Source: an optimization exercise on an open RTL-to-GDS flow (aim: small area). Production flows keep margins and buffers that such runs may drop. Where RTL was checked, it was by simulation tests only, not by an equivalence proof against the original. Not every run is shown, and edits may drop behaviour that the tests do not exercise. Only the layout flow was run in run 4; the RTL was not checked for function there.

===== flow/design.v =====
module fix_mult (s0, s1, s2, s3, z0, z1, z2, z3, a, b, c);
output c;          
input  [15:0] s0, s1, s2, s3;
input  z0, z1, z2, z3;
output [25:0] a;
output [25:0] b;
wire [15:0] ns0 = ~s0;
wire nz0 = ~z0;
wire [15:0] ns1 = ~s1;
wire nz1 = ~z1;
wire [15:0] ns2 = ~s2;
wire nz2 = ~z2;
wire [15:0] ns3 = ~s3;
wire nz3 = ~z3;
wire qs0p = ~s0[15] | z0;    
wire qs1p = ~s1[15] | z1;    
wire qs1n = s1[15] & ~z1;    
wire qs2p = ~s2[15] | z2;    
wire qs3p = ~s3[15] | z3;    
wire qs3n = s3[15] & ~z3;    
wire w0, w1;
fa u1 (.a(s0[2]), .b(s0[0]), .c(ns1[0]), .s(w0), .co(w1));
wire w2, w3;
fa u2 (.a(ns3[0]), .b(w0), .c(s2[2]), .s(w2), .co(w3));
wire w4 = s0[3] ^ s0[1];
wire w5 = s0[3] | s0[1];
wire w6, w7;
fa u3 (.a(w1), .b(ns1[1]), .c(ns3[1]), .s(w6), .co(w7));
wire w8 = ~w4;
wire w9, w10;
fa u4 (.a(w8), .b(s2[3]), .c(w3), .s(w9), .co(w10));
wire w11, w12;
fa u5 (.a(s0[4]), .b(s0[2]), .c(w5), .s(w11), .co(w12));
wire w13, w14;
fa u6 (.a(w11), .b(ns1[2]), .c(ns3[2]), .s(w13), .co(w14));
wire w15, w16;
fa u7 (.a(s2[4]), .b(w7), .c(w13), .s(w15), .co(w16));
wire w17 = s0[5] ^ s0[3];
wire w18 = s0[5] | s0[3];
wire w19 = ~w17;
wire w20, w21;
fa u8 (.a(ns3[0]), .b(w19), .c(w12), .s(w20), .co(w21));
wire w22, w23;
fa u9 (.a(w20), .b(ns1[3]), .c(ns3[3]), .s(w22), .co(w23));
wire w24, w25;
fa u10 (.a(s2[5]), .b(w14), .c(w22), .s(w24), .co(w25));
wire w26, w27;
fa u11 (.a(s0[6]), .b(s0[4]), .c(w18), .s(w26), .co(w27));
wire w28, w29;
fa u12 (.a(s1[0]), .b(w26), .c(ns3[1]), .s(w28), .co(w29));
wire w30, w31;
fa u13 (.a(w21), .b(ns1[4]), .c(ns3[4]), .s(w30), .co(w31));
wire w32, w33;
fa u14 (.a(s2[6]), .b(w28), .c(w23), .s(w32), .co(w33));
wire w34, w35;
fa u15 (.a(w30), .b(w25), .c(w32), .s(w34), .co(w35));
wire w36, w37;
fa u16 (.a(s0[7]), .b(s0[5]), .c(w27), .s(w36), .co(w37));
wire w38, w39;
fa u17 (.a(s1[1]), .b(ns3[2]), .c(w36), .s(w38), .co(w39));
wire w40, w41;
fa u18 (.a(w29), .b(ns1[5]), .c(ns3[5]), .s(w40), .co(w41));
wire w42, w43;
fa u19 (.a(s2[7]), .b(w38), .c(w31), .s(w42), .co(w43));
wire w44, w45;
fa u20 (.a(w40), .b(w33), .c(w42), .s(w44), .co(w45));
wire w46, w47;
fa u21 (.a(s0[8]), .b(s0[6]), .c(s2[0]), .s(w46), .co(w47));
wire w48, w49;
fa u22 (.a(w46), .b(s1[2]), .c(w37), .s(w48), .co(w49));
wire w50, w51;
fa u23 (.a(ns3[3]), .b(ns1[6]), .c(ns3[6]), .s(w50), .co(w51));
wire w52, w53;
fa u24 (.a(w39), .b(w48), .c(s2[8]), .s(w52), .co(w53));
wire w54, w55;
fa u25 (.a(w41), .b(w50), .c(w43), .s(w54), .co(w55));
wire w56, w57;
fa u26 (.a(w52), .b(w45), .c(w54), .s(w56), .co(w57));
wire w58, w59;
fa u27 (.a(s0[9]), .b(s0[7]), .c(s3[0]), .s(w58), .co(w59));
wire w60, w61;
fa u28 (.a(w47), .b(w58), .c(s2[1]), .s(w60), .co(w61));
wire w62, w63;
fa u29 (.a(s1[3]), .b(ns3[4]), .c(w60), .s(w62), .co(w63));
wire w64, w65;
fa u30 (.a(w49), .b(ns1[7]), .c(ns3[7]), .s(w64), .co(w65));
wire w66, w67;
fa u31 (.a(s2[9]), .b(w62), .c(w51), .s(w66), .co(w67));
wire w68, w69;
fa u32 (.a(w53), .b(w64), .c(w66), .s(w68), .co(w69));
wire w70, w71;
fa u33 (.a(w55), .b(w68), .c(w57), .s(w70), .co(w71));
wire w72, w73;
fa u34 (.a(s0[10]), .b(s0[8]), .c(w59), .s(w72), .co(w73));
wire w74, w75;
fa u35 (.a(s3[1]), .b(s2[2]), .c(s1[4]), .s(w74), .co(w75));
wire w76, w77;
fa u36 (.a(w72), .b(w61), .c(ns3[5]), .s(w76), .co(w77));
wire w78, w79;
fa u37 (.a(w74), .b(ns1[8]), .c(ns3[8]), .s(w78), .co(w79));
wire w80, w81;
fa u38 (.a(w63), .b(s2[10]), .c(w76), .s(w80), .co(w81));
wire w82, w83;
fa u39 (.a(w65), .b(w78), .c(w67), .s(w82), .co(w83));
wire w84, w85;
fa u40 (.a(w80), .b(w69), .c(w82), .s(w84), .co(w85));
wire w86, w87;
fa u41 (.a(s0[11]), .b(s0[9]), .c(s3[2]), .s(w86), .co(w87));
wire w88, w89;
fa u42 (.a(s2[3]), .b(w73), .c(s1[5]), .s(w88), .co(w89));
wire w90, w91;
fa u43 (.a(w86), .b(ns3[6]), .c(w75), .s(w90), .co(w91));
wire w92, w93;
fa u44 (.a(w88), .b(w77), .c(ns1[9]), .s(w92), .co(w93));
wire w94, w95;
fa u45 (.a(ns3[9]), .b(s2[11]), .c(w90), .s(w94), .co(w95));
wire w96, w97;
fa u46 (.a(w79), .b(w81), .c(w92), .s(w96), .co(w97));
wire w98, w99;
fa u47 (.a(w94), .b(w83), .c(w96), .s(w98), .co(w99));
wire w100, w101;
fa u48 (.a(s0[12]), .b(s0[10]), .c(s3[3]), .s(w100), .co(w101));
wire w102, w103;
fa u49 (.a(s2[4]), .b(w87), .c(s1[6]), .s(w102), .co(w103));
wire w104, w105;
fa u50 (.a(w100), .b(ns3[7]), .c(w89), .s(w104), .co(w105));
wire w106, w107;
fa u51 (.a(w102), .b(ns1[10]), .c(ns3[10]), .s(w106), .co(w107));
wire w108, w109;
fa u52 (.a(w91), .b(s2[12]), .c(w104), .s(w108), .co(w109));
wire w110, w111;
fa u53 (.a(w93), .b(w106), .c(w95), .s(w110), .co(w111));
wire w112, w113;
fa u54 (.a(w108), .b(w97), .c(w110), .s(w112), .co(w113));
wire w114, w115;
fa u55 (.a(s0[13]), .b(s0[11]), .c(s3[4]), .s(w114), .co(w115));
wire w116, w117;
fa u56 (.a(s2[5]), .b(w101), .c(s1[7]), .s(w116), .co(w117));
wire w118, w119;
fa u57 (.a(w114), .b(ns3[8]), .c(w103), .s(w118), .co(w119));
wire w120, w121;
fa u58 (.a(w116), .b(s2[13]), .c(ns1[11]), .s(w120), .co(w121));
wire w122, w123;
fa u59 (.a(ns3[11]), .b(w105), .c(w118), .s(w122), .co(w123));
wire w124, w125;
fa u60 (.a(w107), .b(w120), .c(w109), .s(w124), .co(w125));
wire w126, w127;
fa u61 (.a(w122), .b(w111), .c(w124), .s(w126), .co(w127));
wire w128, w129;
fa u62 (.a(s0[14]), .b(s0[12]), .c(s3[5]), .s(w128), .co(w129));
wire w130, w131;
fa u63 (.a(s2[6]), .b(w115), .c(s1[8]), .s(w130), .co(w131));
wire w132, w133;
fa u64 (.a(w128), .b(ns3[9]), .c(w117), .s(w132), .co(w133));
wire w134, w135;
fa u65 (.a(s2[14]), .b(w130), .c(ns1[12]), .s(w134), .co(w135));
wire w136, w137;
fa u66 (.a(ns3[12]), .b(w119), .c(w132), .s(w136), .co(w137));
wire w138, w139;
fa u67 (.a(w121), .b(w134), .c(w123), .s(w138), .co(w139));
wire w140, w141;
fa u68 (.a(w136), .b(w125), .c(w138), .s(w140), .co(w141));
wire w142, w143;
fa u69 (.a(s0[13]), .b(qs0p), .c(s3[6]), .s(w142), .co(w143));
wire w144, w145;
fa u70 (.a(s2[7]), .b(w129), .c(s1[9]), .s(w144), .co(w145));
wire w146, w147;
fa u71 (.a(w142), .b(ns3[10]), .c(w131), .s(w146), .co(w147));
wire w148, w149;
fa u72 (.a(ns1[13]), .b(ns3[13]), .c(w144), .s(w148), .co(w149));
wire w150, w151;
fa u73 (.a(w133), .b(w146), .c(w135), .s(w150), .co(w151));
wire w152, w153;
fa u74 (.a(w148), .b(w137), .c(w150), .s(w152), .co(w153));
wire w154, w155;
fa u75 (.a(w139), .b(qs2p), .c(w152), .s(w154), .co(w155));
wire w156 = s0[14] ^ s3[7];
wire w157 = s0[14] | s3[7];
wire w158, w159;
fa u76 (.a(s2[8]), .b(w143), .c(s1[10]), .s(w158), .co(w159));
wire w160, w161;
fa u77 (.a(ns3[11]), .b(ns1[14]), .c(ns3[14]), .s(w160), .co(w161));
wire w162 = ~w156;
wire w163, w164;
fa u78 (.a(w162), .b(w145), .c(w158), .s(w163), .co(w164));
wire w165, w166;
fa u79 (.a(w147), .b(w160), .c(w149), .s(w165), .co(w166));
wire w167, w168;
fa u80 (.a(w163), .b(w151), .c(w165), .s(w167), .co(w168));
wire w169, w170;
fa u81 (.a(w153), .b(w167), .c(w155), .s(w169), .co(w170));
wire w171, w172;
fa u82 (.a(qs0p), .b(s3[8]), .c(s2[9]), .s(w171), .co(w172));
wire w173, w174;
fa u83 (.a(w157), .b(s1[11]), .c(ns3[12]), .s(w173), .co(w174));
wire w175, w176;
fa u84 (.a(w171), .b(w159), .c(w161), .s(w175), .co(w176));
wire w177, w178;
fa u85 (.a(w173), .b(w164), .c(w175), .s(w177), .co(w178));
wire w179, w180;
fa u86 (.a(w166), .b(qs1n), .c(qs3n), .s(w179), .co(w180));
wire w181, w182;
fa u87 (.a(w177), .b(w168), .c(w179), .s(w181), .co(w182));
wire w183, w184;
fa u88 (.a(s3[9]), .b(s2[10]), .c(s1[12]), .s(w183), .co(w184));
wire w185, w186;
fa u89 (.a(ns3[13]), .b(w172), .c(w183), .s(w185), .co(w186));
wire w187, w188;
fa u90 (.a(w174), .b(w176), .c(w185), .s(w187), .co(w188));
wire w189, w190;
fa u91 (.a(w178), .b(w187), .c(w180), .s(w189), .co(w190));
wire w191 = s3[10] ^ s2[11];
wire w192 = s3[10] | s2[11];
wire w193, w194;
fa u92 (.a(s1[13]), .b(ns3[14]), .c(w184), .s(w193), .co(w194));
wire w195 = ~w191;
wire w196, w197;
fa u93 (.a(w195), .b(w186), .c(w193), .s(w196), .co(w197));
wire w198, w199;
fa u94 (.a(w188), .b(w196), .c(w190), .s(w198), .co(w199));
wire w200, w201;
fa u95 (.a(s3[11]), .b(s1[14]), .c(s2[12]), .s(w200), .co(w201));
wire w202, w203;
fa u96 (.a(w192), .b(w200), .c(w194), .s(w202), .co(w203));
wire w204, w205;
fa u97 (.a(w197), .b(w202), .c(qs3n), .s(w204), .co(w205));
wire w206, w207;
fa u98 (.a(s2[13]), .b(s3[12]), .c(w201), .s(w206), .co(w207));
wire w208, w209;
fa u99 (.a(w206), .b(w203), .c(qs1p), .s(w208), .co(w209));
wire w210 = s2[14] ^ s3[13];
wire w211 = s2[14] | s3[13];
wire w212 = ~w210;
wire w213, w214;
fa u100 (.a(w212), .b(w207), .c(w209), .s(w213), .co(w214));
wire w215, w216;
fa u101 (.a(s3[14]), .b(w211), .c(qs2p), .s(w215), .co(w216));
wire cp0_p0 = s0[0] ^ s2[0];
wire cp0_g0 = s0[0] & s2[0];
wire cp0_p1 = s0[1] ^ s2[1];
wire cp0_g1 = s0[1] & s2[1];
wire cp0_p2 = w2 ^ 1'b0;
wire cp0_g2 = w2 & 1'b0;
wire cp0_p3 = w6 ^ w9;
wire cp0_g3 = w6 & w9;
wire cp0_p4 = w10 ^ w15;
wire cp0_g4 = w10 & w15;
wire cp0_p5 = w16 ^ w24;
wire cp0_g5 = w16 & w24;
wire cp0_p6 = w34 ^ 1'b0;
wire cp0_g6 = w34 & 1'b0;
wire cp0_p7 = w35 ^ w44;
wire cp0_g7 = w35 & w44;
wire cp0_p8 = w56 ^ 1'b0;
wire cp0_g8 = w56 & 1'b0;
wire cp0_p9 = w70 ^ 1'b0;
wire cp0_g9 = w70 & 1'b0;
wire cp0_p10 = w71 ^ w84;
wire cp0_g10 = w71 & w84;
wire cp0_p11 = w85 ^ w98;
wire cp0_g11 = w85 & w98;
wire cp0_p12 = w99 ^ w112;
wire cp0_g12 = w99 & w112;
wire cp0_p13 = w113 ^ w126;
wire cp0_g13 = w113 & w126;
wire cp0_p14 = w127 ^ w140;
wire cp0_g14 = w127 & w140;
wire cp0_G1 = cp0_g1 | (cp0_p1 & cp0_g0);
wire cp0_G2 = cp0_g3 | (cp0_p3 & cp0_g2);
wire cp0_P2 = cp0_p3 & cp0_p2;
wire cp0_G3 = cp0_g5 | (cp0_p5 & cp0_g4);
wire cp0_P3 = cp0_p5 & cp0_p4;
wire cp0_G4 = cp0_g7 | (cp0_p7 & cp0_g6);
wire cp0_P4 = cp0_p7 & cp0_p6;
wire cp0_G5 = cp0_g9 | (cp0_p9 & cp0_g8);
wire cp0_P5 = cp0_p9 & cp0_p8;
wire cp0_G6 = cp0_g11 | (cp0_p11 & cp0_g10);
wire cp0_P6 = cp0_p11 & cp0_p10;
wire cp0_G7 = cp0_g13 | (cp0_p13 & cp0_g12);
wire cp0_P7 = cp0_p13 & cp0_p12;
wire cp0_G8 = cp0_G2 | (cp0_P2 & cp0_G1);
wire cp0_G9 = cp0_G4 | (cp0_P4 & cp0_G3);
wire cp0_P9 = cp0_P4 & cp0_P3;
wire cp0_G10 = cp0_G6 | (cp0_P6 & cp0_G5);
wire cp0_P10 = cp0_P6 & cp0_P5;
wire cp0_G11 = cp0_G9 | (cp0_P9 & cp0_G8);
wire cp0_G12 = cp0_G10 | (cp0_P10 & cp0_G11);
wire cp0_G13 = cp0_G3 | (cp0_P3 & cp0_G8);
wire cp0_G14 = cp0_G5 | (cp0_P5 & cp0_G11);
wire cp0_G15 = cp0_G7 | (cp0_P7 & cp0_G12);
wire cp0_fs2, cp0_G16;
fa cp0_f2 (.a(w2), .b(1'b0), .c(cp0_G1), .s(cp0_fs2), .co(cp0_G16));
wire cp0_fs4, cp0_G17;
fa cp0_f4 (.a(w10), .b(w15), .c(cp0_G8), .s(cp0_fs4), .co(cp0_G17));
wire cp0_fs6, cp0_G18;
fa cp0_f6 (.a(w34), .b(1'b0), .c(cp0_G13), .s(cp0_fs6), .co(cp0_G18));
wire cp0_fs8, cp0_G19;
fa cp0_f8 (.a(w56), .b(1'b0), .c(cp0_G11), .s(cp0_fs8), .co(cp0_G19));
wire cp0_fs10, cp0_G20;
fa cp0_f10 (.a(w71), .b(w84), .c(cp0_G14), .s(cp0_fs10), .co(cp0_G20));
wire cp0_fs12, cp0_G21;
fa cp0_f12 (.a(w99), .b(w112), .c(cp0_G12), .s(cp0_fs12), .co(cp0_G21));
wire cp0_fs14, cp0_G22;
fa cp0_f14 (.a(w127), .b(w140), .c(cp0_G15), .s(cp0_fs14), .co(cp0_G22));
wire [14:0] cp0 = {cp0_fs14, cp0_p13 ^ cp0_G21, cp0_fs12, cp0_p11 ^ cp0_G20, cp0_fs10, cp0_p9 ^ cp0_G19, cp0_fs8, cp0_p7 ^ cp0_G18, cp0_fs6, cp0_p5 ^ cp0_G17, cp0_fs4, cp0_p3 ^ cp0_G16, cp0_fs2, cp0_p1 ^ cp0_g0, cp0_p0};
wire cp0_co = cp0_G22;
assign a = {1'b1, qs3p, w214, w213, w205, w199, w198, w182, w170, w169, w141, cp0[14], cp0[13], cp0[12], cp0[11], cp0[10], cp0[9], cp0[8], cp0[7], cp0[6], cp0[5], cp0[4], cp0[3], cp0[2], cp0[1], cp0[0]};
assign b = {1'b0, w216, w215, 1'b0, w208, w204, 1'b0, w189, w181, 1'b0, w154, 1'b0, 1'b0, 1'b0, 1'b0, 1'b0, 1'b0, 1'b0, 1'b0, 1'b0, 1'b0, 1'b0, 1'b0, 1'b0, 1'b0, 1'b0};
assign c = cp0_co;
endmodule
module fa (a, b, c, s, co);
input  a, b, c;
output s, co;
assign s  = a ^ b ^ c;
assign co = (a & b) | (a & c) | (b & c);
endmodule
module fir(
	out,
	x,
	clk,
	rest
	);
output [34:0] out;
input         rest;
input  [15:0] x;
input         clk;
reg  [15:0] r0, r1, r2, r3, r4, r5, r6, r7, r8, r9, r10, r11, r12, r13;
reg  [15:0] p;
reg  [2:0]  n;           
reg         z;           
reg  [2:0]  q;           
reg  [24:0] ra;
reg  [6:0] rb;
reg         rc;
wire [25:0] l = {1'b1, ra[24], ra[23], ra[22], ra[21], ra[20], ra[19], ra[18], ra[17], ra[16], ra[15], ra[14], ra[13], ra[12], ra[11], ra[10], ra[9], ra[8], ra[7], ra[6], ra[5], ra[4], ra[3], ra[2], ra[1], ra[0]}
              + {1'b0, rb[6], rb[5], 1'b0, rb[4], rb[3], 1'b0, rb[2], rb[1], 1'b0, rb[0], 1'b0, 1'b0, 1'b0, 1'b0, 1'b0, 1'b0, 1'b0, 1'b0, 1'b0, 1'b0, 1'b0, 1'b0, 1'b0, 1'b0, 1'b0}
              + {rc, 15'd0};
wire [3:0] hi = {4{l[25]}} - {1'b0, q};
assign out = {hi, {4{l[25]}}, l, 1'b0} & {35{~z}};
wire [15:0] d7  = (rest && n == 3'd7) ? r6 : 16'd0;
wire [15:0] d14 = rest ? ~r13 : 16'd0;
wire t1n_x0 = r8[0] ^ r13[0];
wire t1n_s0 = t1n_x0 ^ 1'b1;
wire t1n_g0 = (r8[0] & r13[0]) | (t1n_x0 & 1'b1);
wire t1n_p0 = 1'b0;
wire t1n_p1 = r8[1] ^ r13[1];
wire t1n_g1 = r8[1] & r13[1];
wire t1n_p2 = r8[2] ^ r13[2];
wire t1n_g2 = r8[2] & r13[2];
wire t1n_p3 = r8[3] ^ r13[3];
wire t1n_g3 = r8[3] & r13[3];
wire t1n_p4 = r8[4] ^ r13[4];
wire t1n_g4 = r8[4] & r13[4];
wire t1n_p5 = r8[5] ^ r13[5];
wire t1n_g5 = r8[5] & r13[5];
wire t1n_p6 = r8[6] ^ r13[6];
wire t1n_g6 = r8[6] & r13[6];
wire t1n_p7 = r8[7] ^ r13[7];
wire t1n_g7 = r8[7] & r13[7];
wire t1n_p8 = r8[8] ^ r13[8];
wire t1n_g8 = r8[8] & r13[8];
wire t1n_p9 = r8[9] ^ r13[9];
wire t1n_g9 = r8[9] & r13[9];
wire t1n_p10 = r8[10] ^ r13[10];
wire t1n_g10 = r8[10] & r13[10];
wire t1n_p11 = r8[11] ^ r13[11];
wire t1n_g11 = r8[11] & r13[11];
wire t1n_p12 = r8[12] ^ r13[12];
wire t1n_g12 = r8[12] & r13[12];
wire t1n_p13 = r8[13] ^ r13[13];
wire t1n_g13 = r8[13] & r13[13];
wire t1n_p14 = r8[14] ^ r13[14];
wire t1n_g14 = r8[14] & r13[14];
wire t1n_p15 = r8[15] ^ r13[15];
wire t1n_g15 = r8[15] & r13[15];
wire t1n_G1 = t1n_g1 | (t1n_p1 & t1n_g0);
wire t1n_G2 = t1n_g3 | (t1n_p3 & t1n_g2);
wire t1n_P2 = t1n_p3 & t1n_p2;
wire t1n_G3 = t1n_g5 | (t1n_p5 & t1n_g4);
wire t1n_P3 = t1n_p5 & t1n_p4;
wire t1n_G4 = t1n_g7 | (t1n_p7 & t1n_g6);
wire t1n_P4 = t1n_p7 & t1n_p6;
wire t1n_G5 = t1n_g9 | (t1n_p9 & t1n_g8);
wire t1n_P5 = t1n_p9 & t1n_p8;
wire t1n_G6 = t1n_g11 | (t1n_p11 & t1n_g10);
wire t1n_P6 = t1n_p11 & t1n_p10;
wire t1n_G7 = t1n_g13 | (t1n_p13 & t1n_g12);
wire t1n_P7 = t1n_p13 & t1n_p12;
wire t1n_G8 = t1n_g15 | (t1n_p15 & t1n_g14);
wire t1n_P8 = t1n_p15 & t1n_p14;
wire t1n_G9 = t1n_G2 | (t1n_P2 & t1n_G1);
wire t1n_G10 = t1n_G4 | (t1n_P4 & t1n_G3);
wire t1n_P10 = t1n_P4 & t1n_P3;
wire t1n_G11 = t1n_G6 | (t1n_P6 & t1n_G5);
wire t1n_P11 = t1n_P6 & t1n_P5;
wire t1n_G12 = t1n_G8 | (t1n_P8 & t1n_G7);
wire t1n_P12 = t1n_P8 & t1n_P7;
wire t1n_G13 = t1n_G10 | (t1n_P10 & t1n_G9);
wire t1n_G14 = t1n_G12 | (t1n_P12 & t1n_G11);
wire t1n_P14 = t1n_P12 & t1n_P11;
wire t1n_G15 = t1n_G14 | (t1n_P14 & t1n_G13);
wire t1n_G16 = t1n_G11 | (t1n_P11 & t1n_G13);
wire t1n_G17 = t1n_G3 | (t1n_P3 & t1n_G9);
wire t1n_G18 = t1n_G5 | (t1n_P5 & t1n_G13);
wire t1n_G19 = t1n_G7 | (t1n_P7 & t1n_G16);
wire t1n_fs2, t1n_G20;
fa t1n_f2 (.a(r8[2]), .b(r13[2]), .c(t1n_G1), .s(t1n_fs2), .co(t1n_G20));
wire t1n_fs4, t1n_G21;
fa t1n_f4 (.a(r8[4]), .b(r13[4]), .c(t1n_G9), .s(t1n_fs4), .co(t1n_G21));
wire t1n_fs6, t1n_G22;
fa t1n_f6 (.a(r8[6]), .b(r13[6]), .c(t1n_G17), .s(t1n_fs6), .co(t1n_G22));
wire t1n_fs8, t1n_G23;
fa t1n_f8 (.a(r8[8]), .b(r13[8]), .c(t1n_G13), .s(t1n_fs8), .co(t1n_G23));
wire t1n_fs10, t1n_G24;
fa t1n_f10 (.a(r8[10]), .b(r13[10]), .c(t1n_G18), .s(t1n_fs10), .co(t1n_G24));
wire t1n_fs12, t1n_G25;
fa t1n_f12 (.a(r8[12]), .b(r13[12]), .c(t1n_G16), .s(t1n_fs12), .co(t1n_G25));
wire t1n_fs14, t1n_G26;
fa t1n_f14 (.a(r8[14]), .b(r13[14]), .c(t1n_G19), .s(t1n_fs14), .co(t1n_G26));
wire [15:0] t1n = {t1n_p15 ^ t1n_G26, t1n_fs14, t1n_p13 ^ t1n_G25, t1n_fs12, t1n_p11 ^ t1n_G24, t1n_fs10, t1n_p9 ^ t1n_G23, t1n_fs8, t1n_p7 ^ t1n_G22, t1n_fs6, t1n_p5 ^ t1n_G21, t1n_fs4, t1n_p3 ^ t1n_G20, t1n_fs2, t1n_p1 ^ t1n_g0, t1n_s0};
wire t1n_co = t1n_G15;
wire t2_p0 = r9[0] ^ r12[0];
wire t2_g0 = r9[0] & r12[0];
wire t2_p1 = r9[1] ^ r12[1];
wire t2_g1 = r9[1] & r12[1];
wire t2_p2 = r9[2] ^ r12[2];
wire t2_g2 = r9[2] & r12[2];
wire t2_p3 = r9[3] ^ r12[3];
wire t2_g3 = r9[3] & r12[3];
wire t2_p4 = r9[4] ^ r12[4];
wire t2_g4 = r9[4] & r12[4];
wire t2_p5 = r9[5] ^ r12[5];
wire t2_g5 = r9[5] & r12[5];
wire t2_p6 = r9[6] ^ r12[6];
wire t2_g6 = r9[6] & r12[6];
wire t2_p7 = r9[7] ^ r12[7];
wire t2_g7 = r9[7] & r12[7];
wire t2_p8 = r9[8] ^ r12[8];
wire t2_g8 = r9[8] & r12[8];
wire t2_p9 = r9[9] ^ r12[9];
wire t2_g9 = r9[9] & r12[9];
wire t2_p10 = r9[10] ^ r12[10];
wire t2_g10 = r9[10] & r12[10];
wire t2_p11 = r9[11] ^ r12[11];
wire t2_g11 = r9[11] & r12[11];
wire t2_p12 = r9[12] ^ r12[12];
wire t2_g12 = r9[12] & r12[12];
wire t2_p13 = r9[13] ^ r12[13];
wire t2_g13 = r9[13] & r12[13];
wire t2_p14 = r9[14] ^ r12[14];
wire t2_g14 = r9[14] & r12[14];
wire t2_p15 = r9[15] ^ r12[15];
wire t2_g15 = r9[15] & r12[15];
wire t2_G1 = t2_g1 | (t2_p1 & t2_g0);
wire t2_G2 = t2_g3 | (t2_p3 & t2_g2);
wire t2_P2 = t2_p3 & t2_p2;
wire t2_G3 = t2_g5 | (t2_p5 & t2_g4);
wire t2_P3 = t2_p5 & t2_p4;
wire t2_G4 = t2_g7 | (t2_p7 & t2_g6);
wire t2_P4 = t2_p7 & t2_p6;
wire t2_G5 = t2_g9 | (t2_p9 & t2_g8);
wire t2_P5 = t2_p9 & t2_p8;
wire t2_G6 = t2_g11 | (t2_p11 & t2_g10);
wire t2_P6 = t2_p11 & t2_p10;
wire t2_G7 = t2_g13 | (t2_p13 & t2_g12);
wire t2_P7 = t2_p13 & t2_p12;
wire t2_G8 = t2_g15 | (t2_p15 & t2_g14);
wire t2_P8 = t2_p15 & t2_p14;
wire t2_G9 = t2_G2 | (t2_P2 & t2_G1);
wire t2_G10 = t2_G4 | (t2_P4 & t2_G3);
wire t2_P10 = t2_P4 & t2_P3;
wire t2_G11 = t2_G6 | (t2_P6 & t2_G5);
wire t2_P11 = t2_P6 & t2_P5;
wire t2_G12 = t2_G8 | (t2_P8 & t2_G7);
wire t2_P12 = t2_P8 & t2_P7;
wire t2_G13 = t2_G10 | (t2_P10 & t2_G9);
wire t2_G14 = t2_G12 | (t2_P12 & t2_G11);
wire t2_P14 = t2_P12 & t2_P11;
wire t2_G15 = t2_G14 | (t2_P14 & t2_G13);
wire t2_G16 = t2_G11 | (t2_P11 & t2_G13);
wire t2_G17 = t2_G3 | (t2_P3 & t2_G9);
wire t2_G18 = t2_G5 | (t2_P5 & t2_G13);
wire t2_G19 = t2_G7 | (t2_P7 & t2_G16);
wire t2_fs2, t2_G20;
fa t2_f2 (.a(r9[2]), .b(r12[2]), .c(t2_G1), .s(t2_fs2), .co(t2_G20));
wire t2_fs4, t2_G21;
fa t2_f4 (.a(r9[4]), .b(r12[4]), .c(t2_G9), .s(t2_fs4), .co(t2_G21));
wire t2_fs6, t2_G22;
fa t2_f6 (.a(r9[6]), .b(r12[6]), .c(t2_G17), .s(t2_fs6), .co(t2_G22));
wire t2_fs8, t2_G23;
fa t2_f8 (.a(r9[8]), .b(r12[8]), .c(t2_G13), .s(t2_fs8), .co(t2_G23));
wire t2_fs10, t2_G24;
fa t2_f10 (.a(r9[10]), .b(r12[10]), .c(t2_G18), .s(t2_fs10), .co(t2_G24));
wire t2_fs12, t2_G25;
fa t2_f12 (.a(r9[12]), .b(r12[12]), .c(t2_G16), .s(t2_fs12), .co(t2_G25));
wire t2_fs14, t2_G26;
fa t2_f14 (.a(r9[14]), .b(r12[14]), .c(t2_G19), .s(t2_fs14), .co(t2_G26));
wire [15:0] t2 = {t2_p15 ^ t2_G26, t2_fs14, t2_p13 ^ t2_G25, t2_fs12, t2_p11 ^ t2_G24, t2_fs10, t2_p9 ^ t2_G23, t2_fs8, t2_p7 ^ t2_G22, t2_fs6, t2_p5 ^ t2_G21, t2_fs4, t2_p3 ^ t2_G20, t2_fs2, t2_p1 ^ t2_g0, t2_p0};
wire t2_co = t2_G15;
wire t3n_x0 = r10[0] ^ r11[0];
wire t3n_s0 = t3n_x0 ^ 1'b1;
wire t3n_g0 = (r10[0] & r11[0]) | (t3n_x0 & 1'b1);
wire t3n_p0 = 1'b0;
wire t3n_p1 = r10[1] ^ r11[1];
wire t3n_g1 = r10[1] & r11[1];
wire t3n_p2 = r10[2] ^ r11[2];
wire t3n_g2 = r10[2] & r11[2];
wire t3n_p3 = r10[3] ^ r11[3];
wire t3n_g3 = r10[3] & r11[3];
wire t3n_p4 = r10[4] ^ r11[4];
wire t3n_g4 = r10[4] & r11[4];
wire t3n_p5 = r10[5] ^ r11[5];
wire t3n_g5 = r10[5] & r11[5];
wire t3n_p6 = r10[6] ^ r11[6];
wire t3n_g6 = r10[6] & r11[6];
wire t3n_p7 = r10[7] ^ r11[7];
wire t3n_g7 = r10[7] & r11[7];
wire t3n_p8 = r10[8] ^ r11[8];
wire t3n_g8 = r10[8] & r11[8];
wire t3n_p9 = r10[9] ^ r11[9];
wire t3n_g9 = r10[9] & r11[9];
wire t3n_p10 = r10[10] ^ r11[10];
wire t3n_g10 = r10[10] & r11[10];
wire t3n_p11 = r10[11] ^ r11[11];
wire t3n_g11 = r10[11] & r11[11];
wire t3n_p12 = r10[12] ^ r11[12];
wire t3n_g12 = r10[12] & r11[12];
wire t3n_p13 = r10[13] ^ r11[13];
wire t3n_g13 = r10[13] & r11[13];
wire t3n_p14 = r10[14] ^ r11[14];
wire t3n_g14 = r10[14] & r11[14];
wire t3n_p15 = r10[15] ^ r11[15];
wire t3n_g15 = r10[15] & r11[15];
wire t3n_G1 = t3n_g1 | (t3n_p1 & t3n_g0);
wire t3n_G2 = t3n_g3 | (t3n_p3 & t3n_g2);
wire t3n_P2 = t3n_p3 & t3n_p2;
wire t3n_G3 = t3n_g5 | (t3n_p5 & t3n_g4);
wire t3n_P3 = t3n_p5 & t3n_p4;
wire t3n_G4 = t3n_g7 | (t3n_p7 & t3n_g6);
wire t3n_P4 = t3n_p7 & t3n_p6;
wire t3n_G5 = t3n_g9 | (t3n_p9 & t3n_g8);
wire t3n_P5 = t3n_p9 & t3n_p8;
wire t3n_G6 = t3n_g11 | (t3n_p11 & t3n_g10);
wire t3n_P6 = t3n_p11 & t3n_p10;
wire t3n_G7 = t3n_g13 | (t3n_p13 & t3n_g12);
wire t3n_P7 = t3n_p13 & t3n_p12;
wire t3n_G8 = t3n_g15 | (t3n_p15 & t3n_g14);
wire t3n_P8 = t3n_p15 & t3n_p14;
wire t3n_G9 = t3n_G2 | (t3n_P2 & t3n_G1);
wire t3n_G10 = t3n_G4 | (t3n_P4 & t3n_G3);
wire t3n_P10 = t3n_P4 & t3n_P3;
wire t3n_G11 = t3n_G6 | (t3n_P6 & t3n_G5);
wire t3n_P11 = t3n_P6 & t3n_P5;
wire t3n_G12 = t3n_G8 | (t3n_P8 & t3n_G7);
wire t3n_P12 = t3n_P8 & t3n_P7;
wire t3n_G13 = t3n_G10 | (t3n_P10 & t3n_G9);
wire t3n_G14 = t3n_G12 | (t3n_P12 & t3n_G11);
wire t3n_P14 = t3n_P12 & t3n_P11;
wire t3n_G15 = t3n_G14 | (t3n_P14 & t3n_G13);
wire t3n_G16 = t3n_G11 | (t3n_P11 & t3n_G13);
wire t3n_G17 = t3n_G3 | (t3n_P3 & t3n_G9);
wire t3n_G18 = t3n_G5 | (t3n_P5 & t3n_G13);
wire t3n_G19 = t3n_G7 | (t3n_P7 & t3n_G16);
wire t3n_fs2, t3n_G20;
fa t3n_f2 (.a(r10[2]), .b(r11[2]), .c(t3n_G1), .s(t3n_fs2), .co(t3n_G20));
wire t3n_fs4, t3n_G21;
fa t3n_f4 (.a(r10[4]), .b(r11[4]), .c(t3n_G9), .s(t3n_fs4), .co(t3n_G21));
wire t3n_fs6, t3n_G22;
fa t3n_f6 (.a(r10[6]), .b(r11[6]), .c(t3n_G17), .s(t3n_fs6), .co(t3n_G22));
wire t3n_fs8, t3n_G23;
fa t3n_f8 (.a(r10[8]), .b(r11[8]), .c(t3n_G13), .s(t3n_fs8), .co(t3n_G23));
wire t3n_fs10, t3n_G24;
fa t3n_f10 (.a(r10[10]), .b(r11[10]), .c(t3n_G18), .s(t3n_fs10), .co(t3n_G24));
wire t3n_fs12, t3n_G25;
fa t3n_f12 (.a(r10[12]), .b(r11[12]), .c(t3n_G16), .s(t3n_fs12), .co(t3n_G25));
wire t3n_fs14, t3n_G26;
fa t3n_f14 (.a(r10[14]), .b(r11[14]), .c(t3n_G19), .s(t3n_fs14), .co(t3n_G26));
wire [15:0] t3n = {t3n_p15 ^ t3n_G26, t3n_fs14, t3n_p13 ^ t3n_G25, t3n_fs12, t3n_p11 ^ t3n_G24, t3n_fs10, t3n_p9 ^ t3n_G23, t3n_fs8, t3n_p7 ^ t3n_G22, t3n_fs6, t3n_p5 ^ t3n_G21, t3n_fs4, t3n_p3 ^ t3n_G20, t3n_fs2, t3n_p1 ^ t3n_g0, t3n_s0};
wire t3n_co = t3n_G15;
wire pn_p0 = d7[0] ^ d14[0];
wire pn_g0 = d7[0] & d14[0];
wire pn_p1 = d7[1] ^ d14[1];
wire pn_g1 = d7[1] & d14[1];
wire pn_p2 = d7[2] ^ d14[2];
wire pn_g2 = d7[2] & d14[2];
wire pn_p3 = d7[3] ^ d14[3];
wire pn_g3 = d7[3] & d14[3];
wire pn_p4 = d7[4] ^ d14[4];
wire pn_g4 = d7[4] & d14[4];
wire pn_p5 = d7[5] ^ d14[5];
wire pn_g5 = d7[5] & d14[5];
wire pn_p6 = d7[6] ^ d14[6];
wire pn_g6 = d7[6] & d14[6];
wire pn_p7 = d7[7] ^ d14[7];
wire pn_g7 = d7[7] & d14[7];
wire pn_p8 = d7[8] ^ d14[8];
wire pn_g8 = d7[8] & d14[8];
wire pn_p9 = d7[9] ^ d14[9];
wire pn_g9 = d7[9] & d14[9];
wire pn_p10 = d7[10] ^ d14[10];
wire pn_g10 = d7[10] & d14[10];
wire pn_p11 = d7[11] ^ d14[11];
wire pn_g11 = d7[11] & d14[11];
wire pn_p12 = d7[12] ^ d14[12];
wire pn_g12 = d7[12] & d14[12];
wire pn_p13 = d7[13] ^ d14[13];
wire pn_g13 = d7[13] & d14[13];
wire pn_p14 = d7[14] ^ d14[14];
wire pn_g14 = d7[14] & d14[14];
wire pn_p15 = d7[15] ^ d14[15];
wire pn_g15 = d7[15] & d14[15];
wire pn_G1 = pn_g1 | (pn_p1 & pn_g0);
wire pn_G2 = pn_g3 | (pn_p3 & pn_g2);
wire pn_P2 = pn_p3 & pn_p2;
wire pn_G3 = pn_g5 | (pn_p5 & pn_g4);
wire pn_P3 = pn_p5 & pn_p4;
wire pn_G4 = pn_g7 | (pn_p7 & pn_g6);
wire pn_P4 = pn_p7 & pn_p6;
wire pn_G5 = pn_g9 | (pn_p9 & pn_g8);
wire pn_P5 = pn_p9 & pn_p8;
wire pn_G6 = pn_g11 | (pn_p11 & pn_g10);
wire pn_P6 = pn_p11 & pn_p10;
wire pn_G7 = pn_g13 | (pn_p13 & pn_g12);
wire pn_P7 = pn_p13 & pn_p12;
wire pn_G8 = pn_g15 | (pn_p15 & pn_g14);
wire pn_P8 = pn_p15 & pn_p14;
wire pn_G9 = pn_G2 | (pn_P2 & pn_G1);
wire pn_G10 = pn_G4 | (pn_P4 & pn_G3);
wire pn_P10 = pn_P4 & pn_P3;
wire pn_G11 = pn_G6 | (pn_P6 & pn_G5);
wire pn_P11 = pn_P6 & pn_P5;
wire pn_G12 = pn_G8 | (pn_P8 & pn_G7);
wire pn_P12 = pn_P8 & pn_P7;
wire pn_G13 = pn_G10 | (pn_P10 & pn_G9);
wire pn_G14 = pn_G12 | (pn_P12 & pn_G11);
wire pn_P14 = pn_P12 & pn_P11;
wire pn_G15 = pn_G14 | (pn_P14 & pn_G13);
wire pn_G16 = pn_G11 | (pn_P11 & pn_G13);
wire pn_G17 = pn_G3 | (pn_P3 & pn_G9);
wire pn_G18 = pn_G5 | (pn_P5 & pn_G13);
wire pn_G19 = pn_G7 | (pn_P7 & pn_G16);
wire pn_fs2, pn_G20;
fa pn_f2 (.a(d7[2]), .b(d14[2]), .c(pn_G1), .s(pn_fs2), .co(pn_G20));
wire pn_fs4, pn_G21;
fa pn_f4 (.a(d7[4]), .b(d14[4]), .c(pn_G9), .s(pn_fs4), .co(pn_G21));
wire pn_fs6, pn_G22;
fa pn_f6 (.a(d7[6]), .b(d14[6]), .c(pn_G17), .s(pn_fs6), .co(pn_G22));
wire pn_fs8, pn_G23;
fa pn_f8 (.a(d7[8]), .b(d14[8]), .c(pn_G13), .s(pn_fs8), .co(pn_G23));
wire pn_fs10, pn_G24;
fa pn_f10 (.a(d7[10]), .b(d14[10]), .c(pn_G18), .s(pn_fs10), .co(pn_G24));
wire pn_fs12, pn_G25;
fa pn_f12 (.a(d7[12]), .b(d14[12]), .c(pn_G16), .s(pn_fs12), .co(pn_G25));
wire pn_fs14, pn_G26;
fa pn_f14 (.a(d7[14]), .b(d14[14]), .c(pn_G19), .s(pn_fs14), .co(pn_G26));
wire [15:0] pn = {pn_p15 ^ pn_G26, pn_fs14, pn_p13 ^ pn_G25, pn_fs12, pn_p11 ^ pn_G24, pn_fs10, pn_p9 ^ pn_G23, pn_fs8, pn_p7 ^ pn_G22, pn_fs6, pn_p5 ^ pn_G21, pn_fs4, pn_p3 ^ pn_G20, pn_fs2, pn_p1 ^ pn_g0, pn_p0};
wire pn_co = pn_G15;
wire [15:0] t1 = ~t1n;    
wire [15:0] t3 = ~t3n;    
wire z0 = p[15]  & ~|p[14:0];
wire z1 = t1[15] & ~|t1[14:0];
wire z2 = t2[15] & ~|t2[14:0];
wire z3 = t3[15] & ~|t3[14:0];
wire [2:0] qn = z0 + z1 + z2 + z3;
wire [25:0] an, bn;
wire cn;
fix_mult core (.s0(p), .s1(t1), .s2(t2), .s3(t3), .z0(z0), .z1(z1), .z2(z2), .z3(z3), .a(an), .b(bn), .c(cn));
always @(posedge clk) begin
	r0  <= x;
	r1  <= r0;
	r2  <= r1;
	r3  <= r2;
	r4  <= r3;
	r5  <= r4;
	r6  <= r5;
	r7  <= d7;
	r8  <= ~(rest ? r7  : 16'd0);
	r9  <= rest ? ~r8  : 16'd0;
	r10 <= ~(rest ? r9  : 16'd0);
	r11 <= ~(rest ? ~r10 : 16'd0);
	r12 <= rest ? ~r11 : 16'd0;
	r13 <= ~(rest ? r12 : 16'd0);
	p   <= pn;
	z   <= ~rest;
	q   <= qn;
	ra  <= {an[24], an[23], an[22], an[21], an[20], an[19], an[18], an[17], an[16], an[15], an[14], an[13], an[12], an[11], an[10], an[9], an[8], an[7], an[6], an[5], an[4], an[3], an[2], an[1], an[0]};
	rb  <= {bn[24], bn[23], bn[21], bn[20], bn[18], bn[17], bn[15]};
	rc  <= cn;
	if (!rest)
		n <= 3'd0;
	else if (n != 3'd7)
		n <= n + 3'd1;
end
endmodule

===== flow/flow/run.sh =====
#!/bin/bash
# Own flow: the standard layout (standard.sh, all steps), except that the
# port buffers that global placement inserts (one per input and output port,
# as in the standard flow) are the library's smallest buffer, buf_1.
set -e
export BUFFER_PORTS_ARGS="-buffer_cell sky130_fd_sc_hd__buf_1"
bash standard.sh > standard.log 2>&1

===== flow/standard.sh =====
#!/bin/bash
# synth_recipe.tcl (not shown) runs the flow's synth.tcl, then flattens the netlist and writes it again
# the make line also repeats each setting of config.mk as NAME=value (left out here)
make -C /OpenROAD-flow-scripts/flow DESIGN_CONFIG=/design/flow/config.mk WORK_HOME=/design/flow/orfs CLKGATE_MAP_FILE= SYNTH_SCRIPT=/design/flow/synth_recipe.tcl "${@:-finish}"

===== flow/config.mk =====
export PLATFORM = sky130hd
export DESIGN_NAME = fir
export DESIGN_NICKNAME = fir
export VERILOG_FILES = /design/flow/design.v
export SDC_FILE = /design/flow/constraint.sdc
export NUM_CORES = 4
export LEC_CHECK = 0
export CAP_MARGIN = 20
export CORE_MARGIN = 2
export CORE_UTILIZATION = 78
export CTS_BUF_LIST = sky130_fd_sc_hd__clkbuf_8
export CTS_CLUSTER_DIAMETER = 150
export CTS_CLUSTER_SIZE = 16
export SLEW_MARGIN = 20
export SYNTH_HIERARCHICAL = 1
export SYNTH_MINIMUM_KEEP_SIZE = 0

===== flow/constraint.sdc =====
create_clock -name core_clock -period 6.0 [get_ports {clk}]
set_input_delay 1.2000 -clock core_clock [delete_from_list [all_inputs] [get_ports {clk}]]
set_output_delay 1.2000 -clock core_clock [all_outputs]
set_load 0.01 [all_outputs]

Fig. 1: run 1, clock wires, drivers and flops
Scale: 4 px per micron.
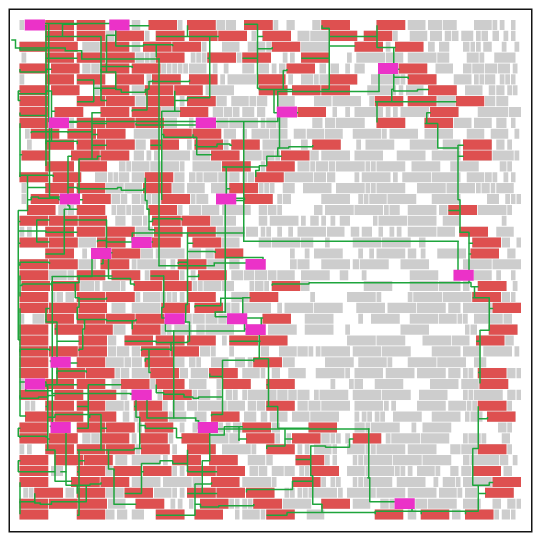
magenta -> clock-net drivers  # count 21
red -> flip-flops  # count 280
green -> clock wires  # length 2680 microns
routed clock nets = 22

Fig. 2: run 1, cells by drive strength
Scale: 4 px per micron.
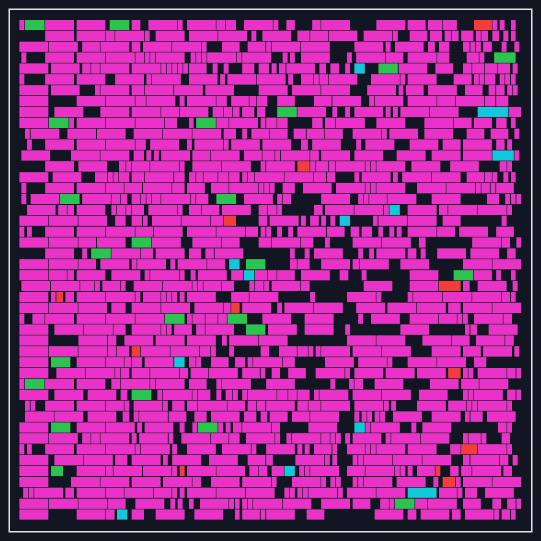
cyan -> x3 and x4  # cells 12
green -> x6 and larger  # cells 23
magenta -> x1 and smaller  # cells 1018
red -> x2  # cells 12

==> run_results.csv, run 1 <==
group,metric,value,unit
cts,clk_latency,0.53,ns
cells_and_area,synthToLayoutAreaGrowth,4.46,%
timing,post-route-min-period,5.66,ns
cells_and_area,final_layout_size_suffix_gt1_share,4.41,%
worst_setup_path,r2r-start,"r8[0]",
timing,relSlewSlack,50.0,%
worst_setup_path,crit_type,"flip-flop to flip-flop",
cells_and_area,diodes,0,
die,die_area,0.0170,sq mm
cts,numCtsBuffers,21,
placed_design,dpl.cell_count,1258,
timing,setup_viol,0,
cts,htreeDepth,1,
worst_setup_path,slowest_stage,"fa_1",
cells_and_area,final_cells,1281,
worst_setup_path,endpoint,"ra[14]",
min_path,hold_path_class,"flip-flop to flip-flop",
worst_setup_path,crit_path_end_kind,"flip-flop",
grt,grt_max_degree,69,
synth,netlist_instances,1029,
grt,antenna_found_initial,0,
worst_setup_path,r2r_cells,18,
cts,cts-root-buf,"clkbuf_8",
cts,cts_tree,"built",
cells_and_area,multi_input_area,0.00616,sq mm
outcome,status,"timing/DRC/antenna clean",
cts,cts_sinks,280,
cells_and_area,area_dominant_class,"multi-input combinational cells",
cells_and_area,post-route-util,82.6,%
die,num_tap_cells,216,
drt,via_per_inst,5.52,
cts,ctsResizeCount,0,
timing,tns,0,ns
cells_and_area,nets,1314,
cells_and_area,final_common_cell,"dfxtp_1",
synth,syn_avg_cell_area,12.1,sq um
cells_and_area,final_area,0.0130,sq mm
cells_and_area,final_cell_mix,"dfxtp_1, fa_1, inv_1, ha_1, nor2_1",
cells_and_area,clkbuf_count,21,
cells_and_area,num-nonclk-buffers,61,
cts,cts_setup_buffers,0,
drt,drc_errors,0,
worst_setup_path,crit_cells,18,
placed_design,finalWeightedCongestion,0.943,
cts,cts_hold_buffers,0,
placed_design,portBuffers,51,
worst_setup_path,worstSetupStartpoint,"r8[0]",
die,chipWidth,130,microns
cells_and_area,top_register,"ra",
timing,worstMarginPinSlew,0.750,ns
timing,post-route-period-util,94.3,%
synth,yosysWarnings,7,
grt,overflow,0,
worst_setup_path,reg2reg_to,"ra[14]",
grt,grt_pass1_vias,7597,
cts,path_clk_slew,0.10,ns
synth,syn_area,0.0124,sq mm
die,start_util,79.1,%
drt,first_pass_iters,5,
cells_and_area,fill_cells,849,
timing,fin_ws,0.343,ns
worst_setup_path,cp_max_fo,4,
placed_design,placed_area,0.0127,sq mm
placed_design,hpwlAfterDp,18700,microns
cells_and_area,seq_area_share,43.2,%
grt,grt_pass1_wl,38500,microns
timing,fmax,177,MHz
drt,wl_per_cell,18.9,microns
worst_setup_path,crit_family,"adder cells",
timing,final_max_slew_viol_count,0,
Fig. 3: run 1, met2 routing
Scale: 4 px per micron. Cells faint in the background.
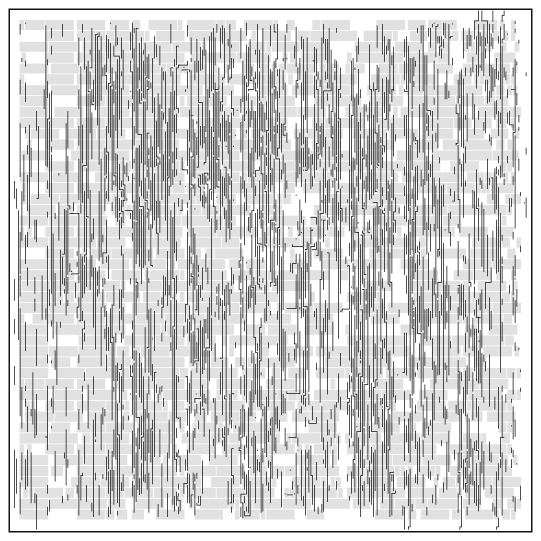
main direction = vertical
wire length on this layer = 12300 microns
share of all routed wire = 51%

Fig. 4: run 1, metal 3
Scale: 3 px per micron. Cells faint in the background.
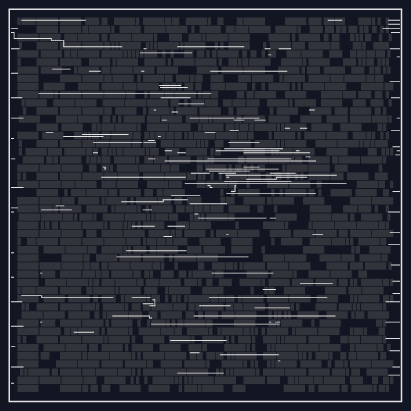
share of all routed wire = 5.5%
nets with wire on the layer = 111

## run 1: routing by layer
layer | vias up | share of wire, % | track usage (%)
met5 | - | 0 | 0
li1 | 3296 | - | -
met1 | 3504 | 41 | 38.5
met3 | 49 | 5.5 | 4.88
met2 | 224 | 51 | 52.9
met4 | 0 | 2.3 | 8.48
## run 1: worst register-to-register path: stages (launching register included)
cell and delay [ns]:
dfxtp_1 0.33, inv_1 0.06, ha_1 0.13, inv_1 0.04, fa_1 0.40, a21o_1 0.22, a41oi_1 0.30, o221ai_1 0.31
a31o_2 0.34, fa_1 0.37, xnor2_1 0.42, inv_1 0.11, fa_1 0.47, fa_1 0.54, fa_1 0.42, ha_1 0.32
nor2_1 0.06, a311oi_2 0.27, fa_1 0.44
## run 1: how the worst min path moves through the flow
| stage | end | slack, ns | cells after the start |
|---|---|---|---|
| finish | r3[0] | 0.33 | 0 |
| CTS | r4[10] | 0.33 | 0 |
| floorplan | r1[0] | 0.31 | 0 |
| global route | r4[10] | 0.33 | 0 |
| detailed placement | r3[12] | 0.31 | 0 |
| global placement | r6[12] | 0.31 | 0 |
==> inputs of run 2 (changes only) <==
--- a/flow/config.mk
+++ b/flow/config.mk
@@ -9,3 +9,3 @@
 export CORE_MARGIN = 2
-export CORE_UTILIZATION = 78
+export CORE_UTILIZATION = 65
 export CTS_BUF_LIST = sky130_fd_sc_hd__clkbuf_8
Fig. 5: run 2, cells by drive strength
Scale: 3 px per micron.
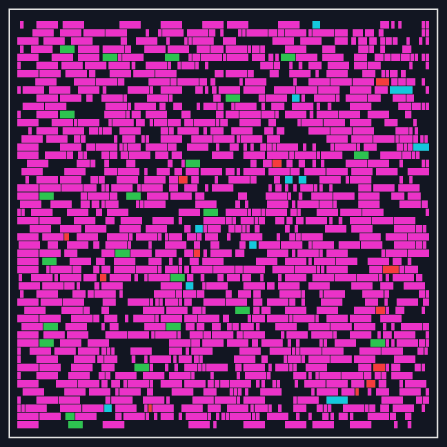
red -> x2  # cells 12
green -> x6 and larger  # cells 22
magenta -> x1 and smaller  # cells 1018
cyan -> x3 and x4  # cells 11

==> run 2 against run 1 <==
  * Via count is 2.7% lower
  * Worst hold slack worse by 0.0063 ns
  * Still clean
  * Largest cell class unchanged
  * Cell count increased by 1.2%
  * Core utilization decreased by 13 points
  * Non-clock buffer count is 2 lower
  * Die area up 19%
  * Synthesized cell count is the same
  * Critical path depth unchanged
  * Flip-flop and latch count did not move
  * Highest routed layer unchanged
  * Wire length shrank 11%
==> run_results.csv, run 2 <==
group,metric,value,unit
worst_setup_path,crit_type,"flip-flop to flip-flop",
worst_setup_path,r2r-start,"r8[0]",
cts,cts_tree,"built",
timing,worstMarginPinSlew,0.728,ns
die,chipWidth,142,microns
worst_setup_path,critPathLaunchType,"flip-flop",
grt,grt_pass1_wl,36100,microns
timing,fmax,175,MHz
cts,numCtsBuffers,21,
synth,yosysWarnings,7,
cts,cts_hold_buffers,0,
die,row_count,50,
worst_setup_path,r2r_slack,0.28,ns
grt,antenna_found_initial,0,
drt,drc_errors,0,
cts,cts-root-buf,"clkbuf_8",
timing,tns,0,ns
drt,first_pass_iters,5,
cells_and_area,post-route-util,69.4,%
timing,setup_viol,0,
grt,overflow,0,
synth,syn_area,0.0124,sq mm
drt,drt_iter0_drc,381,
grt,grtUsageTotal,22.9,%
timing,skew,0.0224,ns
cts,clk_latency,0.53,ns
drt,wl_per_cell,16.6,microns
timing,post-route-period-util,95.3,%
timing,fin_ws,0.282,ns
min_path,hp-start,"r3[0]",
cts,cts_sinks,280,
placed_design,dpl.cell_count,1275,
cells_and_area,nets,1312,
die,die_area,0.0202,sq mm
cts,htreeDepth,1,
grt,grt_max_degree,70,
die,start_util,66.4,%
drt,via_per_inst,5.31,
cts,clock_path_buffers,3,
placed_design,portBuffers,51,
drt,vias,6885,
worst_setup_path,r2r_cells,18,
min_path,holdPathEnd,"r4[0]",
cells_and_area,final_cells,1297,
worst_setup_path,endpoint,"ra[14]",
cts,ctsResizeCount,0,
cells_and_area,final_common_cell,"dfxtp_1",
timing,relSlewSlack,51.5,%
worst_setup_path,cp_max_fo,4,
synth,netlist_instances,1029,
placed_design,placed_area,0.0127,sq mm
die,die_h,142,microns
cells_and_area,final_area,0.0130,sq mm
flow_run,cap_violations,0,
cells_and_area,top_register,"ra",
timing,post-route-min-period,5.72,ns
grt,grt_pass1_vias,7215,
drt,totalWireLength,21600,microns
synth,syn_avg_cell_area,12.1,sq um
worst_setup_path,required,6.42,ns
timing,hold_viol,0,
cts,path_clk_slew,0.11,ns
cells_and_area,diodes,0,
placed_design,finalWeightedCongestion,0.914,
die,fp.coreArea,0.0187,sq mm
placed_design,hpwlAfterDp,17300,microns
drt,drtAntennaViolNets,0,
die,io_pins,53,
cells_and_area,final_cell_mix,"dfxtp_1, fa_1, inv_1, ha_1, nor2_1",
worst_setup_path,critPathArrivalTime,6.14,ns
cts,cts_setup_buffers,0,
min_path,hold_path_class,"flip-flop to flip-flop",
cells_and_area,final_layout_size_suffix_gt1_share,4.23,%
placed_design,place_worst_setup_slack,0.288,ns
timing,final_max_slew_viol_count,0,
timing,worst_hold_slack,0.322,ns
worst_setup_path,reg2reg_to,"ra[14]",
cells_and_area,largest_register_ffs,25,
worst_setup_path,crit_path_end_kind,"flip-flop",
outcome,status,"timing/DRC/antenna clean",
min_path,hold_path_depth,0,
timing,rsz0062_at_grt,"no",
cells_and_area,synthToLayoutAreaGrowth,4.46,%
worst_setup_path,worstSetupStartpoint,"r8[0]",
Fig. 6: run 2, metal 3
Scale: 3 px per micron. Cells faint in the background.
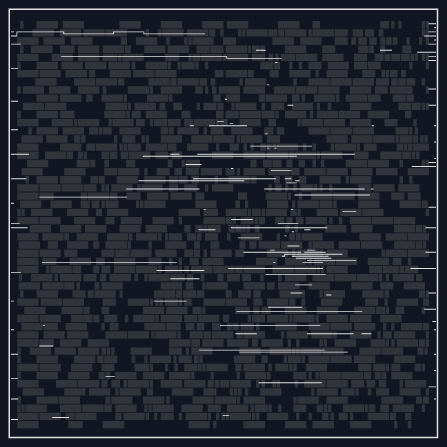
nets with wire on the layer = 95
share of all routed wire = 5.2%
wire length on this layer = 1120 microns

-- run 2: worst max-delay path: stages (launching register included) --
cell and delay [ns]:
dfxtp_1 0.32, inv_1 0.06, ha_1 0.14, inv_1 0.05
fa_1 0.41, a21o_1 0.21, a41oi_1 0.29, o221ai_1 0.31
a31o_2 0.34, fa_1 0.37, xnor2_1 0.48, inv_1 0.12
fa_1 0.48, fa_1 0.54, fa_1 0.42, ha_1 0.33
nor2_1 0.06, a311oi_2 0.26, fa_1 0.44
-- run 2: final cells by class --
class / count / area [sq um]
inverter: 99 / 372
sequential: 280 / 5610
clock buffer: 21 / 289
tap: 234 / 293
fill: 1420 / 5720
clock inverter: 1 / 8.76
timing repair buffer: 59 / 253
multi-input combinational: 603 / 6160
-- run 2: routing by layer --
metal | vias to the layer above | wire (microns) | global-route usage [%]
li1 | 3295 | - | -
met1 | 3373 | 9770 | 31.2
met2 | 178 | 10200 | 38.8
met3 | 39 | 1120 | 3.53
met4 | 0 | 477 | 6.42
met5 | - | 0 | 0
Fig. 7: run 2, met2 routing
Scale: 4 px per micron. Cells faint in the background.
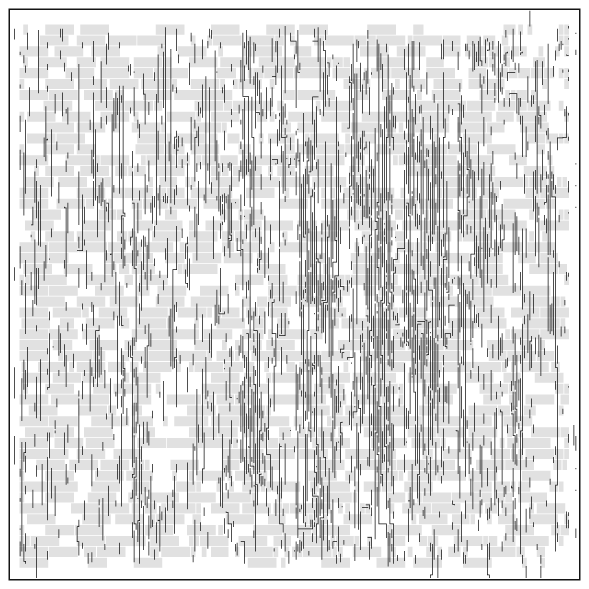

==> inputs of run 3 (changes only) <==
--- a/flow/design.v
+++ b/flow/design.v
@@ -1,4 +1,5 @@
-module fix_mult (s0, s1, s2, s3, z0, z1, z2, z3, a, b, c);
+module fix_mult (s0, s1, s2, s3, ns1, ns3, z0, z1, z2, z3, a, b, c);
 output c;          
 input  [15:0] s0, s1, s2, s3;
+input  [15:0] ns1, ns3;    
 input  z0, z1, z2, z3;
@@ -8,3 +9,2 @@
 wire nz0 = ~z0;
-wire [15:0] ns1 = ~s1;
 wire nz1 = ~z1;
@@ -12,3 +12,2 @@
 wire nz2 = ~z2;
-wire [15:0] ns3 = ~s3;
 wire nz3 = ~z3;
@@ -666,3 +665,3 @@
 wire cn;
-fix_mult core (.s0(p), .s1(t1), .s2(t2), .s3(t3), .z0(z0), .z1(z1), .z2(z2), .z3(z3), .a(an), .b(bn), .c(cn));
+fix_mult core (.s0(p), .s1(t1), .s2(t2), .s3(t3), .ns1(t1n), .ns3(t3n), .z0(z0), .z1(z1), .z2(z2), .z3(z3), .a(an), .b(bn), .c(cn));
 always @(posedge clk) begin
Fig. 8: run 3, met2 routing
Scale: 4 px per micron. Cells faint in the background.
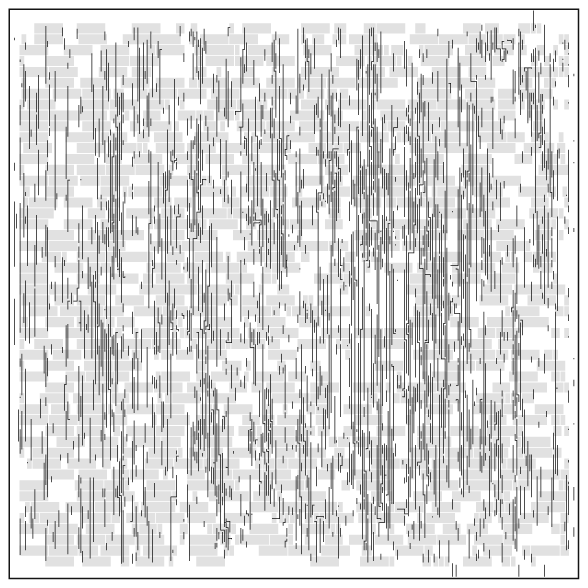
share of all routed wire = 49%
main direction = vertical

Fig. 9: run 3, clock wires, drivers and flops
Scale: 3 px per micron.
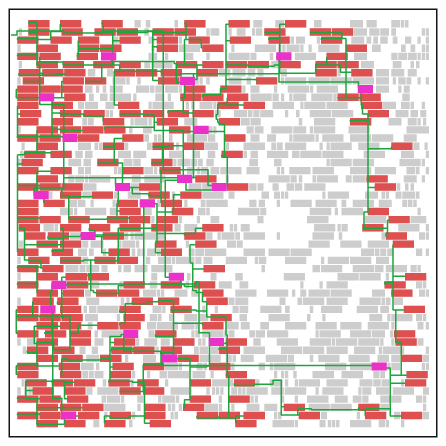
red -> flip-flops  # count 280
magenta -> clock-net drivers  # count 21
green -> clock wires  # length 2680 microns
routed clock nets = 22

==> run 3 against run 2 <==
  * Still clean
  * Cell count shrank 0.54%
  * Flip-flop and latch count is the same
  * Register-to-register slack gained 0.097 ns
  * Synthesized cell count shrank 1.4%
  * First-iteration DRC count shrank 26%
  * Wire length grew 3.7%
  * Final area is essentially flat
  * Highest routed layer unchanged
==> run_results.csv, run 3 <==
group,metric,value,unit
outcome,status,"timing/DRC/antenna clean",
die,start_util,66.1,%
worst_setup_path,crit_path_end_kind,"flip-flop",
min_path,hold_path_depth,0,
drt,wl_per_cell,17.3,microns
cells_and_area,final_cell_mix,"dfxtp_1, fa_1, ha_1, inv_1, nor2_1",
timing,post-route-min-period,5.62,ns
grt,grt_max_degree,40,
flow_run,cap_violations,0,
timing,worst_hold_slack,0.322,ns
timing,worstMarginPinSlew,0.738,ns
cells_and_area,post-route-util,69.4,%
die,die_area,0.0202,sq mm
timing,final_max_slew_viol_count,0,
cts,cts_tree,"built",
worst_setup_path,r2r-start,"r8[0]",
grt,overflow,0,
timing,skew,0.0282,ns
grt,grt_pass1_wl,36200,microns
cts,ctsResizeCount,0,
worst_setup_path,critPathLaunchType,"flip-flop",
worst_setup_path,slowest_stage,"fa_1",
worst_setup_path,crit_type,"flip-flop to flip-flop",
worst_setup_path,r2r_cells,18,
timing,rsz0062_at_grt,"no",
synth,yosysWarnings,7,
worst_setup_path,r2r_slack,0.38,ns
cts,numCtsBuffers,21,
drt,vias,6797,
worst_setup_path,reg2reg_to,"ra[14]",
worst_setup_path,critPathArrivalTime,6.04,ns
cts,htreeDepth,1,
min_path,holdPathEnd,"r4[1]",
grt,antenna_found_initial,0,
cts,cts-root-buf,"clkbuf_8",
worst_setup_path,cp_num_buf_inv,2,
cells_and_area,largest_register_ffs,25,
drt,drtAntennaViolNets,0,
die,row_count,50,
grt,grtUsageTotal,23.4,%
synth,syn_area,0.0124,sq mm
drt,drt_iter0_drc,282,
cells_and_area,diodes,0,
cts,clk_latency,0.53,ns
timing,fmax,178,MHz
worst_setup_path,crit_family,"adder cells",
min_path,hp-start,"r3[1]",
drt,totalWireLength,22400,microns
cts,cts_setup_buffers,0,
cts,cts_sinks,280,
cts,path_clk_slew,0.10,ns
timing,relSlewSlack,50.8,%
cells_and_area,nets,1305,
timing,hold_viol,0,
drt,first_pass_iters,4,
timing,setup_viol,0,
worst_setup_path,crit_chain,"inv_1, ha_1, inv_1, fa_1, a21o_1, a41oi_1, o221ai_1, a31o_2, fa_1, xor2_1, fa_1, fa_1, fa_1, ha_1, or3_1, o21ai_0, a31oi_1, fa_1",
worst_setup_path,critical-path-max-stage-delay,0.55,ns
cts,cts_hold_buffers,0,
worst_setup_path,cp_common_cell,"fa_1",
placed_design,finalWeightedCongestion,0.919,
drt,via_per_inst,5.27,
cells_and_area,top_register,"ra",
placed_design,portBuffers,51,
timing,tns,0,ns
timing,post-route-period-util,93.7,%
drt,drc_errors,0,
cts,clock_path_buffers,3,
worst_setup_path,required,6.42,ns
worst_setup_path,cp_max_fo,4,
cells_and_area,synthToLayoutAreaGrowth,4.90,%
die,io_pins,53,
cells_and_area,final_common_cell,"dfxtp_1",
die,die_h,142,microns
min_path,hold_path_class,"flip-flop to flip-flop",
grt,grt_pass1_vias,7074,
die,chipWidth,142,microns
synth,syn_avg_cell_area,12.2,sq um
cells_and_area,final_layout_size_suffix_gt1_share,4.92,%
placed_design,hpwlAfterDp,17900,microns
synth,netlist_instances,1015,
die,fp.coreArea,0.0187,sq mm
-- run 3: per-layer routing --
metal / routed length, microns / global-route usage, %
met1: 10200 / 32.2
met2: 10900 / 40.1
met3: 838 / 2.73
met4: 514 / 5.89
met5: 0 / 0
-- run 3: how the worst max path moves through the flow --
stage	from	to	slack [ns]	cells after the start
after floorplan	r8[0]	ra[14]	0.67	19
after CTS	r8[0]	ra[14]	0.39	18
after global routing	r8[0]	ra[14]	0.07	18
after global placement	r8[0]	ra[14]	0.49	18
final	r8[0]	ra[14]	0.38	18
after detailed placement	r8[0]	ra[14]	0.38	18
-- run 3: area by class of cell --
| cell class | instances | area, sq um |
|---|---|---|
| clock buffers | 21 | 289 |
| clock inverters | 1 | 8.76 |
| fillers | 1412 | 5730 |
| inverters | 86 | 323 |
| multi-input cells | 602 | 6150 |
| flip-flops and latches | 280 | 5610 |
| well taps | 234 | 293 |
| repair buffers | 66 | 305 |
-- run 3: metrics by stage --
stage          instance area (sq um)  setup WS, ns  instances
2_1_floorplan                  12400         0.667       1017
3_3_place_gp                   12700         0.486       1268
3_5_place_dp                   12700         0.377       1268
4_1_cts                        13000         0.388       1290
5_1_grt                        13000        0.0701       1290
6_report                       13000         0.378       1290
Fig. 10: run 3, cells by drive strength
Scale: 3 px per micron.
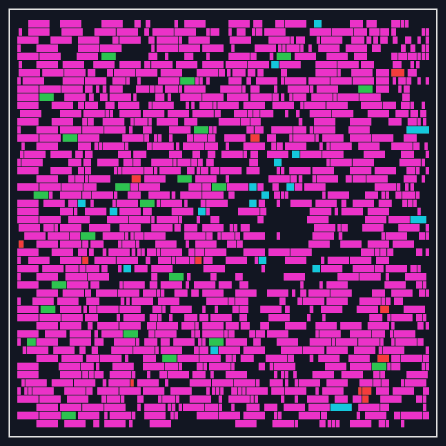

==> inputs of run 4 (changes only) <==
--- a/flow/design.v
+++ b/flow/design.v
@@ -1,5 +1,4 @@
-module fix_mult (s0, s1, s2, s3, ns1, ns3, z0, z1, z2, z3, a, b, c);
+module fix_mult (s0, s1, s2, s3, z0, z1, z2, z3, a, b, c);
 output c;          
 input  [15:0] s0, s1, s2, s3;
-input  [15:0] ns1, ns3;    
 input  z0, z1, z2, z3;
@@ -9,2 +8,3 @@
 wire nz0 = ~z0;
+wire [15:0] ns1 = ~s1;
 wire nz1 = ~z1;
@@ -12,2 +12,3 @@
 wire nz2 = ~z2;
+wire [15:0] ns3 = ~s3;
 wire nz3 = ~z3;
@@ -266,2 +267,6 @@
 wire cp0_g14 = w127 & w140;
+wire cp0_p15 = w141 ^ w154;
+wire cp0_g15 = w141 & w154;
+wire cp0_p16 = w169 ^ 1'b0;
+wire cp0_g16 = w169 & 1'b0;
 wire cp0_G1 = cp0_g1 | (cp0_p1 & cp0_g0);
@@ -279,30 +284,39 @@
 wire cp0_P7 = cp0_p13 & cp0_p12;
-wire cp0_G8 = cp0_G2 | (cp0_P2 & cp0_G1);
-wire cp0_G9 = cp0_G4 | (cp0_P4 & cp0_G3);
-wire cp0_P9 = cp0_P4 & cp0_P3;
-wire cp0_G10 = cp0_G6 | (cp0_P6 & cp0_G5);
-wire cp0_P10 = cp0_P6 & cp0_P5;
-wire cp0_G11 = cp0_G9 | (cp0_P9 & cp0_G8);
-wire cp0_G12 = cp0_G10 | (cp0_P10 & cp0_G11);
-wire cp0_G13 = cp0_G3 | (cp0_P3 & cp0_G8);
-wire cp0_G14 = cp0_G5 | (cp0_P5 & cp0_G11);
-wire cp0_G15 = cp0_G7 | (cp0_P7 & cp0_G12);
-wire cp0_fs2, cp0_G16;
-fa cp0_f2 (.a(w2), .b(1'b0), .c(cp0_G1), .s(cp0_fs2), .co(cp0_G16));
-wire cp0_fs4, cp0_G17;
-fa cp0_f4 (.a(w10), .b(w15), .c(cp0_G8), .s(cp0_fs4), .co(cp0_G17));
-wire cp0_fs6, cp0_G18;
-fa cp0_f6 (.a(w34), .b(1'b0), .c(cp0_G13), .s(cp0_fs6), .co(cp0_G18));
-wire cp0_fs8, cp0_G19;
-fa cp0_f8 (.a(w56), .b(1'b0), .c(cp0_G11), .s(cp0_fs8), .co(cp0_G19));
-wire cp0_fs10, cp0_G20;
-fa cp0_f10 (.a(w71), .b(w84), .c(cp0_G14), .s(cp0_fs10), .co(cp0_G20));
-wire cp0_fs12, cp0_G21;
-fa cp0_f12 (.a(w99), .b(w112), .c(cp0_G12), .s(cp0_fs12), .co(cp0_G21));
-wire cp0_fs14, cp0_G22;
-fa cp0_f14 (.a(w127), .b(w140), .c(cp0_G15), .s(cp0_fs14), .co(cp0_G22));
-wire [14:0] cp0 = {cp0_fs14, cp0_p13 ^ cp0_G21, cp0_fs12, cp0_p11 ^ cp0_G20, cp0_fs10, cp0_p9 ^ cp0_G19, cp0_fs8, cp0_p7 ^ cp0_G18, cp0_fs6, cp0_p5 ^ cp0_G17, cp0_fs4, cp0_p3 ^ cp0_G16, cp0_fs2, cp0_p1 ^ cp0_g0, cp0_p0};
-wire cp0_co = cp0_G22;
-assign a = {1'b1, qs3p, w214, w213, w205, w199, w198, w182, w170, w169, w141, cp0[14], cp0[13], cp0[12], cp0[11], cp0[10], cp0[9], cp0[8], cp0[7], cp0[6], cp0[5], cp0[4], cp0[3], cp0[2], cp0[1], cp0[0]};
-assign b = {1'b0, w216, w215, 1'b0, w208, w204, 1'b0, w189, w181, 1'b0, w154, 1'b0, 1'b0, 1'b0, 1'b0, 1'b0, 1'b0, 1'b0, 1'b0, 1'b0, 1'b0, 1'b0, 1'b0, 1'b0, 1'b0, 1'b0};
+wire cp0_G8 = cp0_g15 | (cp0_p15 & cp0_g14);
+wire cp0_P8 = cp0_p15 & cp0_p14;
+wire cp0_G9 = cp0_G2 | (cp0_P2 & cp0_G1);
+wire cp0_G10 = cp0_G4 | (cp0_P4 & cp0_G3);
+wire cp0_P10 = cp0_P4 & cp0_P3;
+wire cp0_G11 = cp0_G6 | (cp0_P6 & cp0_G5);
+wire cp0_P11 = cp0_P6 & cp0_P5;
+wire cp0_G12 = cp0_G8 | (cp0_P8 & cp0_G7);
+wire cp0_P12 = cp0_P8 & cp0_P7;
+wire cp0_G13 = cp0_G10 | (cp0_P10 & cp0_G9);
+wire cp0_G14 = cp0_G12 | (cp0_P12 & cp0_G11);
+wire cp0_P14 = cp0_P12 & cp0_P11;
+wire cp0_G15 = cp0_G14 | (cp0_P14 & cp0_G13);
+wire cp0_G16 = cp0_G11 | (cp0_P11 & cp0_G13);
+wire cp0_G17 = cp0_G3 | (cp0_P3 & cp0_G9);
+wire cp0_G18 = cp0_G5 | (cp0_P5 & cp0_G13);
+wire cp0_G19 = cp0_G7 | (cp0_P7 & cp0_G16);
+wire cp0_fs2, cp0_G20;
+fa cp0_f2 (.a(w2), .b(1'b0), .c(cp0_G1), .s(cp0_fs2), .co(cp0_G20));
+wire cp0_fs4, cp0_G21;
+fa cp0_f4 (.a(w10), .b(w15), .c(cp0_G9), .s(cp0_fs4), .co(cp0_G21));
+wire cp0_fs6, cp0_G22;
+fa cp0_f6 (.a(w34), .b(1'b0), .c(cp0_G17), .s(cp0_fs6), .co(cp0_G22));
+wire cp0_fs8, cp0_G23;
+fa cp0_f8 (.a(w56), .b(1'b0), .c(cp0_G13), .s(cp0_fs8), .co(cp0_G23));
+wire cp0_fs10, cp0_G24;
+fa cp0_f10 (.a(w71), .b(w84), .c(cp0_G18), .s(cp0_fs10), .co(cp0_G24));
+wire cp0_fs12, cp0_G25;
+fa cp0_f12 (.a(w99), .b(w112), .c(cp0_G16), .s(cp0_fs12), .co(cp0_G25));
+wire cp0_fs14, cp0_G26;
+fa cp0_f14 (.a(w127), .b(w140), .c(cp0_G19), .s(cp0_fs14), .co(cp0_G26));
+wire cp0_fs16, cp0_G27;
+fa cp0_f16 (.a(w169), .b(1'b0), .c(cp0_G15), .s(cp0_fs16), .co(cp0_G27));
+wire [16:0] cp0 = {cp0_fs16, cp0_p15 ^ cp0_G26, cp0_fs14, cp0_p13 ^ cp0_G25, cp0_fs12, cp0_p11 ^ cp0_G24, cp0_fs10, cp0_p9 ^ cp0_G23, cp0_fs8, cp0_p7 ^ cp0_G22, cp0_fs6, cp0_p5 ^ cp0_G21, cp0_fs4, cp0_p3 ^ cp0_G20, cp0_fs2, cp0_p1 ^ cp0_g0, cp0_p0};
+wire cp0_co = cp0_G27;
+assign a = {1'b1, qs3p, w214, w213, w205, w199, w198, w182, w170, cp0[16], cp0[15], cp0[14], cp0[13], cp0[12], cp0[11], cp0[10], cp0[9], cp0[8], cp0[7], cp0[6], cp0[5], cp0[4], cp0[3], cp0[2], cp0[1], cp0[0]};
+assign b = {1'b0, w216, w215, 1'b0, w208, w204, 1'b0, w189, w181, 1'b0, 1'b0, 1'b0, 1'b0, 1'b0, 1'b0, 1'b0, 1'b0, 1'b0, 1'b0, 1'b0, 1'b0, 1'b0, 1'b0, 1'b0, 1'b0, 1'b0};
 assign c = cp0_co;
@@ -331,7 +345,7 @@
 reg  [24:0] ra;
-reg  [6:0] rb;
+reg  [5:0] rb;
 reg         rc;
 wire [25:0] l = {1'b1, ra[24], ra[23], ra[22], ra[21], ra[20], ra[19], ra[18], ra[17], ra[16], ra[15], ra[14], ra[13], ra[12], ra[11], ra[10], ra[9], ra[8], ra[7], ra[6], ra[5], ra[4], ra[3], ra[2], ra[1], ra[0]}
-              + {1'b0, rb[6], rb[5], 1'b0, rb[4], rb[3], 1'b0, rb[2], rb[1], 1'b0, rb[0], 1'b0, 1'b0, 1'b0, 1'b0, 1'b0, 1'b0, 1'b0, 1'b0, 1'b0, 1'b0, 1'b0, 1'b0, 1'b0, 1'b0, 1'b0}
-              + {rc, 15'd0};
+              + {1'b0, rb[5], rb[4], 1'b0, rb[3], rb[2], 1'b0, rb[1], rb[0], 1'b0, 1'b0, 1'b0, 1'b0, 1'b0, 1'b0, 1'b0, 1'b0, 1'b0, 1'b0, 1'b0, 1'b0, 1'b0, 1'b0, 1'b0, 1'b0, 1'b0}
+              + {rc, 17'd0};
 wire [3:0] hi = {4{l[25]}} - {1'b0, q};
@@ -665,3 +679,3 @@
 wire cn;
-fix_mult core (.s0(p), .s1(t1), .s2(t2), .s3(t3), .ns1(t1n), .ns3(t3n), .z0(z0), .z1(z1), .z2(z2), .z3(z3), .a(an), .b(bn), .c(cn));
+fix_mult core (.s0(p), .s1(t1), .s2(t2), .s3(t3), .z0(z0), .z1(z1), .z2(z2), .z3(z3), .a(an), .b(bn), .c(cn));
 always @(posedge clk) begin
@@ -685,3 +699,3 @@
 	ra  <= {an[24], an[23], an[22], an[21], an[20], an[19], an[18], an[17], an[16], an[15], an[14], an[13], an[12], an[11], an[10], an[9], an[8], an[7], an[6], an[5], an[4], an[3], an[2], an[1], an[0]};
-	rb  <= {bn[24], bn[23], bn[21], bn[20], bn[18], bn[17], bn[15]};
+	rb  <= {bn[24], bn[23], bn[21], bn[20], bn[18], bn[17]};
 	rc  <= cn;
Fig. 11: run 4, cells by drive strength
Scale: 3 px per micron.
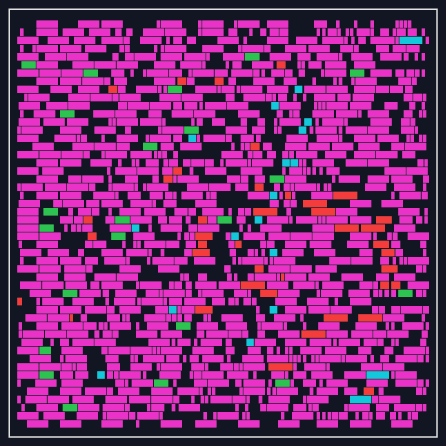
cyan -> x3 and x4  # cells 19
red -> x2  # cells 40
magenta -> x1 and smaller  # cells 978
green -> x6 and larger  # cells 22

Fig. 12: run 4, met2 routing
Scale: 4 px per micron. Cells faint in the background.
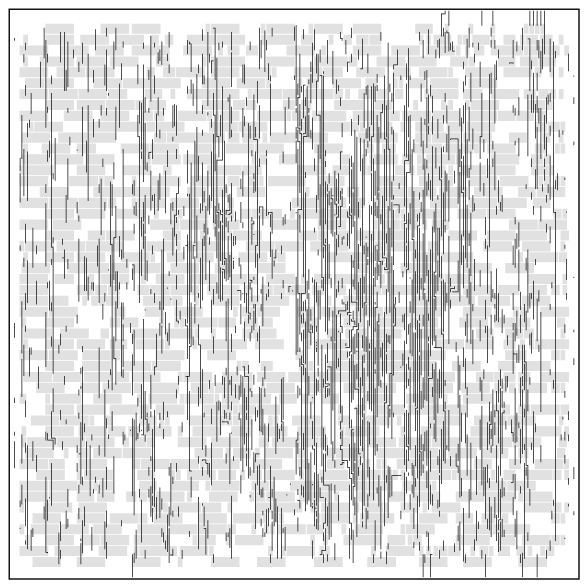
wire length on this layer = 10200 microns
share of all routed wire = 47%
main direction = vertical

==> run 4 against run 3 <==
  * First-iteration DRC count rose by 16%
  * Final area rose by 0.85%
  * Highest routed layer unchanged
  * Critical path depth rose by 2
  * Wire length fell by 3.8%
  * Largest cell class unchanged
  * Core utilization rose by 0.59 points
  * Via count fell by 2.0%
  * Synthesized cell count barely moved
  * Register-to-register slack got worse by 0.18 ns
  * Global-route usage fell by 0.65 points
==> run_results.csv, run 4 <==
group,metric,value,unit
min_path,hold_path_class,"flip-flop to flip-flop",
cells_and_area,nets,1308,
drt,vias,6660,
cells_and_area,final_layout_size_suffix_gt1_share,7.65,%
cells_and_area,multi_input_area_share,47.5,%
cts,clock_path_buffers,3,
die,chipWidth,142,microns
placed_design,dpl.cell_count,1268,
timing,rsz0062_at_grt,"no",
grt,grtUsageTotal,22.7,%
worst_setup_path,cp_max_fo,4,
die,die_h,142,microns
timing,hold_viol,0,
die,num_tap_cells,234,
grt,grt_max_degree,74,
min_path,hold_path_depth,0,
placed_design,finalWeightedCongestion,0.967,
grt,grt_pass1_wl,35500,microns
worst_setup_path,cp_common_cell,"fa_1",
cells_and_area,top_register,"ra",
cells_and_area,diodes,0,
outcome,status,"timing/DRC/antenna clean",
worst_setup_path,critPathLaunchType,"flip-flop",
cells_and_area,seq_area,0.00559,sq mm
die,io_pins,53,
min_path,hp-start,"r0[6]",
cts,clk_latency,0.56,ns
die,row_count,50,
worst_setup_path,r2r_slack,0.20,ns
die,die_area,0.0202,sq mm
drt,met3_length,972,microns
cts,cts_sinks,279,
cts,cts_tree,"built",
cells_and_area,multi_input_area,0.00621,sq mm
worst_setup_path,required,6.45,ns
cells_and_area,multi_input_gates,588,
die,start_util,66.2,%
timing,relSlewSlack,35.4,%
timing,post-route-period-util,96.6,%
synth,netlist_instances,1014,
drt,top_layer,"met4",
cells_and_area,inv_count,103,
cells_and_area,final_cells,1293,
cells_and_area,synthToLayoutAreaGrowth,5.65,%
drt,drc_errors,0,
cts,cts_setup_buffers,0,
worst_setup_path,crit_type,"flip-flop to flip-flop",
cts,numCtsBuffers,21,
synth,syn_avg_cell_area,12.2,sq um
cells_and_area,largest_register_ffs,25,
timing,final_max_slew_viol_count,0,
placed_design,hpwlAfterDp,17100,microns
drt,via_per_inst,5.15,
worst_setup_path,r2r-start,"r8[0]",
worst_setup_path,reg2reg_to,"ra[15]",
worst_setup_path,r2r_cells,20,
timing,tns,0,ns
cts,cts-root-buf,"clkbuf_8",
cells_and_area,seq_area_share,42.7,%
cells_and_area,final_common_cell,"dfxtp_1",
timing,worstMarginPinSlew,0.967,ns
worst_setup_path,critPathArrivalTime,6.25,ns
drt,first_pass_iters,4,
die,fp.coreArea,0.0187,sq mm
cells_and_area,clkbuf_count,21,
placed_design,portBuffers,51,
cts,cts_hold_buffers,0,
drt,wl_met2,10200,microns
timing,setup_viol,0,
worst_setup_path,crit_family,"adder cells",
flow_run,cap_violations,0,
worst_setup_path,slowest_stage,"fa_1",
drt,wl_per_cell,16.6,microns
cells_and_area,fill_cells,1399,
worst_setup_path,critical-path-max-stage-delay,0.56,ns
worst_setup_path,crit_chain,"inv_1, ha_1, inv_1, fa_1, a21o_1, nand2_1, nand2b_1, fa_1, xnor2_1, fa_1, fa_1, fa_1, fa_1, ha_1, a21oi_1, a21oi_2, a2111oi_2, nor2_1, fa_1, xor2_1",
drt,drtAntennaViolNets,0,
min_path,holdPathEnd,"r1[6]",
drt,totalWireLength,21500,microns
cells_and_area,clk_share,2.35,%
grt,antenna_found_initial,0,
worst_setup_path,crit_path_end_kind,"flip-flop",
grt,overflow,0,
cells_and_area,final_cell_mix,"dfxtp_1, fa_1, inv_1, ha_1, nor2_1",
synth,yosysWarnings,7,
-- run 4: cell types whose count changed in the layout (fill, tap and decap cells not counted), sizes merged, moves of 6 or more --
cell	delta
nor2	-6
a31o	+11
inv	+17
nand2	-7
-- run 4: how the worst max path moves through the flow --
stage / end / slack (ns) / depth (start not counted) / startpoint
final: ra[15] / 0.20 / 20 / r8[0]
after global routing: ra[16] / 0.005 / 19 / r11[0]
after floorplan: ra[16] / 0.38 / 20 / r10[0]
after CTS: ra[16] / 0.11 / 19 / r11[0]
after detailed placement: ra[16] / 0.14 / 19 / r10[0]
after global placement: ra[16] / 0.22 / 19 / r10[0]
-- run 4: stage by stage --
stage / utilization (%) / hold WS (ns) / setup slack, ns / instance area (sq um)
after floorplan: - / 0.310 / 0.383 / 12400
after global placement: 67.9 / 0.310 / 0.222 / 12700
after detailed placement: 67.9 / 0.312 / 0.142 / 12700
after CTS: 69.6 / 0.321 / 0.107 / 13000
after global routing: 70.0 / 0.304 / 0.00451 / 13100
final: 70.0 / 0.314 / 0.203 / 13100
-- run 4: metal layers --
metal	global-route usage (%)	vias up
li1	-	3263
met1	31.6	3225
met2	37.8	146
met3	3.53	26
met4	5.79	0
met5	0	-
Fig. 13: run 4, clock wires, drivers and flops
Scale: 3 px per micron.
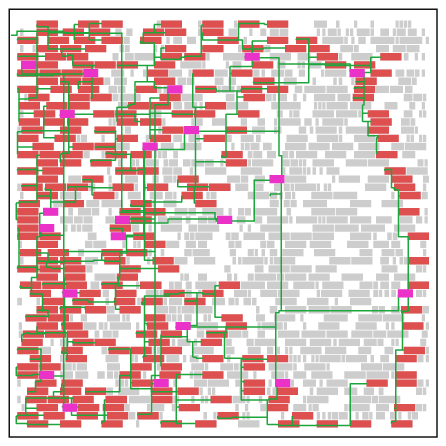

## Run 5: large edit since run 4, in outline
flow/design.v: 707 -> 686 lines; modules unchanged: 1
  fir: edited, 378 -> 680 lines
  removed: fix_mult
Fig. 14: run 5, clock wires, drivers and flops
Scale: 3 px per micron.
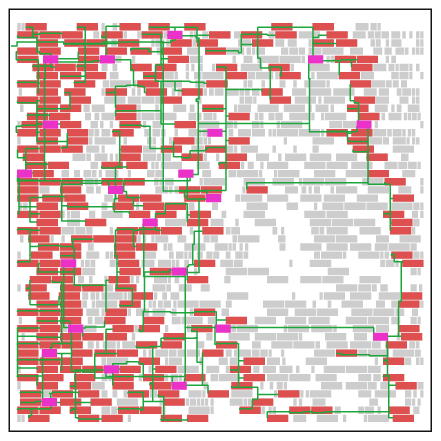
green -> clock wires  # length 2690 microns
magenta -> clock-net drivers  # count 21
red -> flip-flops  # count 280
flops lie = spread over the die

Fig. 15: run 5, metal 3
Scale: 3 px per micron. Cells faint in the background.
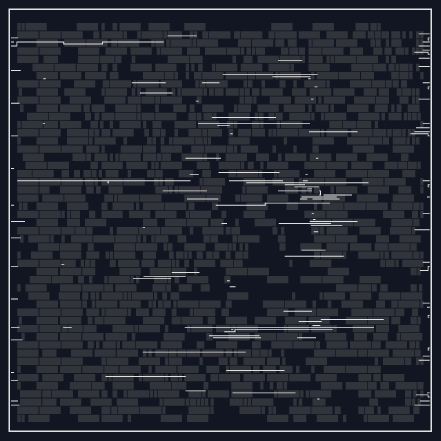
nets with wire on the layer = 92
wire length on this layer = 1020 microns

==> run 5 against run 4 <==
  * Still clean
  * Highest routed layer unchanged
  * Largest cell class unchanged
  * Critical path depth shrank 1
  * Wire length grew 2.5%
  * Register-to-register slack gained 0.15 ns
  * Die area shrank 2.6%
==> run_results.csv, run 5 <==
group,metric,value,unit
drt,first_pass_iters,4,
die,die_area,0.0197,sq mm
placed_design,finalWeightedCongestion,0.872,
grt,use_met2,39.9,%
cts,numCtsBuffers,21,
timing,rsz0062_at_grt,"no",
drt,vias,6743,
timing,setup_viol,0,
die,row_count,49,
flow_run,cap_violations,0,
worst_setup_path,crit_family,"adder cells",
timing,fin_ws,0.356,ns
timing,worst_hold_slack,0.323,ns
cells_and_area,final_layout_size_suffix_gt1_share,4.13,%
cells_and_area,final_area,0.0128,sq mm
timing,worstMarginPinSlew,0.964,ns
worst_setup_path,cp_common_cell,"fa_1",
die,chipWidth,140,microns
timing,hold_viol,0,
drt,totalWireLength,22100,microns
die,start_util,66.7,%
grt,grt_pass1_wl,36100,microns
cts,clk_latency,0.53,ns
cells_and_area,post-route-util,70.8,%
worst_setup_path,required,6.42,ns
die,io_pins,53,
cells_and_area,diodes,0,
drt,via_per_inst,5.31,
placed_design,placed_area,0.0125,sq mm
worst_setup_path,critical-path-max-stage-delay,0.53,ns
timing,relSlewSlack,35.6,%
synth,netlist_instances,980,
grt,antenna_found_initial,0,
worst_setup_path,r2r_slack,0.36,ns
cts,cts_hold_buffers,0,
placed_design,portBuffers,51,
cells_and_area,final_cell_mix,"dfxtp_1, fa_1, ha_1, nor2_1, nand2_1",
cts,cts_tree,"built",
cts,cts_sinks,280,
grt,use_met1,31.9,%
die,die_h,140,microns
worst_setup_path,crit_chain,"inv_1, ha_1, inv_1, fa_1, a21o_1, a21o_1, fa_1, xnor2_1, inv_1, fa_1, fa_1, fa_1, fa_1, ha_1, and4_1, a21boi_1, inv_1, fa_1, xor2_1",
grt,grt_max_degree,83,
cells_and_area,synthToLayoutAreaGrowth,6.19,%
cells_and_area,fill_cells,1310,
grt,overflow,0,
min_path,hold_path_class,"flip-flop to flip-flop",
worst_setup_path,slowest_stage,"fa_1",
timing,post-route-period-util,94.1,%
outcome,status,"timing/DRC/antenna clean",
worst_setup_path,critPathLaunchType,"flip-flop",
worst_setup_path,crit_path_end_kind,"flip-flop",
worst_setup_path,cp_max_fo,3,
drt,drc_errors,0,
cells_and_area,top_register,"ra",
drt,drtAntennaViolNets,0,
grt,grtUsageTotal,23.5,%
worst_setup_path,crit_type,"flip-flop to flip-flop",
cells_and_area,largest_register_ffs,25,
grt,grt.busiest_layer,"met2",
grt,use_met3,3.32,%
cts,cts_setup_buffers,0,
## run 5: routing by layer
| metal | wire length (microns) | vias up |
|---|---|---|
| met5 | 0 | - |
| li1 | - | 3254 |
| met4 | 608 | 0 |
| met2 | 10400 | 165 |
| met3 | 1020 | 40 |
| met1 | 10100 | 3284 |
## run 5: worst paths after layout
path	start	to	cells past startpoint
worst max-delay path	r10[0]	ra[13]	19
worst min-delay path	r1[2]	r2[2]	0
worst max register to register	r10[0]	ra[13]	19
worst min register to register	r1[2]	r2[2]	0
## run 5: cell type report
| cell class | instances | area, sq um | share of cell area [%] |
|---|---|---|---|
| clock inverters | 1 | 8.76 | 0.0684 |
| flip-flops and latches | 280 | 5610 | 43.8 |
| clock buffers | 21 | 289 | 2.26 |
| well taps | 229 | 287 | 2.24 |
| multi-input cells | 616 | 6120 | 47.8 |
| inverters | 63 | 238 | 1.86 |
| repair buffers | 60 | 260 | 2.03 |
Fig. 16: run 5, cells by drive strength
Scale: 3 px per micron.
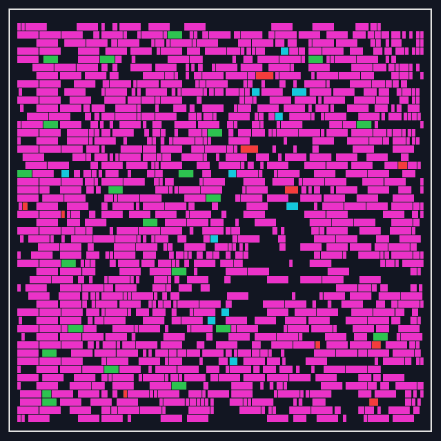

==> inputs of run 6 (changes only) <==
--- a/flow/design.v
+++ b/flow/design.v
@@ -24,5 +24,54 @@
 reg         rc;
-wire [25:0] l = {1'b1, ra[24], ra[23], ra[22], ra[21], ra[20], ra[19], ra[18], ra[17], ra[16], ra[15], ra[14], ra[13], ra[12], ra[11], ra[10], ra[9], ra[8], ra[7], ra[6], ra[5], ra[4], ra[3], ra[2], ra[1], ra[0]}
-              + {1'b0, rb[6], rb[5], 1'b0, rb[4], rb[3], 1'b0, rb[2], rb[1], 1'b0, rb[0], 1'b0, 1'b0, 1'b0, 1'b0, 1'b0, 1'b0, 1'b0, 1'b0, 1'b0, 1'b0, 1'b0, 1'b0, 1'b0, 1'b0, 1'b0}
-              + {rc, 15'd0};
+wire lu_x0 = ra[15] ^ rb[0];
+wire lu_s0 = lu_x0 ^ rc;
+wire lu_g0 = (ra[15] & rb[0]) | (lu_x0 & rc);
+wire lu_p0 = 1'b0;
+wire lu_p1 = ra[16] ^ 1'b0;
+wire lu_g1 = ra[16] & 1'b0;
+wire lu_p2 = ra[17] ^ rb[1];
+wire lu_g2 = ra[17] & rb[1];
+wire lu_p3 = ra[18] ^ rb[2];
+wire lu_g3 = ra[18] & rb[2];
+wire lu_p4 = ra[19] ^ 1'b0;
+wire lu_g4 = ra[19] & 1'b0;
+wire lu_p5 = ra[20] ^ rb[3];
+wire lu_g5 = ra[20] & rb[3];
+wire lu_p6 = ra[21] ^ rb[4];
+wire lu_g6 = ra[21] & rb[4];
+wire lu_p7 = ra[22] ^ 1'b0;
+wire lu_g7 = ra[22] & 1'b0;
+wire lu_p8 = ra[23] ^ rb[5];
+wire lu_g8 = ra[23] & rb[5];
+wire lu_p9 = ra[24] ^ rb[6];
+wire lu_g9 = ra[24] & rb[6];
+wire lu_p10 = 1'b1 ^ 1'b0;
+wire lu_g10 = 1'b1 & 1'b0;
+wire lu_G1 = lu_g1 | (lu_p1 & lu_g0);
+wire lu_G2 = lu_g3 | (lu_p3 & lu_g2);
+wire lu_P2 = lu_p3 & lu_p2;
+wire lu_G3 = lu_g5 | (lu_p5 & lu_g4);
+wire lu_P3 = lu_p5 & lu_p4;
+wire lu_G4 = lu_g7 | (lu_p7 & lu_g6);
+wire lu_P4 = lu_p7 & lu_p6;
+wire lu_G5 = lu_g9 | (lu_p9 & lu_g8);
+wire lu_P5 = lu_p9 & lu_p8;
+wire lu_G6 = lu_G2 | (lu_P2 & lu_G1);
+wire lu_G7 = lu_G4 | (lu_P4 & lu_G3);
+wire lu_P7 = lu_P4 & lu_P3;
+wire lu_G8 = lu_G7 | (lu_P7 & lu_G6);
+wire lu_G9 = lu_G3 | (lu_P3 & lu_G6);
+wire lu_G10 = lu_G5 | (lu_P5 & lu_G8);
+wire lu_fs2, lu_G11;
+fa lu_f2 (.a(ra[17]), .b(rb[1]), .c(lu_G1), .s(lu_fs2), .co(lu_G11));
+wire lu_fs4, lu_G12;
+fa lu_f4 (.a(ra[19]), .b(1'b0), .c(lu_G6), .s(lu_fs4), .co(lu_G12));
+wire lu_fs6, lu_G13;
+fa lu_f6 (.a(ra[21]), .b(rb[4]), .c(lu_G9), .s(lu_fs6), .co(lu_G13));
+wire lu_fs8, lu_G14;
+fa lu_f8 (.a(ra[23]), .b(rb[5]), .c(lu_G8), .s(lu_fs8), .co(lu_G14));
+wire lu_fs10, lu_G15;
+fa lu_f10 (.a(1'b1), .b(1'b0), .c(lu_G10), .s(lu_fs10), .co(lu_G15));
+wire [10:0] lu = {lu_fs10, lu_p9 ^ lu_G14, lu_fs8, lu_p7 ^ lu_G13, lu_fs6, lu_p5 ^ lu_G12, lu_fs4, lu_p3 ^ lu_G11, lu_fs2, lu_p1 ^ lu_g0, lu_s0};
+wire lu_co = lu_G15;
+wire [25:0] l = {lu, ra[14], ra[13], ra[12], ra[11], ra[10], ra[9], ra[8], ra[7], ra[6], ra[5], ra[4], ra[3], ra[2], ra[1], ra[0]};
 wire [3:0] hi = {4{l[25]}} - {1'b0, q};
Fig. 17: run 6, cells by drive strength
Scale: 3 px per micron.
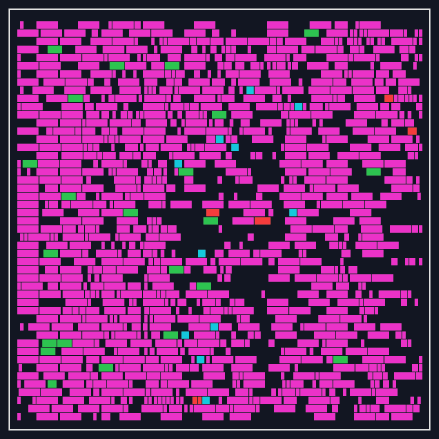
cyan -> x3 and x4  # cells 11
red -> x2  # cells 6
magenta -> x1 and smaller  # cells 991
green -> x6 and larger  # cells 22

==> run 6 against run 5 <==
  * Still clean
  * Worst setup slack improved by 0.13 ns
  * Die area fell by 0.80%
  * Critical path depth shrank 1
  * Wire length up 10%
==> run_results.csv, run 6 <==
group,metric,value,unit
cells_and_area,seq_area_share,44.1,%
min_path,hold_path_class,"flip-flop to flip-flop",
cells_and_area,final_cell_mix,"dfxtp_1, fa_1, nand2_1, ha_1, nor2_1",
worst_setup_path,reg2reg_to,"ra[14]",
cts,cts_hold_buffers,0,
grt,grt_pass1_wl,39700,microns
timing,rsz0062_at_grt,"no",
cells_and_area,buf_share,2.16,%
cts,cts_setup_buffers,0,
worst_setup_path,crit_family,"adder cells",
outcome,status,"timing/DRC/antenna clean",
grt,grtUsageTotal,26.2,%
worst_setup_path,r2r-start,"r10[0]",
cells_and_area,synthToLayoutAreaGrowth,6.35,%
cells_and_area,seq_cell_count,280,
worst_setup_path,endpoint,"ra[14]",
grt,overflow,0,
worst_setup_path,worstSetupStartpoint,"r10[0]",
worst_setup_path,required,6.41,ns
drt,totalWireLength,24300,microns
cells_and_area,inv_count,66,
worst_setup_path,cp_max_fo,3,
drt,drc_errors,0,
placed_design,finalWeightedCongestion,0.971,
cts,cts_tree,"built",
die,die_h,140,microns
drt,via_per_inst,5.46,
cells_and_area,multi_input_area_share,47.2,%
worst_setup_path,r2r_cells,18,
drt,first_pass_iters,5,
cts,numCtsBuffers,21,
synth,netlist_instances,965,
die,chipWidth,140,microns
die,num_tap_cells,229,
min_path,holdPathEnd,"r5[1]",
cts,cts_sinks,280,
cells_and_area,clkbuf_count,21,
placed_design,placed_area,0.0124,sq mm
grt,grt_max_degree,83,
die,row_count,49,
cells_and_area,final_layout_size_suffix_gt1_share,3.79,%
worst_setup_path,crit_chain,"inv_1, ha_1, inv_1, fa_1, fa_1, xnor2_1, inv_1, fa_1, fa_1, fa_1, fa_1, fa_1, ha_1, nand2_1, nor2_1, o21ai_0, a311oi_1, fa_1",
grt,antenna_found_initial,0,
worst_setup_path,slowest_stage,"fa_1",
timing,post-route-period-util,92.0,%
worst_setup_path,r2r_slack,0.48,ns
cells_and_area,num-nonclk-buffers,62,
cells_and_area,seq_area,0.00561,sq mm
worst_setup_path,critPathLaunchType,"flip-flop",
cells_and_area,multi_input_gates,600,
die,io_pins,53,
die,start_util,66.3,%
timing,relSlewSlack,32.2,%
cells_and_area,fill_cells,1249,
worst_setup_path,crit_path_end_kind,"flip-flop",
worst_setup_path,crit_type,"flip-flop to flip-flop",
Fig. 18: run 6, clock wires, drivers and flops
Scale: 3 px per micron.
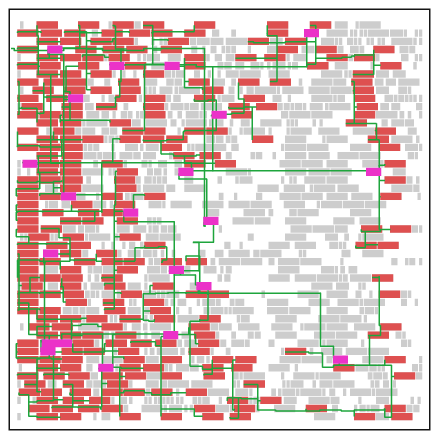
green -> clock wires  # length 2710 microns
magenta -> clock-net drivers  # count 21
red -> flip-flops  # count 280
flops lie = spread over the die

==> run 6: cell types whose count changed after synthesis, moves of 6 or more <==
| cell | delta |
|---|---|
| nand3_1 | -6 |
| nand2_1 | +8 |
| buf_2 | +8 |
| o21ai_0 | +14 |
| o21ai_1 | -12 |
| clkbuf_1 | -7 |
| a21o_1 | -15 |
| ha_1 | -6 |
| nor2_1 | -14 |
| a31oi_1 | +8 |
==> run 6: metrics by stage <==
stage | utilization, % | setup slack, ns | instances | hold slack [ns]
floorplan | - | 0.936 | 970 | 0.310
global placement | 68.9 | 0.534 | 1237 | 0.309
detailed placement | 68.9 | 0.485 | 1237 | 0.312
CTS | 70.6 | 0.489 | 1259 | 0.323
global route | 70.6 | 0.231 | 1259 | 0.318
finish | 70.6 | 0.482 | 1259 | 0.320
==> run 6: layer usage <==
layer | part of all wire (%) | global-route usage (%) | up-vias
met3 | 4.4 | 3.72 | 54
met1 | 43 | 34.4 | 3446
met5 | 0 | 0 | -
li1 | - | - | 3193
met2 | 49 | 45.0 | 177
met4 | 3.7 | 9.26 | 0
==> run 6: modules after synthesis (local to each module, per instance) <==
module / cell area, sq um / cells / copies in the design
fir: 9140 / 824 / 1
fa: 20.0 / 1 / 141
Fig. 19: run 6, metal 3
Scale: 3 px per micron. Cells faint in the background.
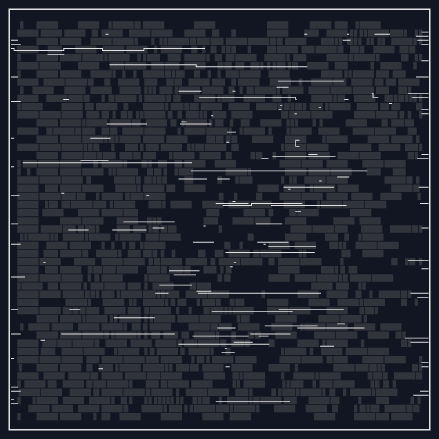

==> inputs of run 7 (changes only) <==
--- a/flow/config.mk
+++ b/flow/config.mk
@@ -12,3 +12,3 @@
 export CTS_CLUSTER_DIAMETER = 150
-export CTS_CLUSTER_SIZE = 16
+export CTS_CLUSTER_SIZE = 14
 export SLEW_MARGIN = 20
Fig. 20: run 7, metal 3
Scale: 3 px per micron. Cells faint in the background.
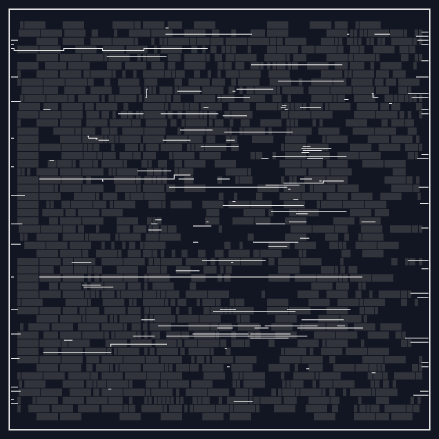
share of all routed wire = 5.1%
longest straight run = 107 microns
main direction = horizontal

Fig. 21: run 7, cells by drive strength
Scale: 3 px per micron.
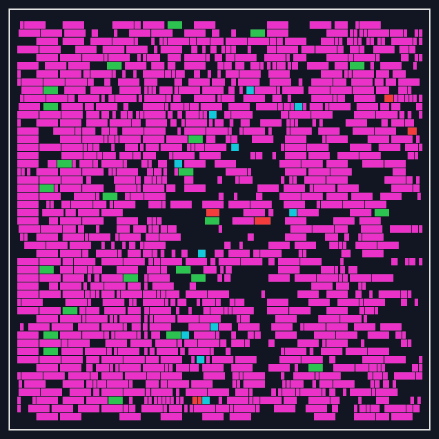
cyan -> x3 and x4  # cells 11
green -> x6 and larger  # cells 23
red -> x2  # cells 6
magenta -> x1 and smaller  # cells 991

==> run 7 against run 6 <==
  * Count of clock-buffer cells in the layout increased by 2
  * Core utilization increased by 0.10 points
  * Worst hold slack got worse by 0.0017 ns
  * Register-to-register slack got worse by 0.02 ns
  * Critical path type unchanged
  * Largest cell class unchanged
==> run_results.csv, run 7 <==
group,metric,value,unit
placed_design,finalWeightedCongestion,0.971,
flow_run,cap_violations,0,
synth,syn_area,0.0120,sq mm
die,chipWidth,140,microns
timing,setup_viol,0,
timing,final_max_slew_viol_count,0,
synth,synth_xor_area_share,3.15,%
drt,drtAntennaViolNets,0,
timing,rsz0062_at_grt,"no",
cts,clk_latency,0.55,ns
grt,grt_pass1_vias,7567,
cells_and_area,final_layout_size_suffix_gt1_share,3.88,%
grt,use_met3,3.75,%
grt,grt.busiest_layer,"met2",
grt,use_met2,44.2,%
grt,antenna_found_initial,0,
outcome,status,"timing/DRC/antenna clean",
cells_and_area,final_cells,1260,
grt,grtUsageTotal,25.7,%
drt,wl_per_cell,19.1,microns
timing,relSlewSlack,32.6,%
cts,clock_path_buffers,3,
cells_and_area,fill_cells,1255,
synth,netlist_instances,965,
cts,htreeDepth,1,
synth,synth_top_family_by_area,"adder cells",
die,fp.coreArea,0.0180,sq mm
cts,cts_tree,"built",
worst_setup_path,crit_family,"adder cells",
worst_setup_path,slowest_stage,"fa_1",
worst_setup_path,critPathLaunchType,"flip-flop",
cts,ctsResizeCount,0,
die,die_h,140,microns
timing,worst_hold_slack,0.319,ns
cells_and_area,nets,1280,
placed_design,hpwlAfterDp,19200,microns
worst_setup_path,r2r_slack,0.46,ns
synth,synthTopCellsByArea,"dfxtp_1, fa_1, ha_1",
worst_setup_path,cp_max_fo,3,
drt,top_layer,"met4",
cells_and_area,final_common_cell,"dfxtp_1",
cts,cts_setup_buffers,0,
synth,synth-seq-cells,280,
drt,met3_length,1230,microns
drt,via_per_inst,5.42,
worst_setup_path,cp_common_cell,"fa_1",
synth,synth-async-reset-ratio,0,%
synth,synth_most_common_cell,"dfxtp_1",
drt,wl_met2,11800,microns
synth,synth_flop_cell,"dfxtp_1",
drt,first_pass_iters,5,
synth,synth_fa_ha_area_share,33.3,%
worst_setup_path,crit_chain,"inv_1, ha_1, inv_1, fa_1, fa_1, xnor2_1, inv_1, fa_1, fa_1, fa_1, fa_1, fa_1, ha_1, nand2_1, nor2_1, o21ai_0, a311oi_1, fa_1",
synth,synth_edf_count,0,
placed_design,placed_area,0.0124,sq mm
synth,yosysTopAreaCellShare,46.9,%
synth,synth_compound_area_share,3.68,%
cts,cts_hold_buffers,0,
timing,fin_ws,0.459,ns
cells_and_area,final_area,0.0127,sq mm
cells_and_area,diodes,0,
drt,wl_met1,10300,microns
die,die_area,0.0195,sq mm
drt,totalWireLength,24100,microns
timing,post-route-min-period,5.54,ns
cts,path_clk_slew,0.10,ns
synth,yosysWarnings,7,
grt,use_met1,34.1,%
synth,yosys.area_share.simple,9.69,%
worst_setup_path,crit_path_end_kind,"flip-flop",
cts,cts_sinks,280,
synth,seq_area_frac_synth,46.9,%
worst_setup_path,required,6.41,ns
placed_design,dpl.cell_count,1237,
timing,post-route-period-util,92.3,%
worst_setup_path,critPathArrivalTime,5.95,ns
synth,syn_avg_cell_area,12.4,sq um
synth,muxShareOfSynthArea,0.167,%
drt,vias,6831,
timing,worstMarginPinSlew,1.01,ns
min_path,hold_path_class,"flip-flop to flip-flop",
die,row_count,49,
synth,yosys.area.top_type,"dfxtp_1",
synth,yosys-top-cells-count,"dfxtp_1, fa_1, nand2_1",
cts,numCtsBuffers,23,
placed_design,portBuffers,51,
grt,grt_max_degree,83,
synth,yosysUniqueCellTypes,39,
cells_and_area,largest_register_ffs,25,
timing,tns,0,ns
grt,grt_pass1_wl,39100,microns
worst_setup_path,cp_num_buf_inv,3,
cells_and_area,top_register,"ra",
timing,skew,0.0392,ns
grt,overflow,0,
timing,fmax,180,MHz
cells_and_area,post-route-util,70.7,%
die,io_pins,53,
drt,drt_iter0_drc,317,
cells_and_area,final_cell_mix,"dfxtp_1, fa_1, nand2_1, ha_1, nor2_1",
timing,hold_viol,0,
placed_design,place_worst_setup_slack,0.485,ns
cells_and_area,synthToLayoutAreaGrowth,6.51,%
die,start_util,66.3,%
worst_setup_path,crit_type,"flip-flop to flip-flop",
drt,drc_errors,0,
worst_setup_path,critical-path-max-stage-delay,0.47,ns
cts,cts-root-buf,"clkbuf_8",
[run 7: cell type report]
class / instances / area (sq um) / share of cell area, %
Clock buffer: 23 / 317 / 2.49
Inverter: 66 / 248 / 1.94
Multi-Input combinational cell: 600 / 6010 / 47.2
Sequential cell: 280 / 5610 / 44.0
Tap cell: 229 / 287 / 2.25
Timing Repair Buffer: 62 / 275 / 2.16
[run 7: final timing paths]
path,startpoint,endpoint,depth (start not counted)
max,r10[0],ra[14],18
min,r2[7],r3[7],0
max reg2reg,r10[0],ra[14],18
min reg2reg,r2[7],r3[7],0
[run 7: cell families after synthesis]
family / count (synthesis)
simple gates: 245
flops: 280
compound gates: 74
buf+inv: 90
fa+ha+maj: 229
xor+xnor: 43
other cells: 2
mux: 2
[run 7: per-module statistics from Yosys (local to each module, per instance)]
module  flops+latches  cells inside  cell area, sq um
fir               280           824              9140
fa                  0             1              20.0

## re-timing with driven ports
Ports are ideal in the flow. The routed layouts listed here were re-timed in OpenROAD. Step 1 sets driving cells, clkbuf_16 on the clock port and buf_2 on the other inputs (assumed; they add their load-dependent delay and slew). Step 2 moves the port delays by t, midway between the first and last clock arrival at a register: inputs arrive t later, outputs are due t later. That takes back most of the time a late clock gives input paths. Slacks: no drivers / after step 1 / after step 2; pairs: no drivers / after step 1.
run	t, ns	setup WS [ns]	worst hold slack (ns)	worst setup path at the end	worst slew at a driven data input, ns
run 1	0.558	0.343 / 0.343 / 0.343	0.329 / 0.329 / 0.329	register to register	0.04
run 2	0.552	0.282 / 0.282 / 0.282	0.322 / 0.322 / 0.322	register to register	0.04
run 3	0.552	0.378 / 0.378 / 0.378	0.322 / 0.322 / 0.322	register to register	0.03
run 4	0.587	0.203 / 0.203 / 0.203	0.314 / 0.314 / 0.314	register to register	0.03
run 5	0.557	0.356 / 0.356 / 0.356	0.323 / 0.323 / 0.323	register to register	0.03
run 6	0.557	0.482 / 0.482 / 0.482	0.320 / 0.320 / 0.320	register to register	0.04
run 7	0.565	0.459 / 0.459 / 0.459	0.319 / 0.319 / 0.319	register to register	0.03
After both steps every run listed still meets setup and hold.
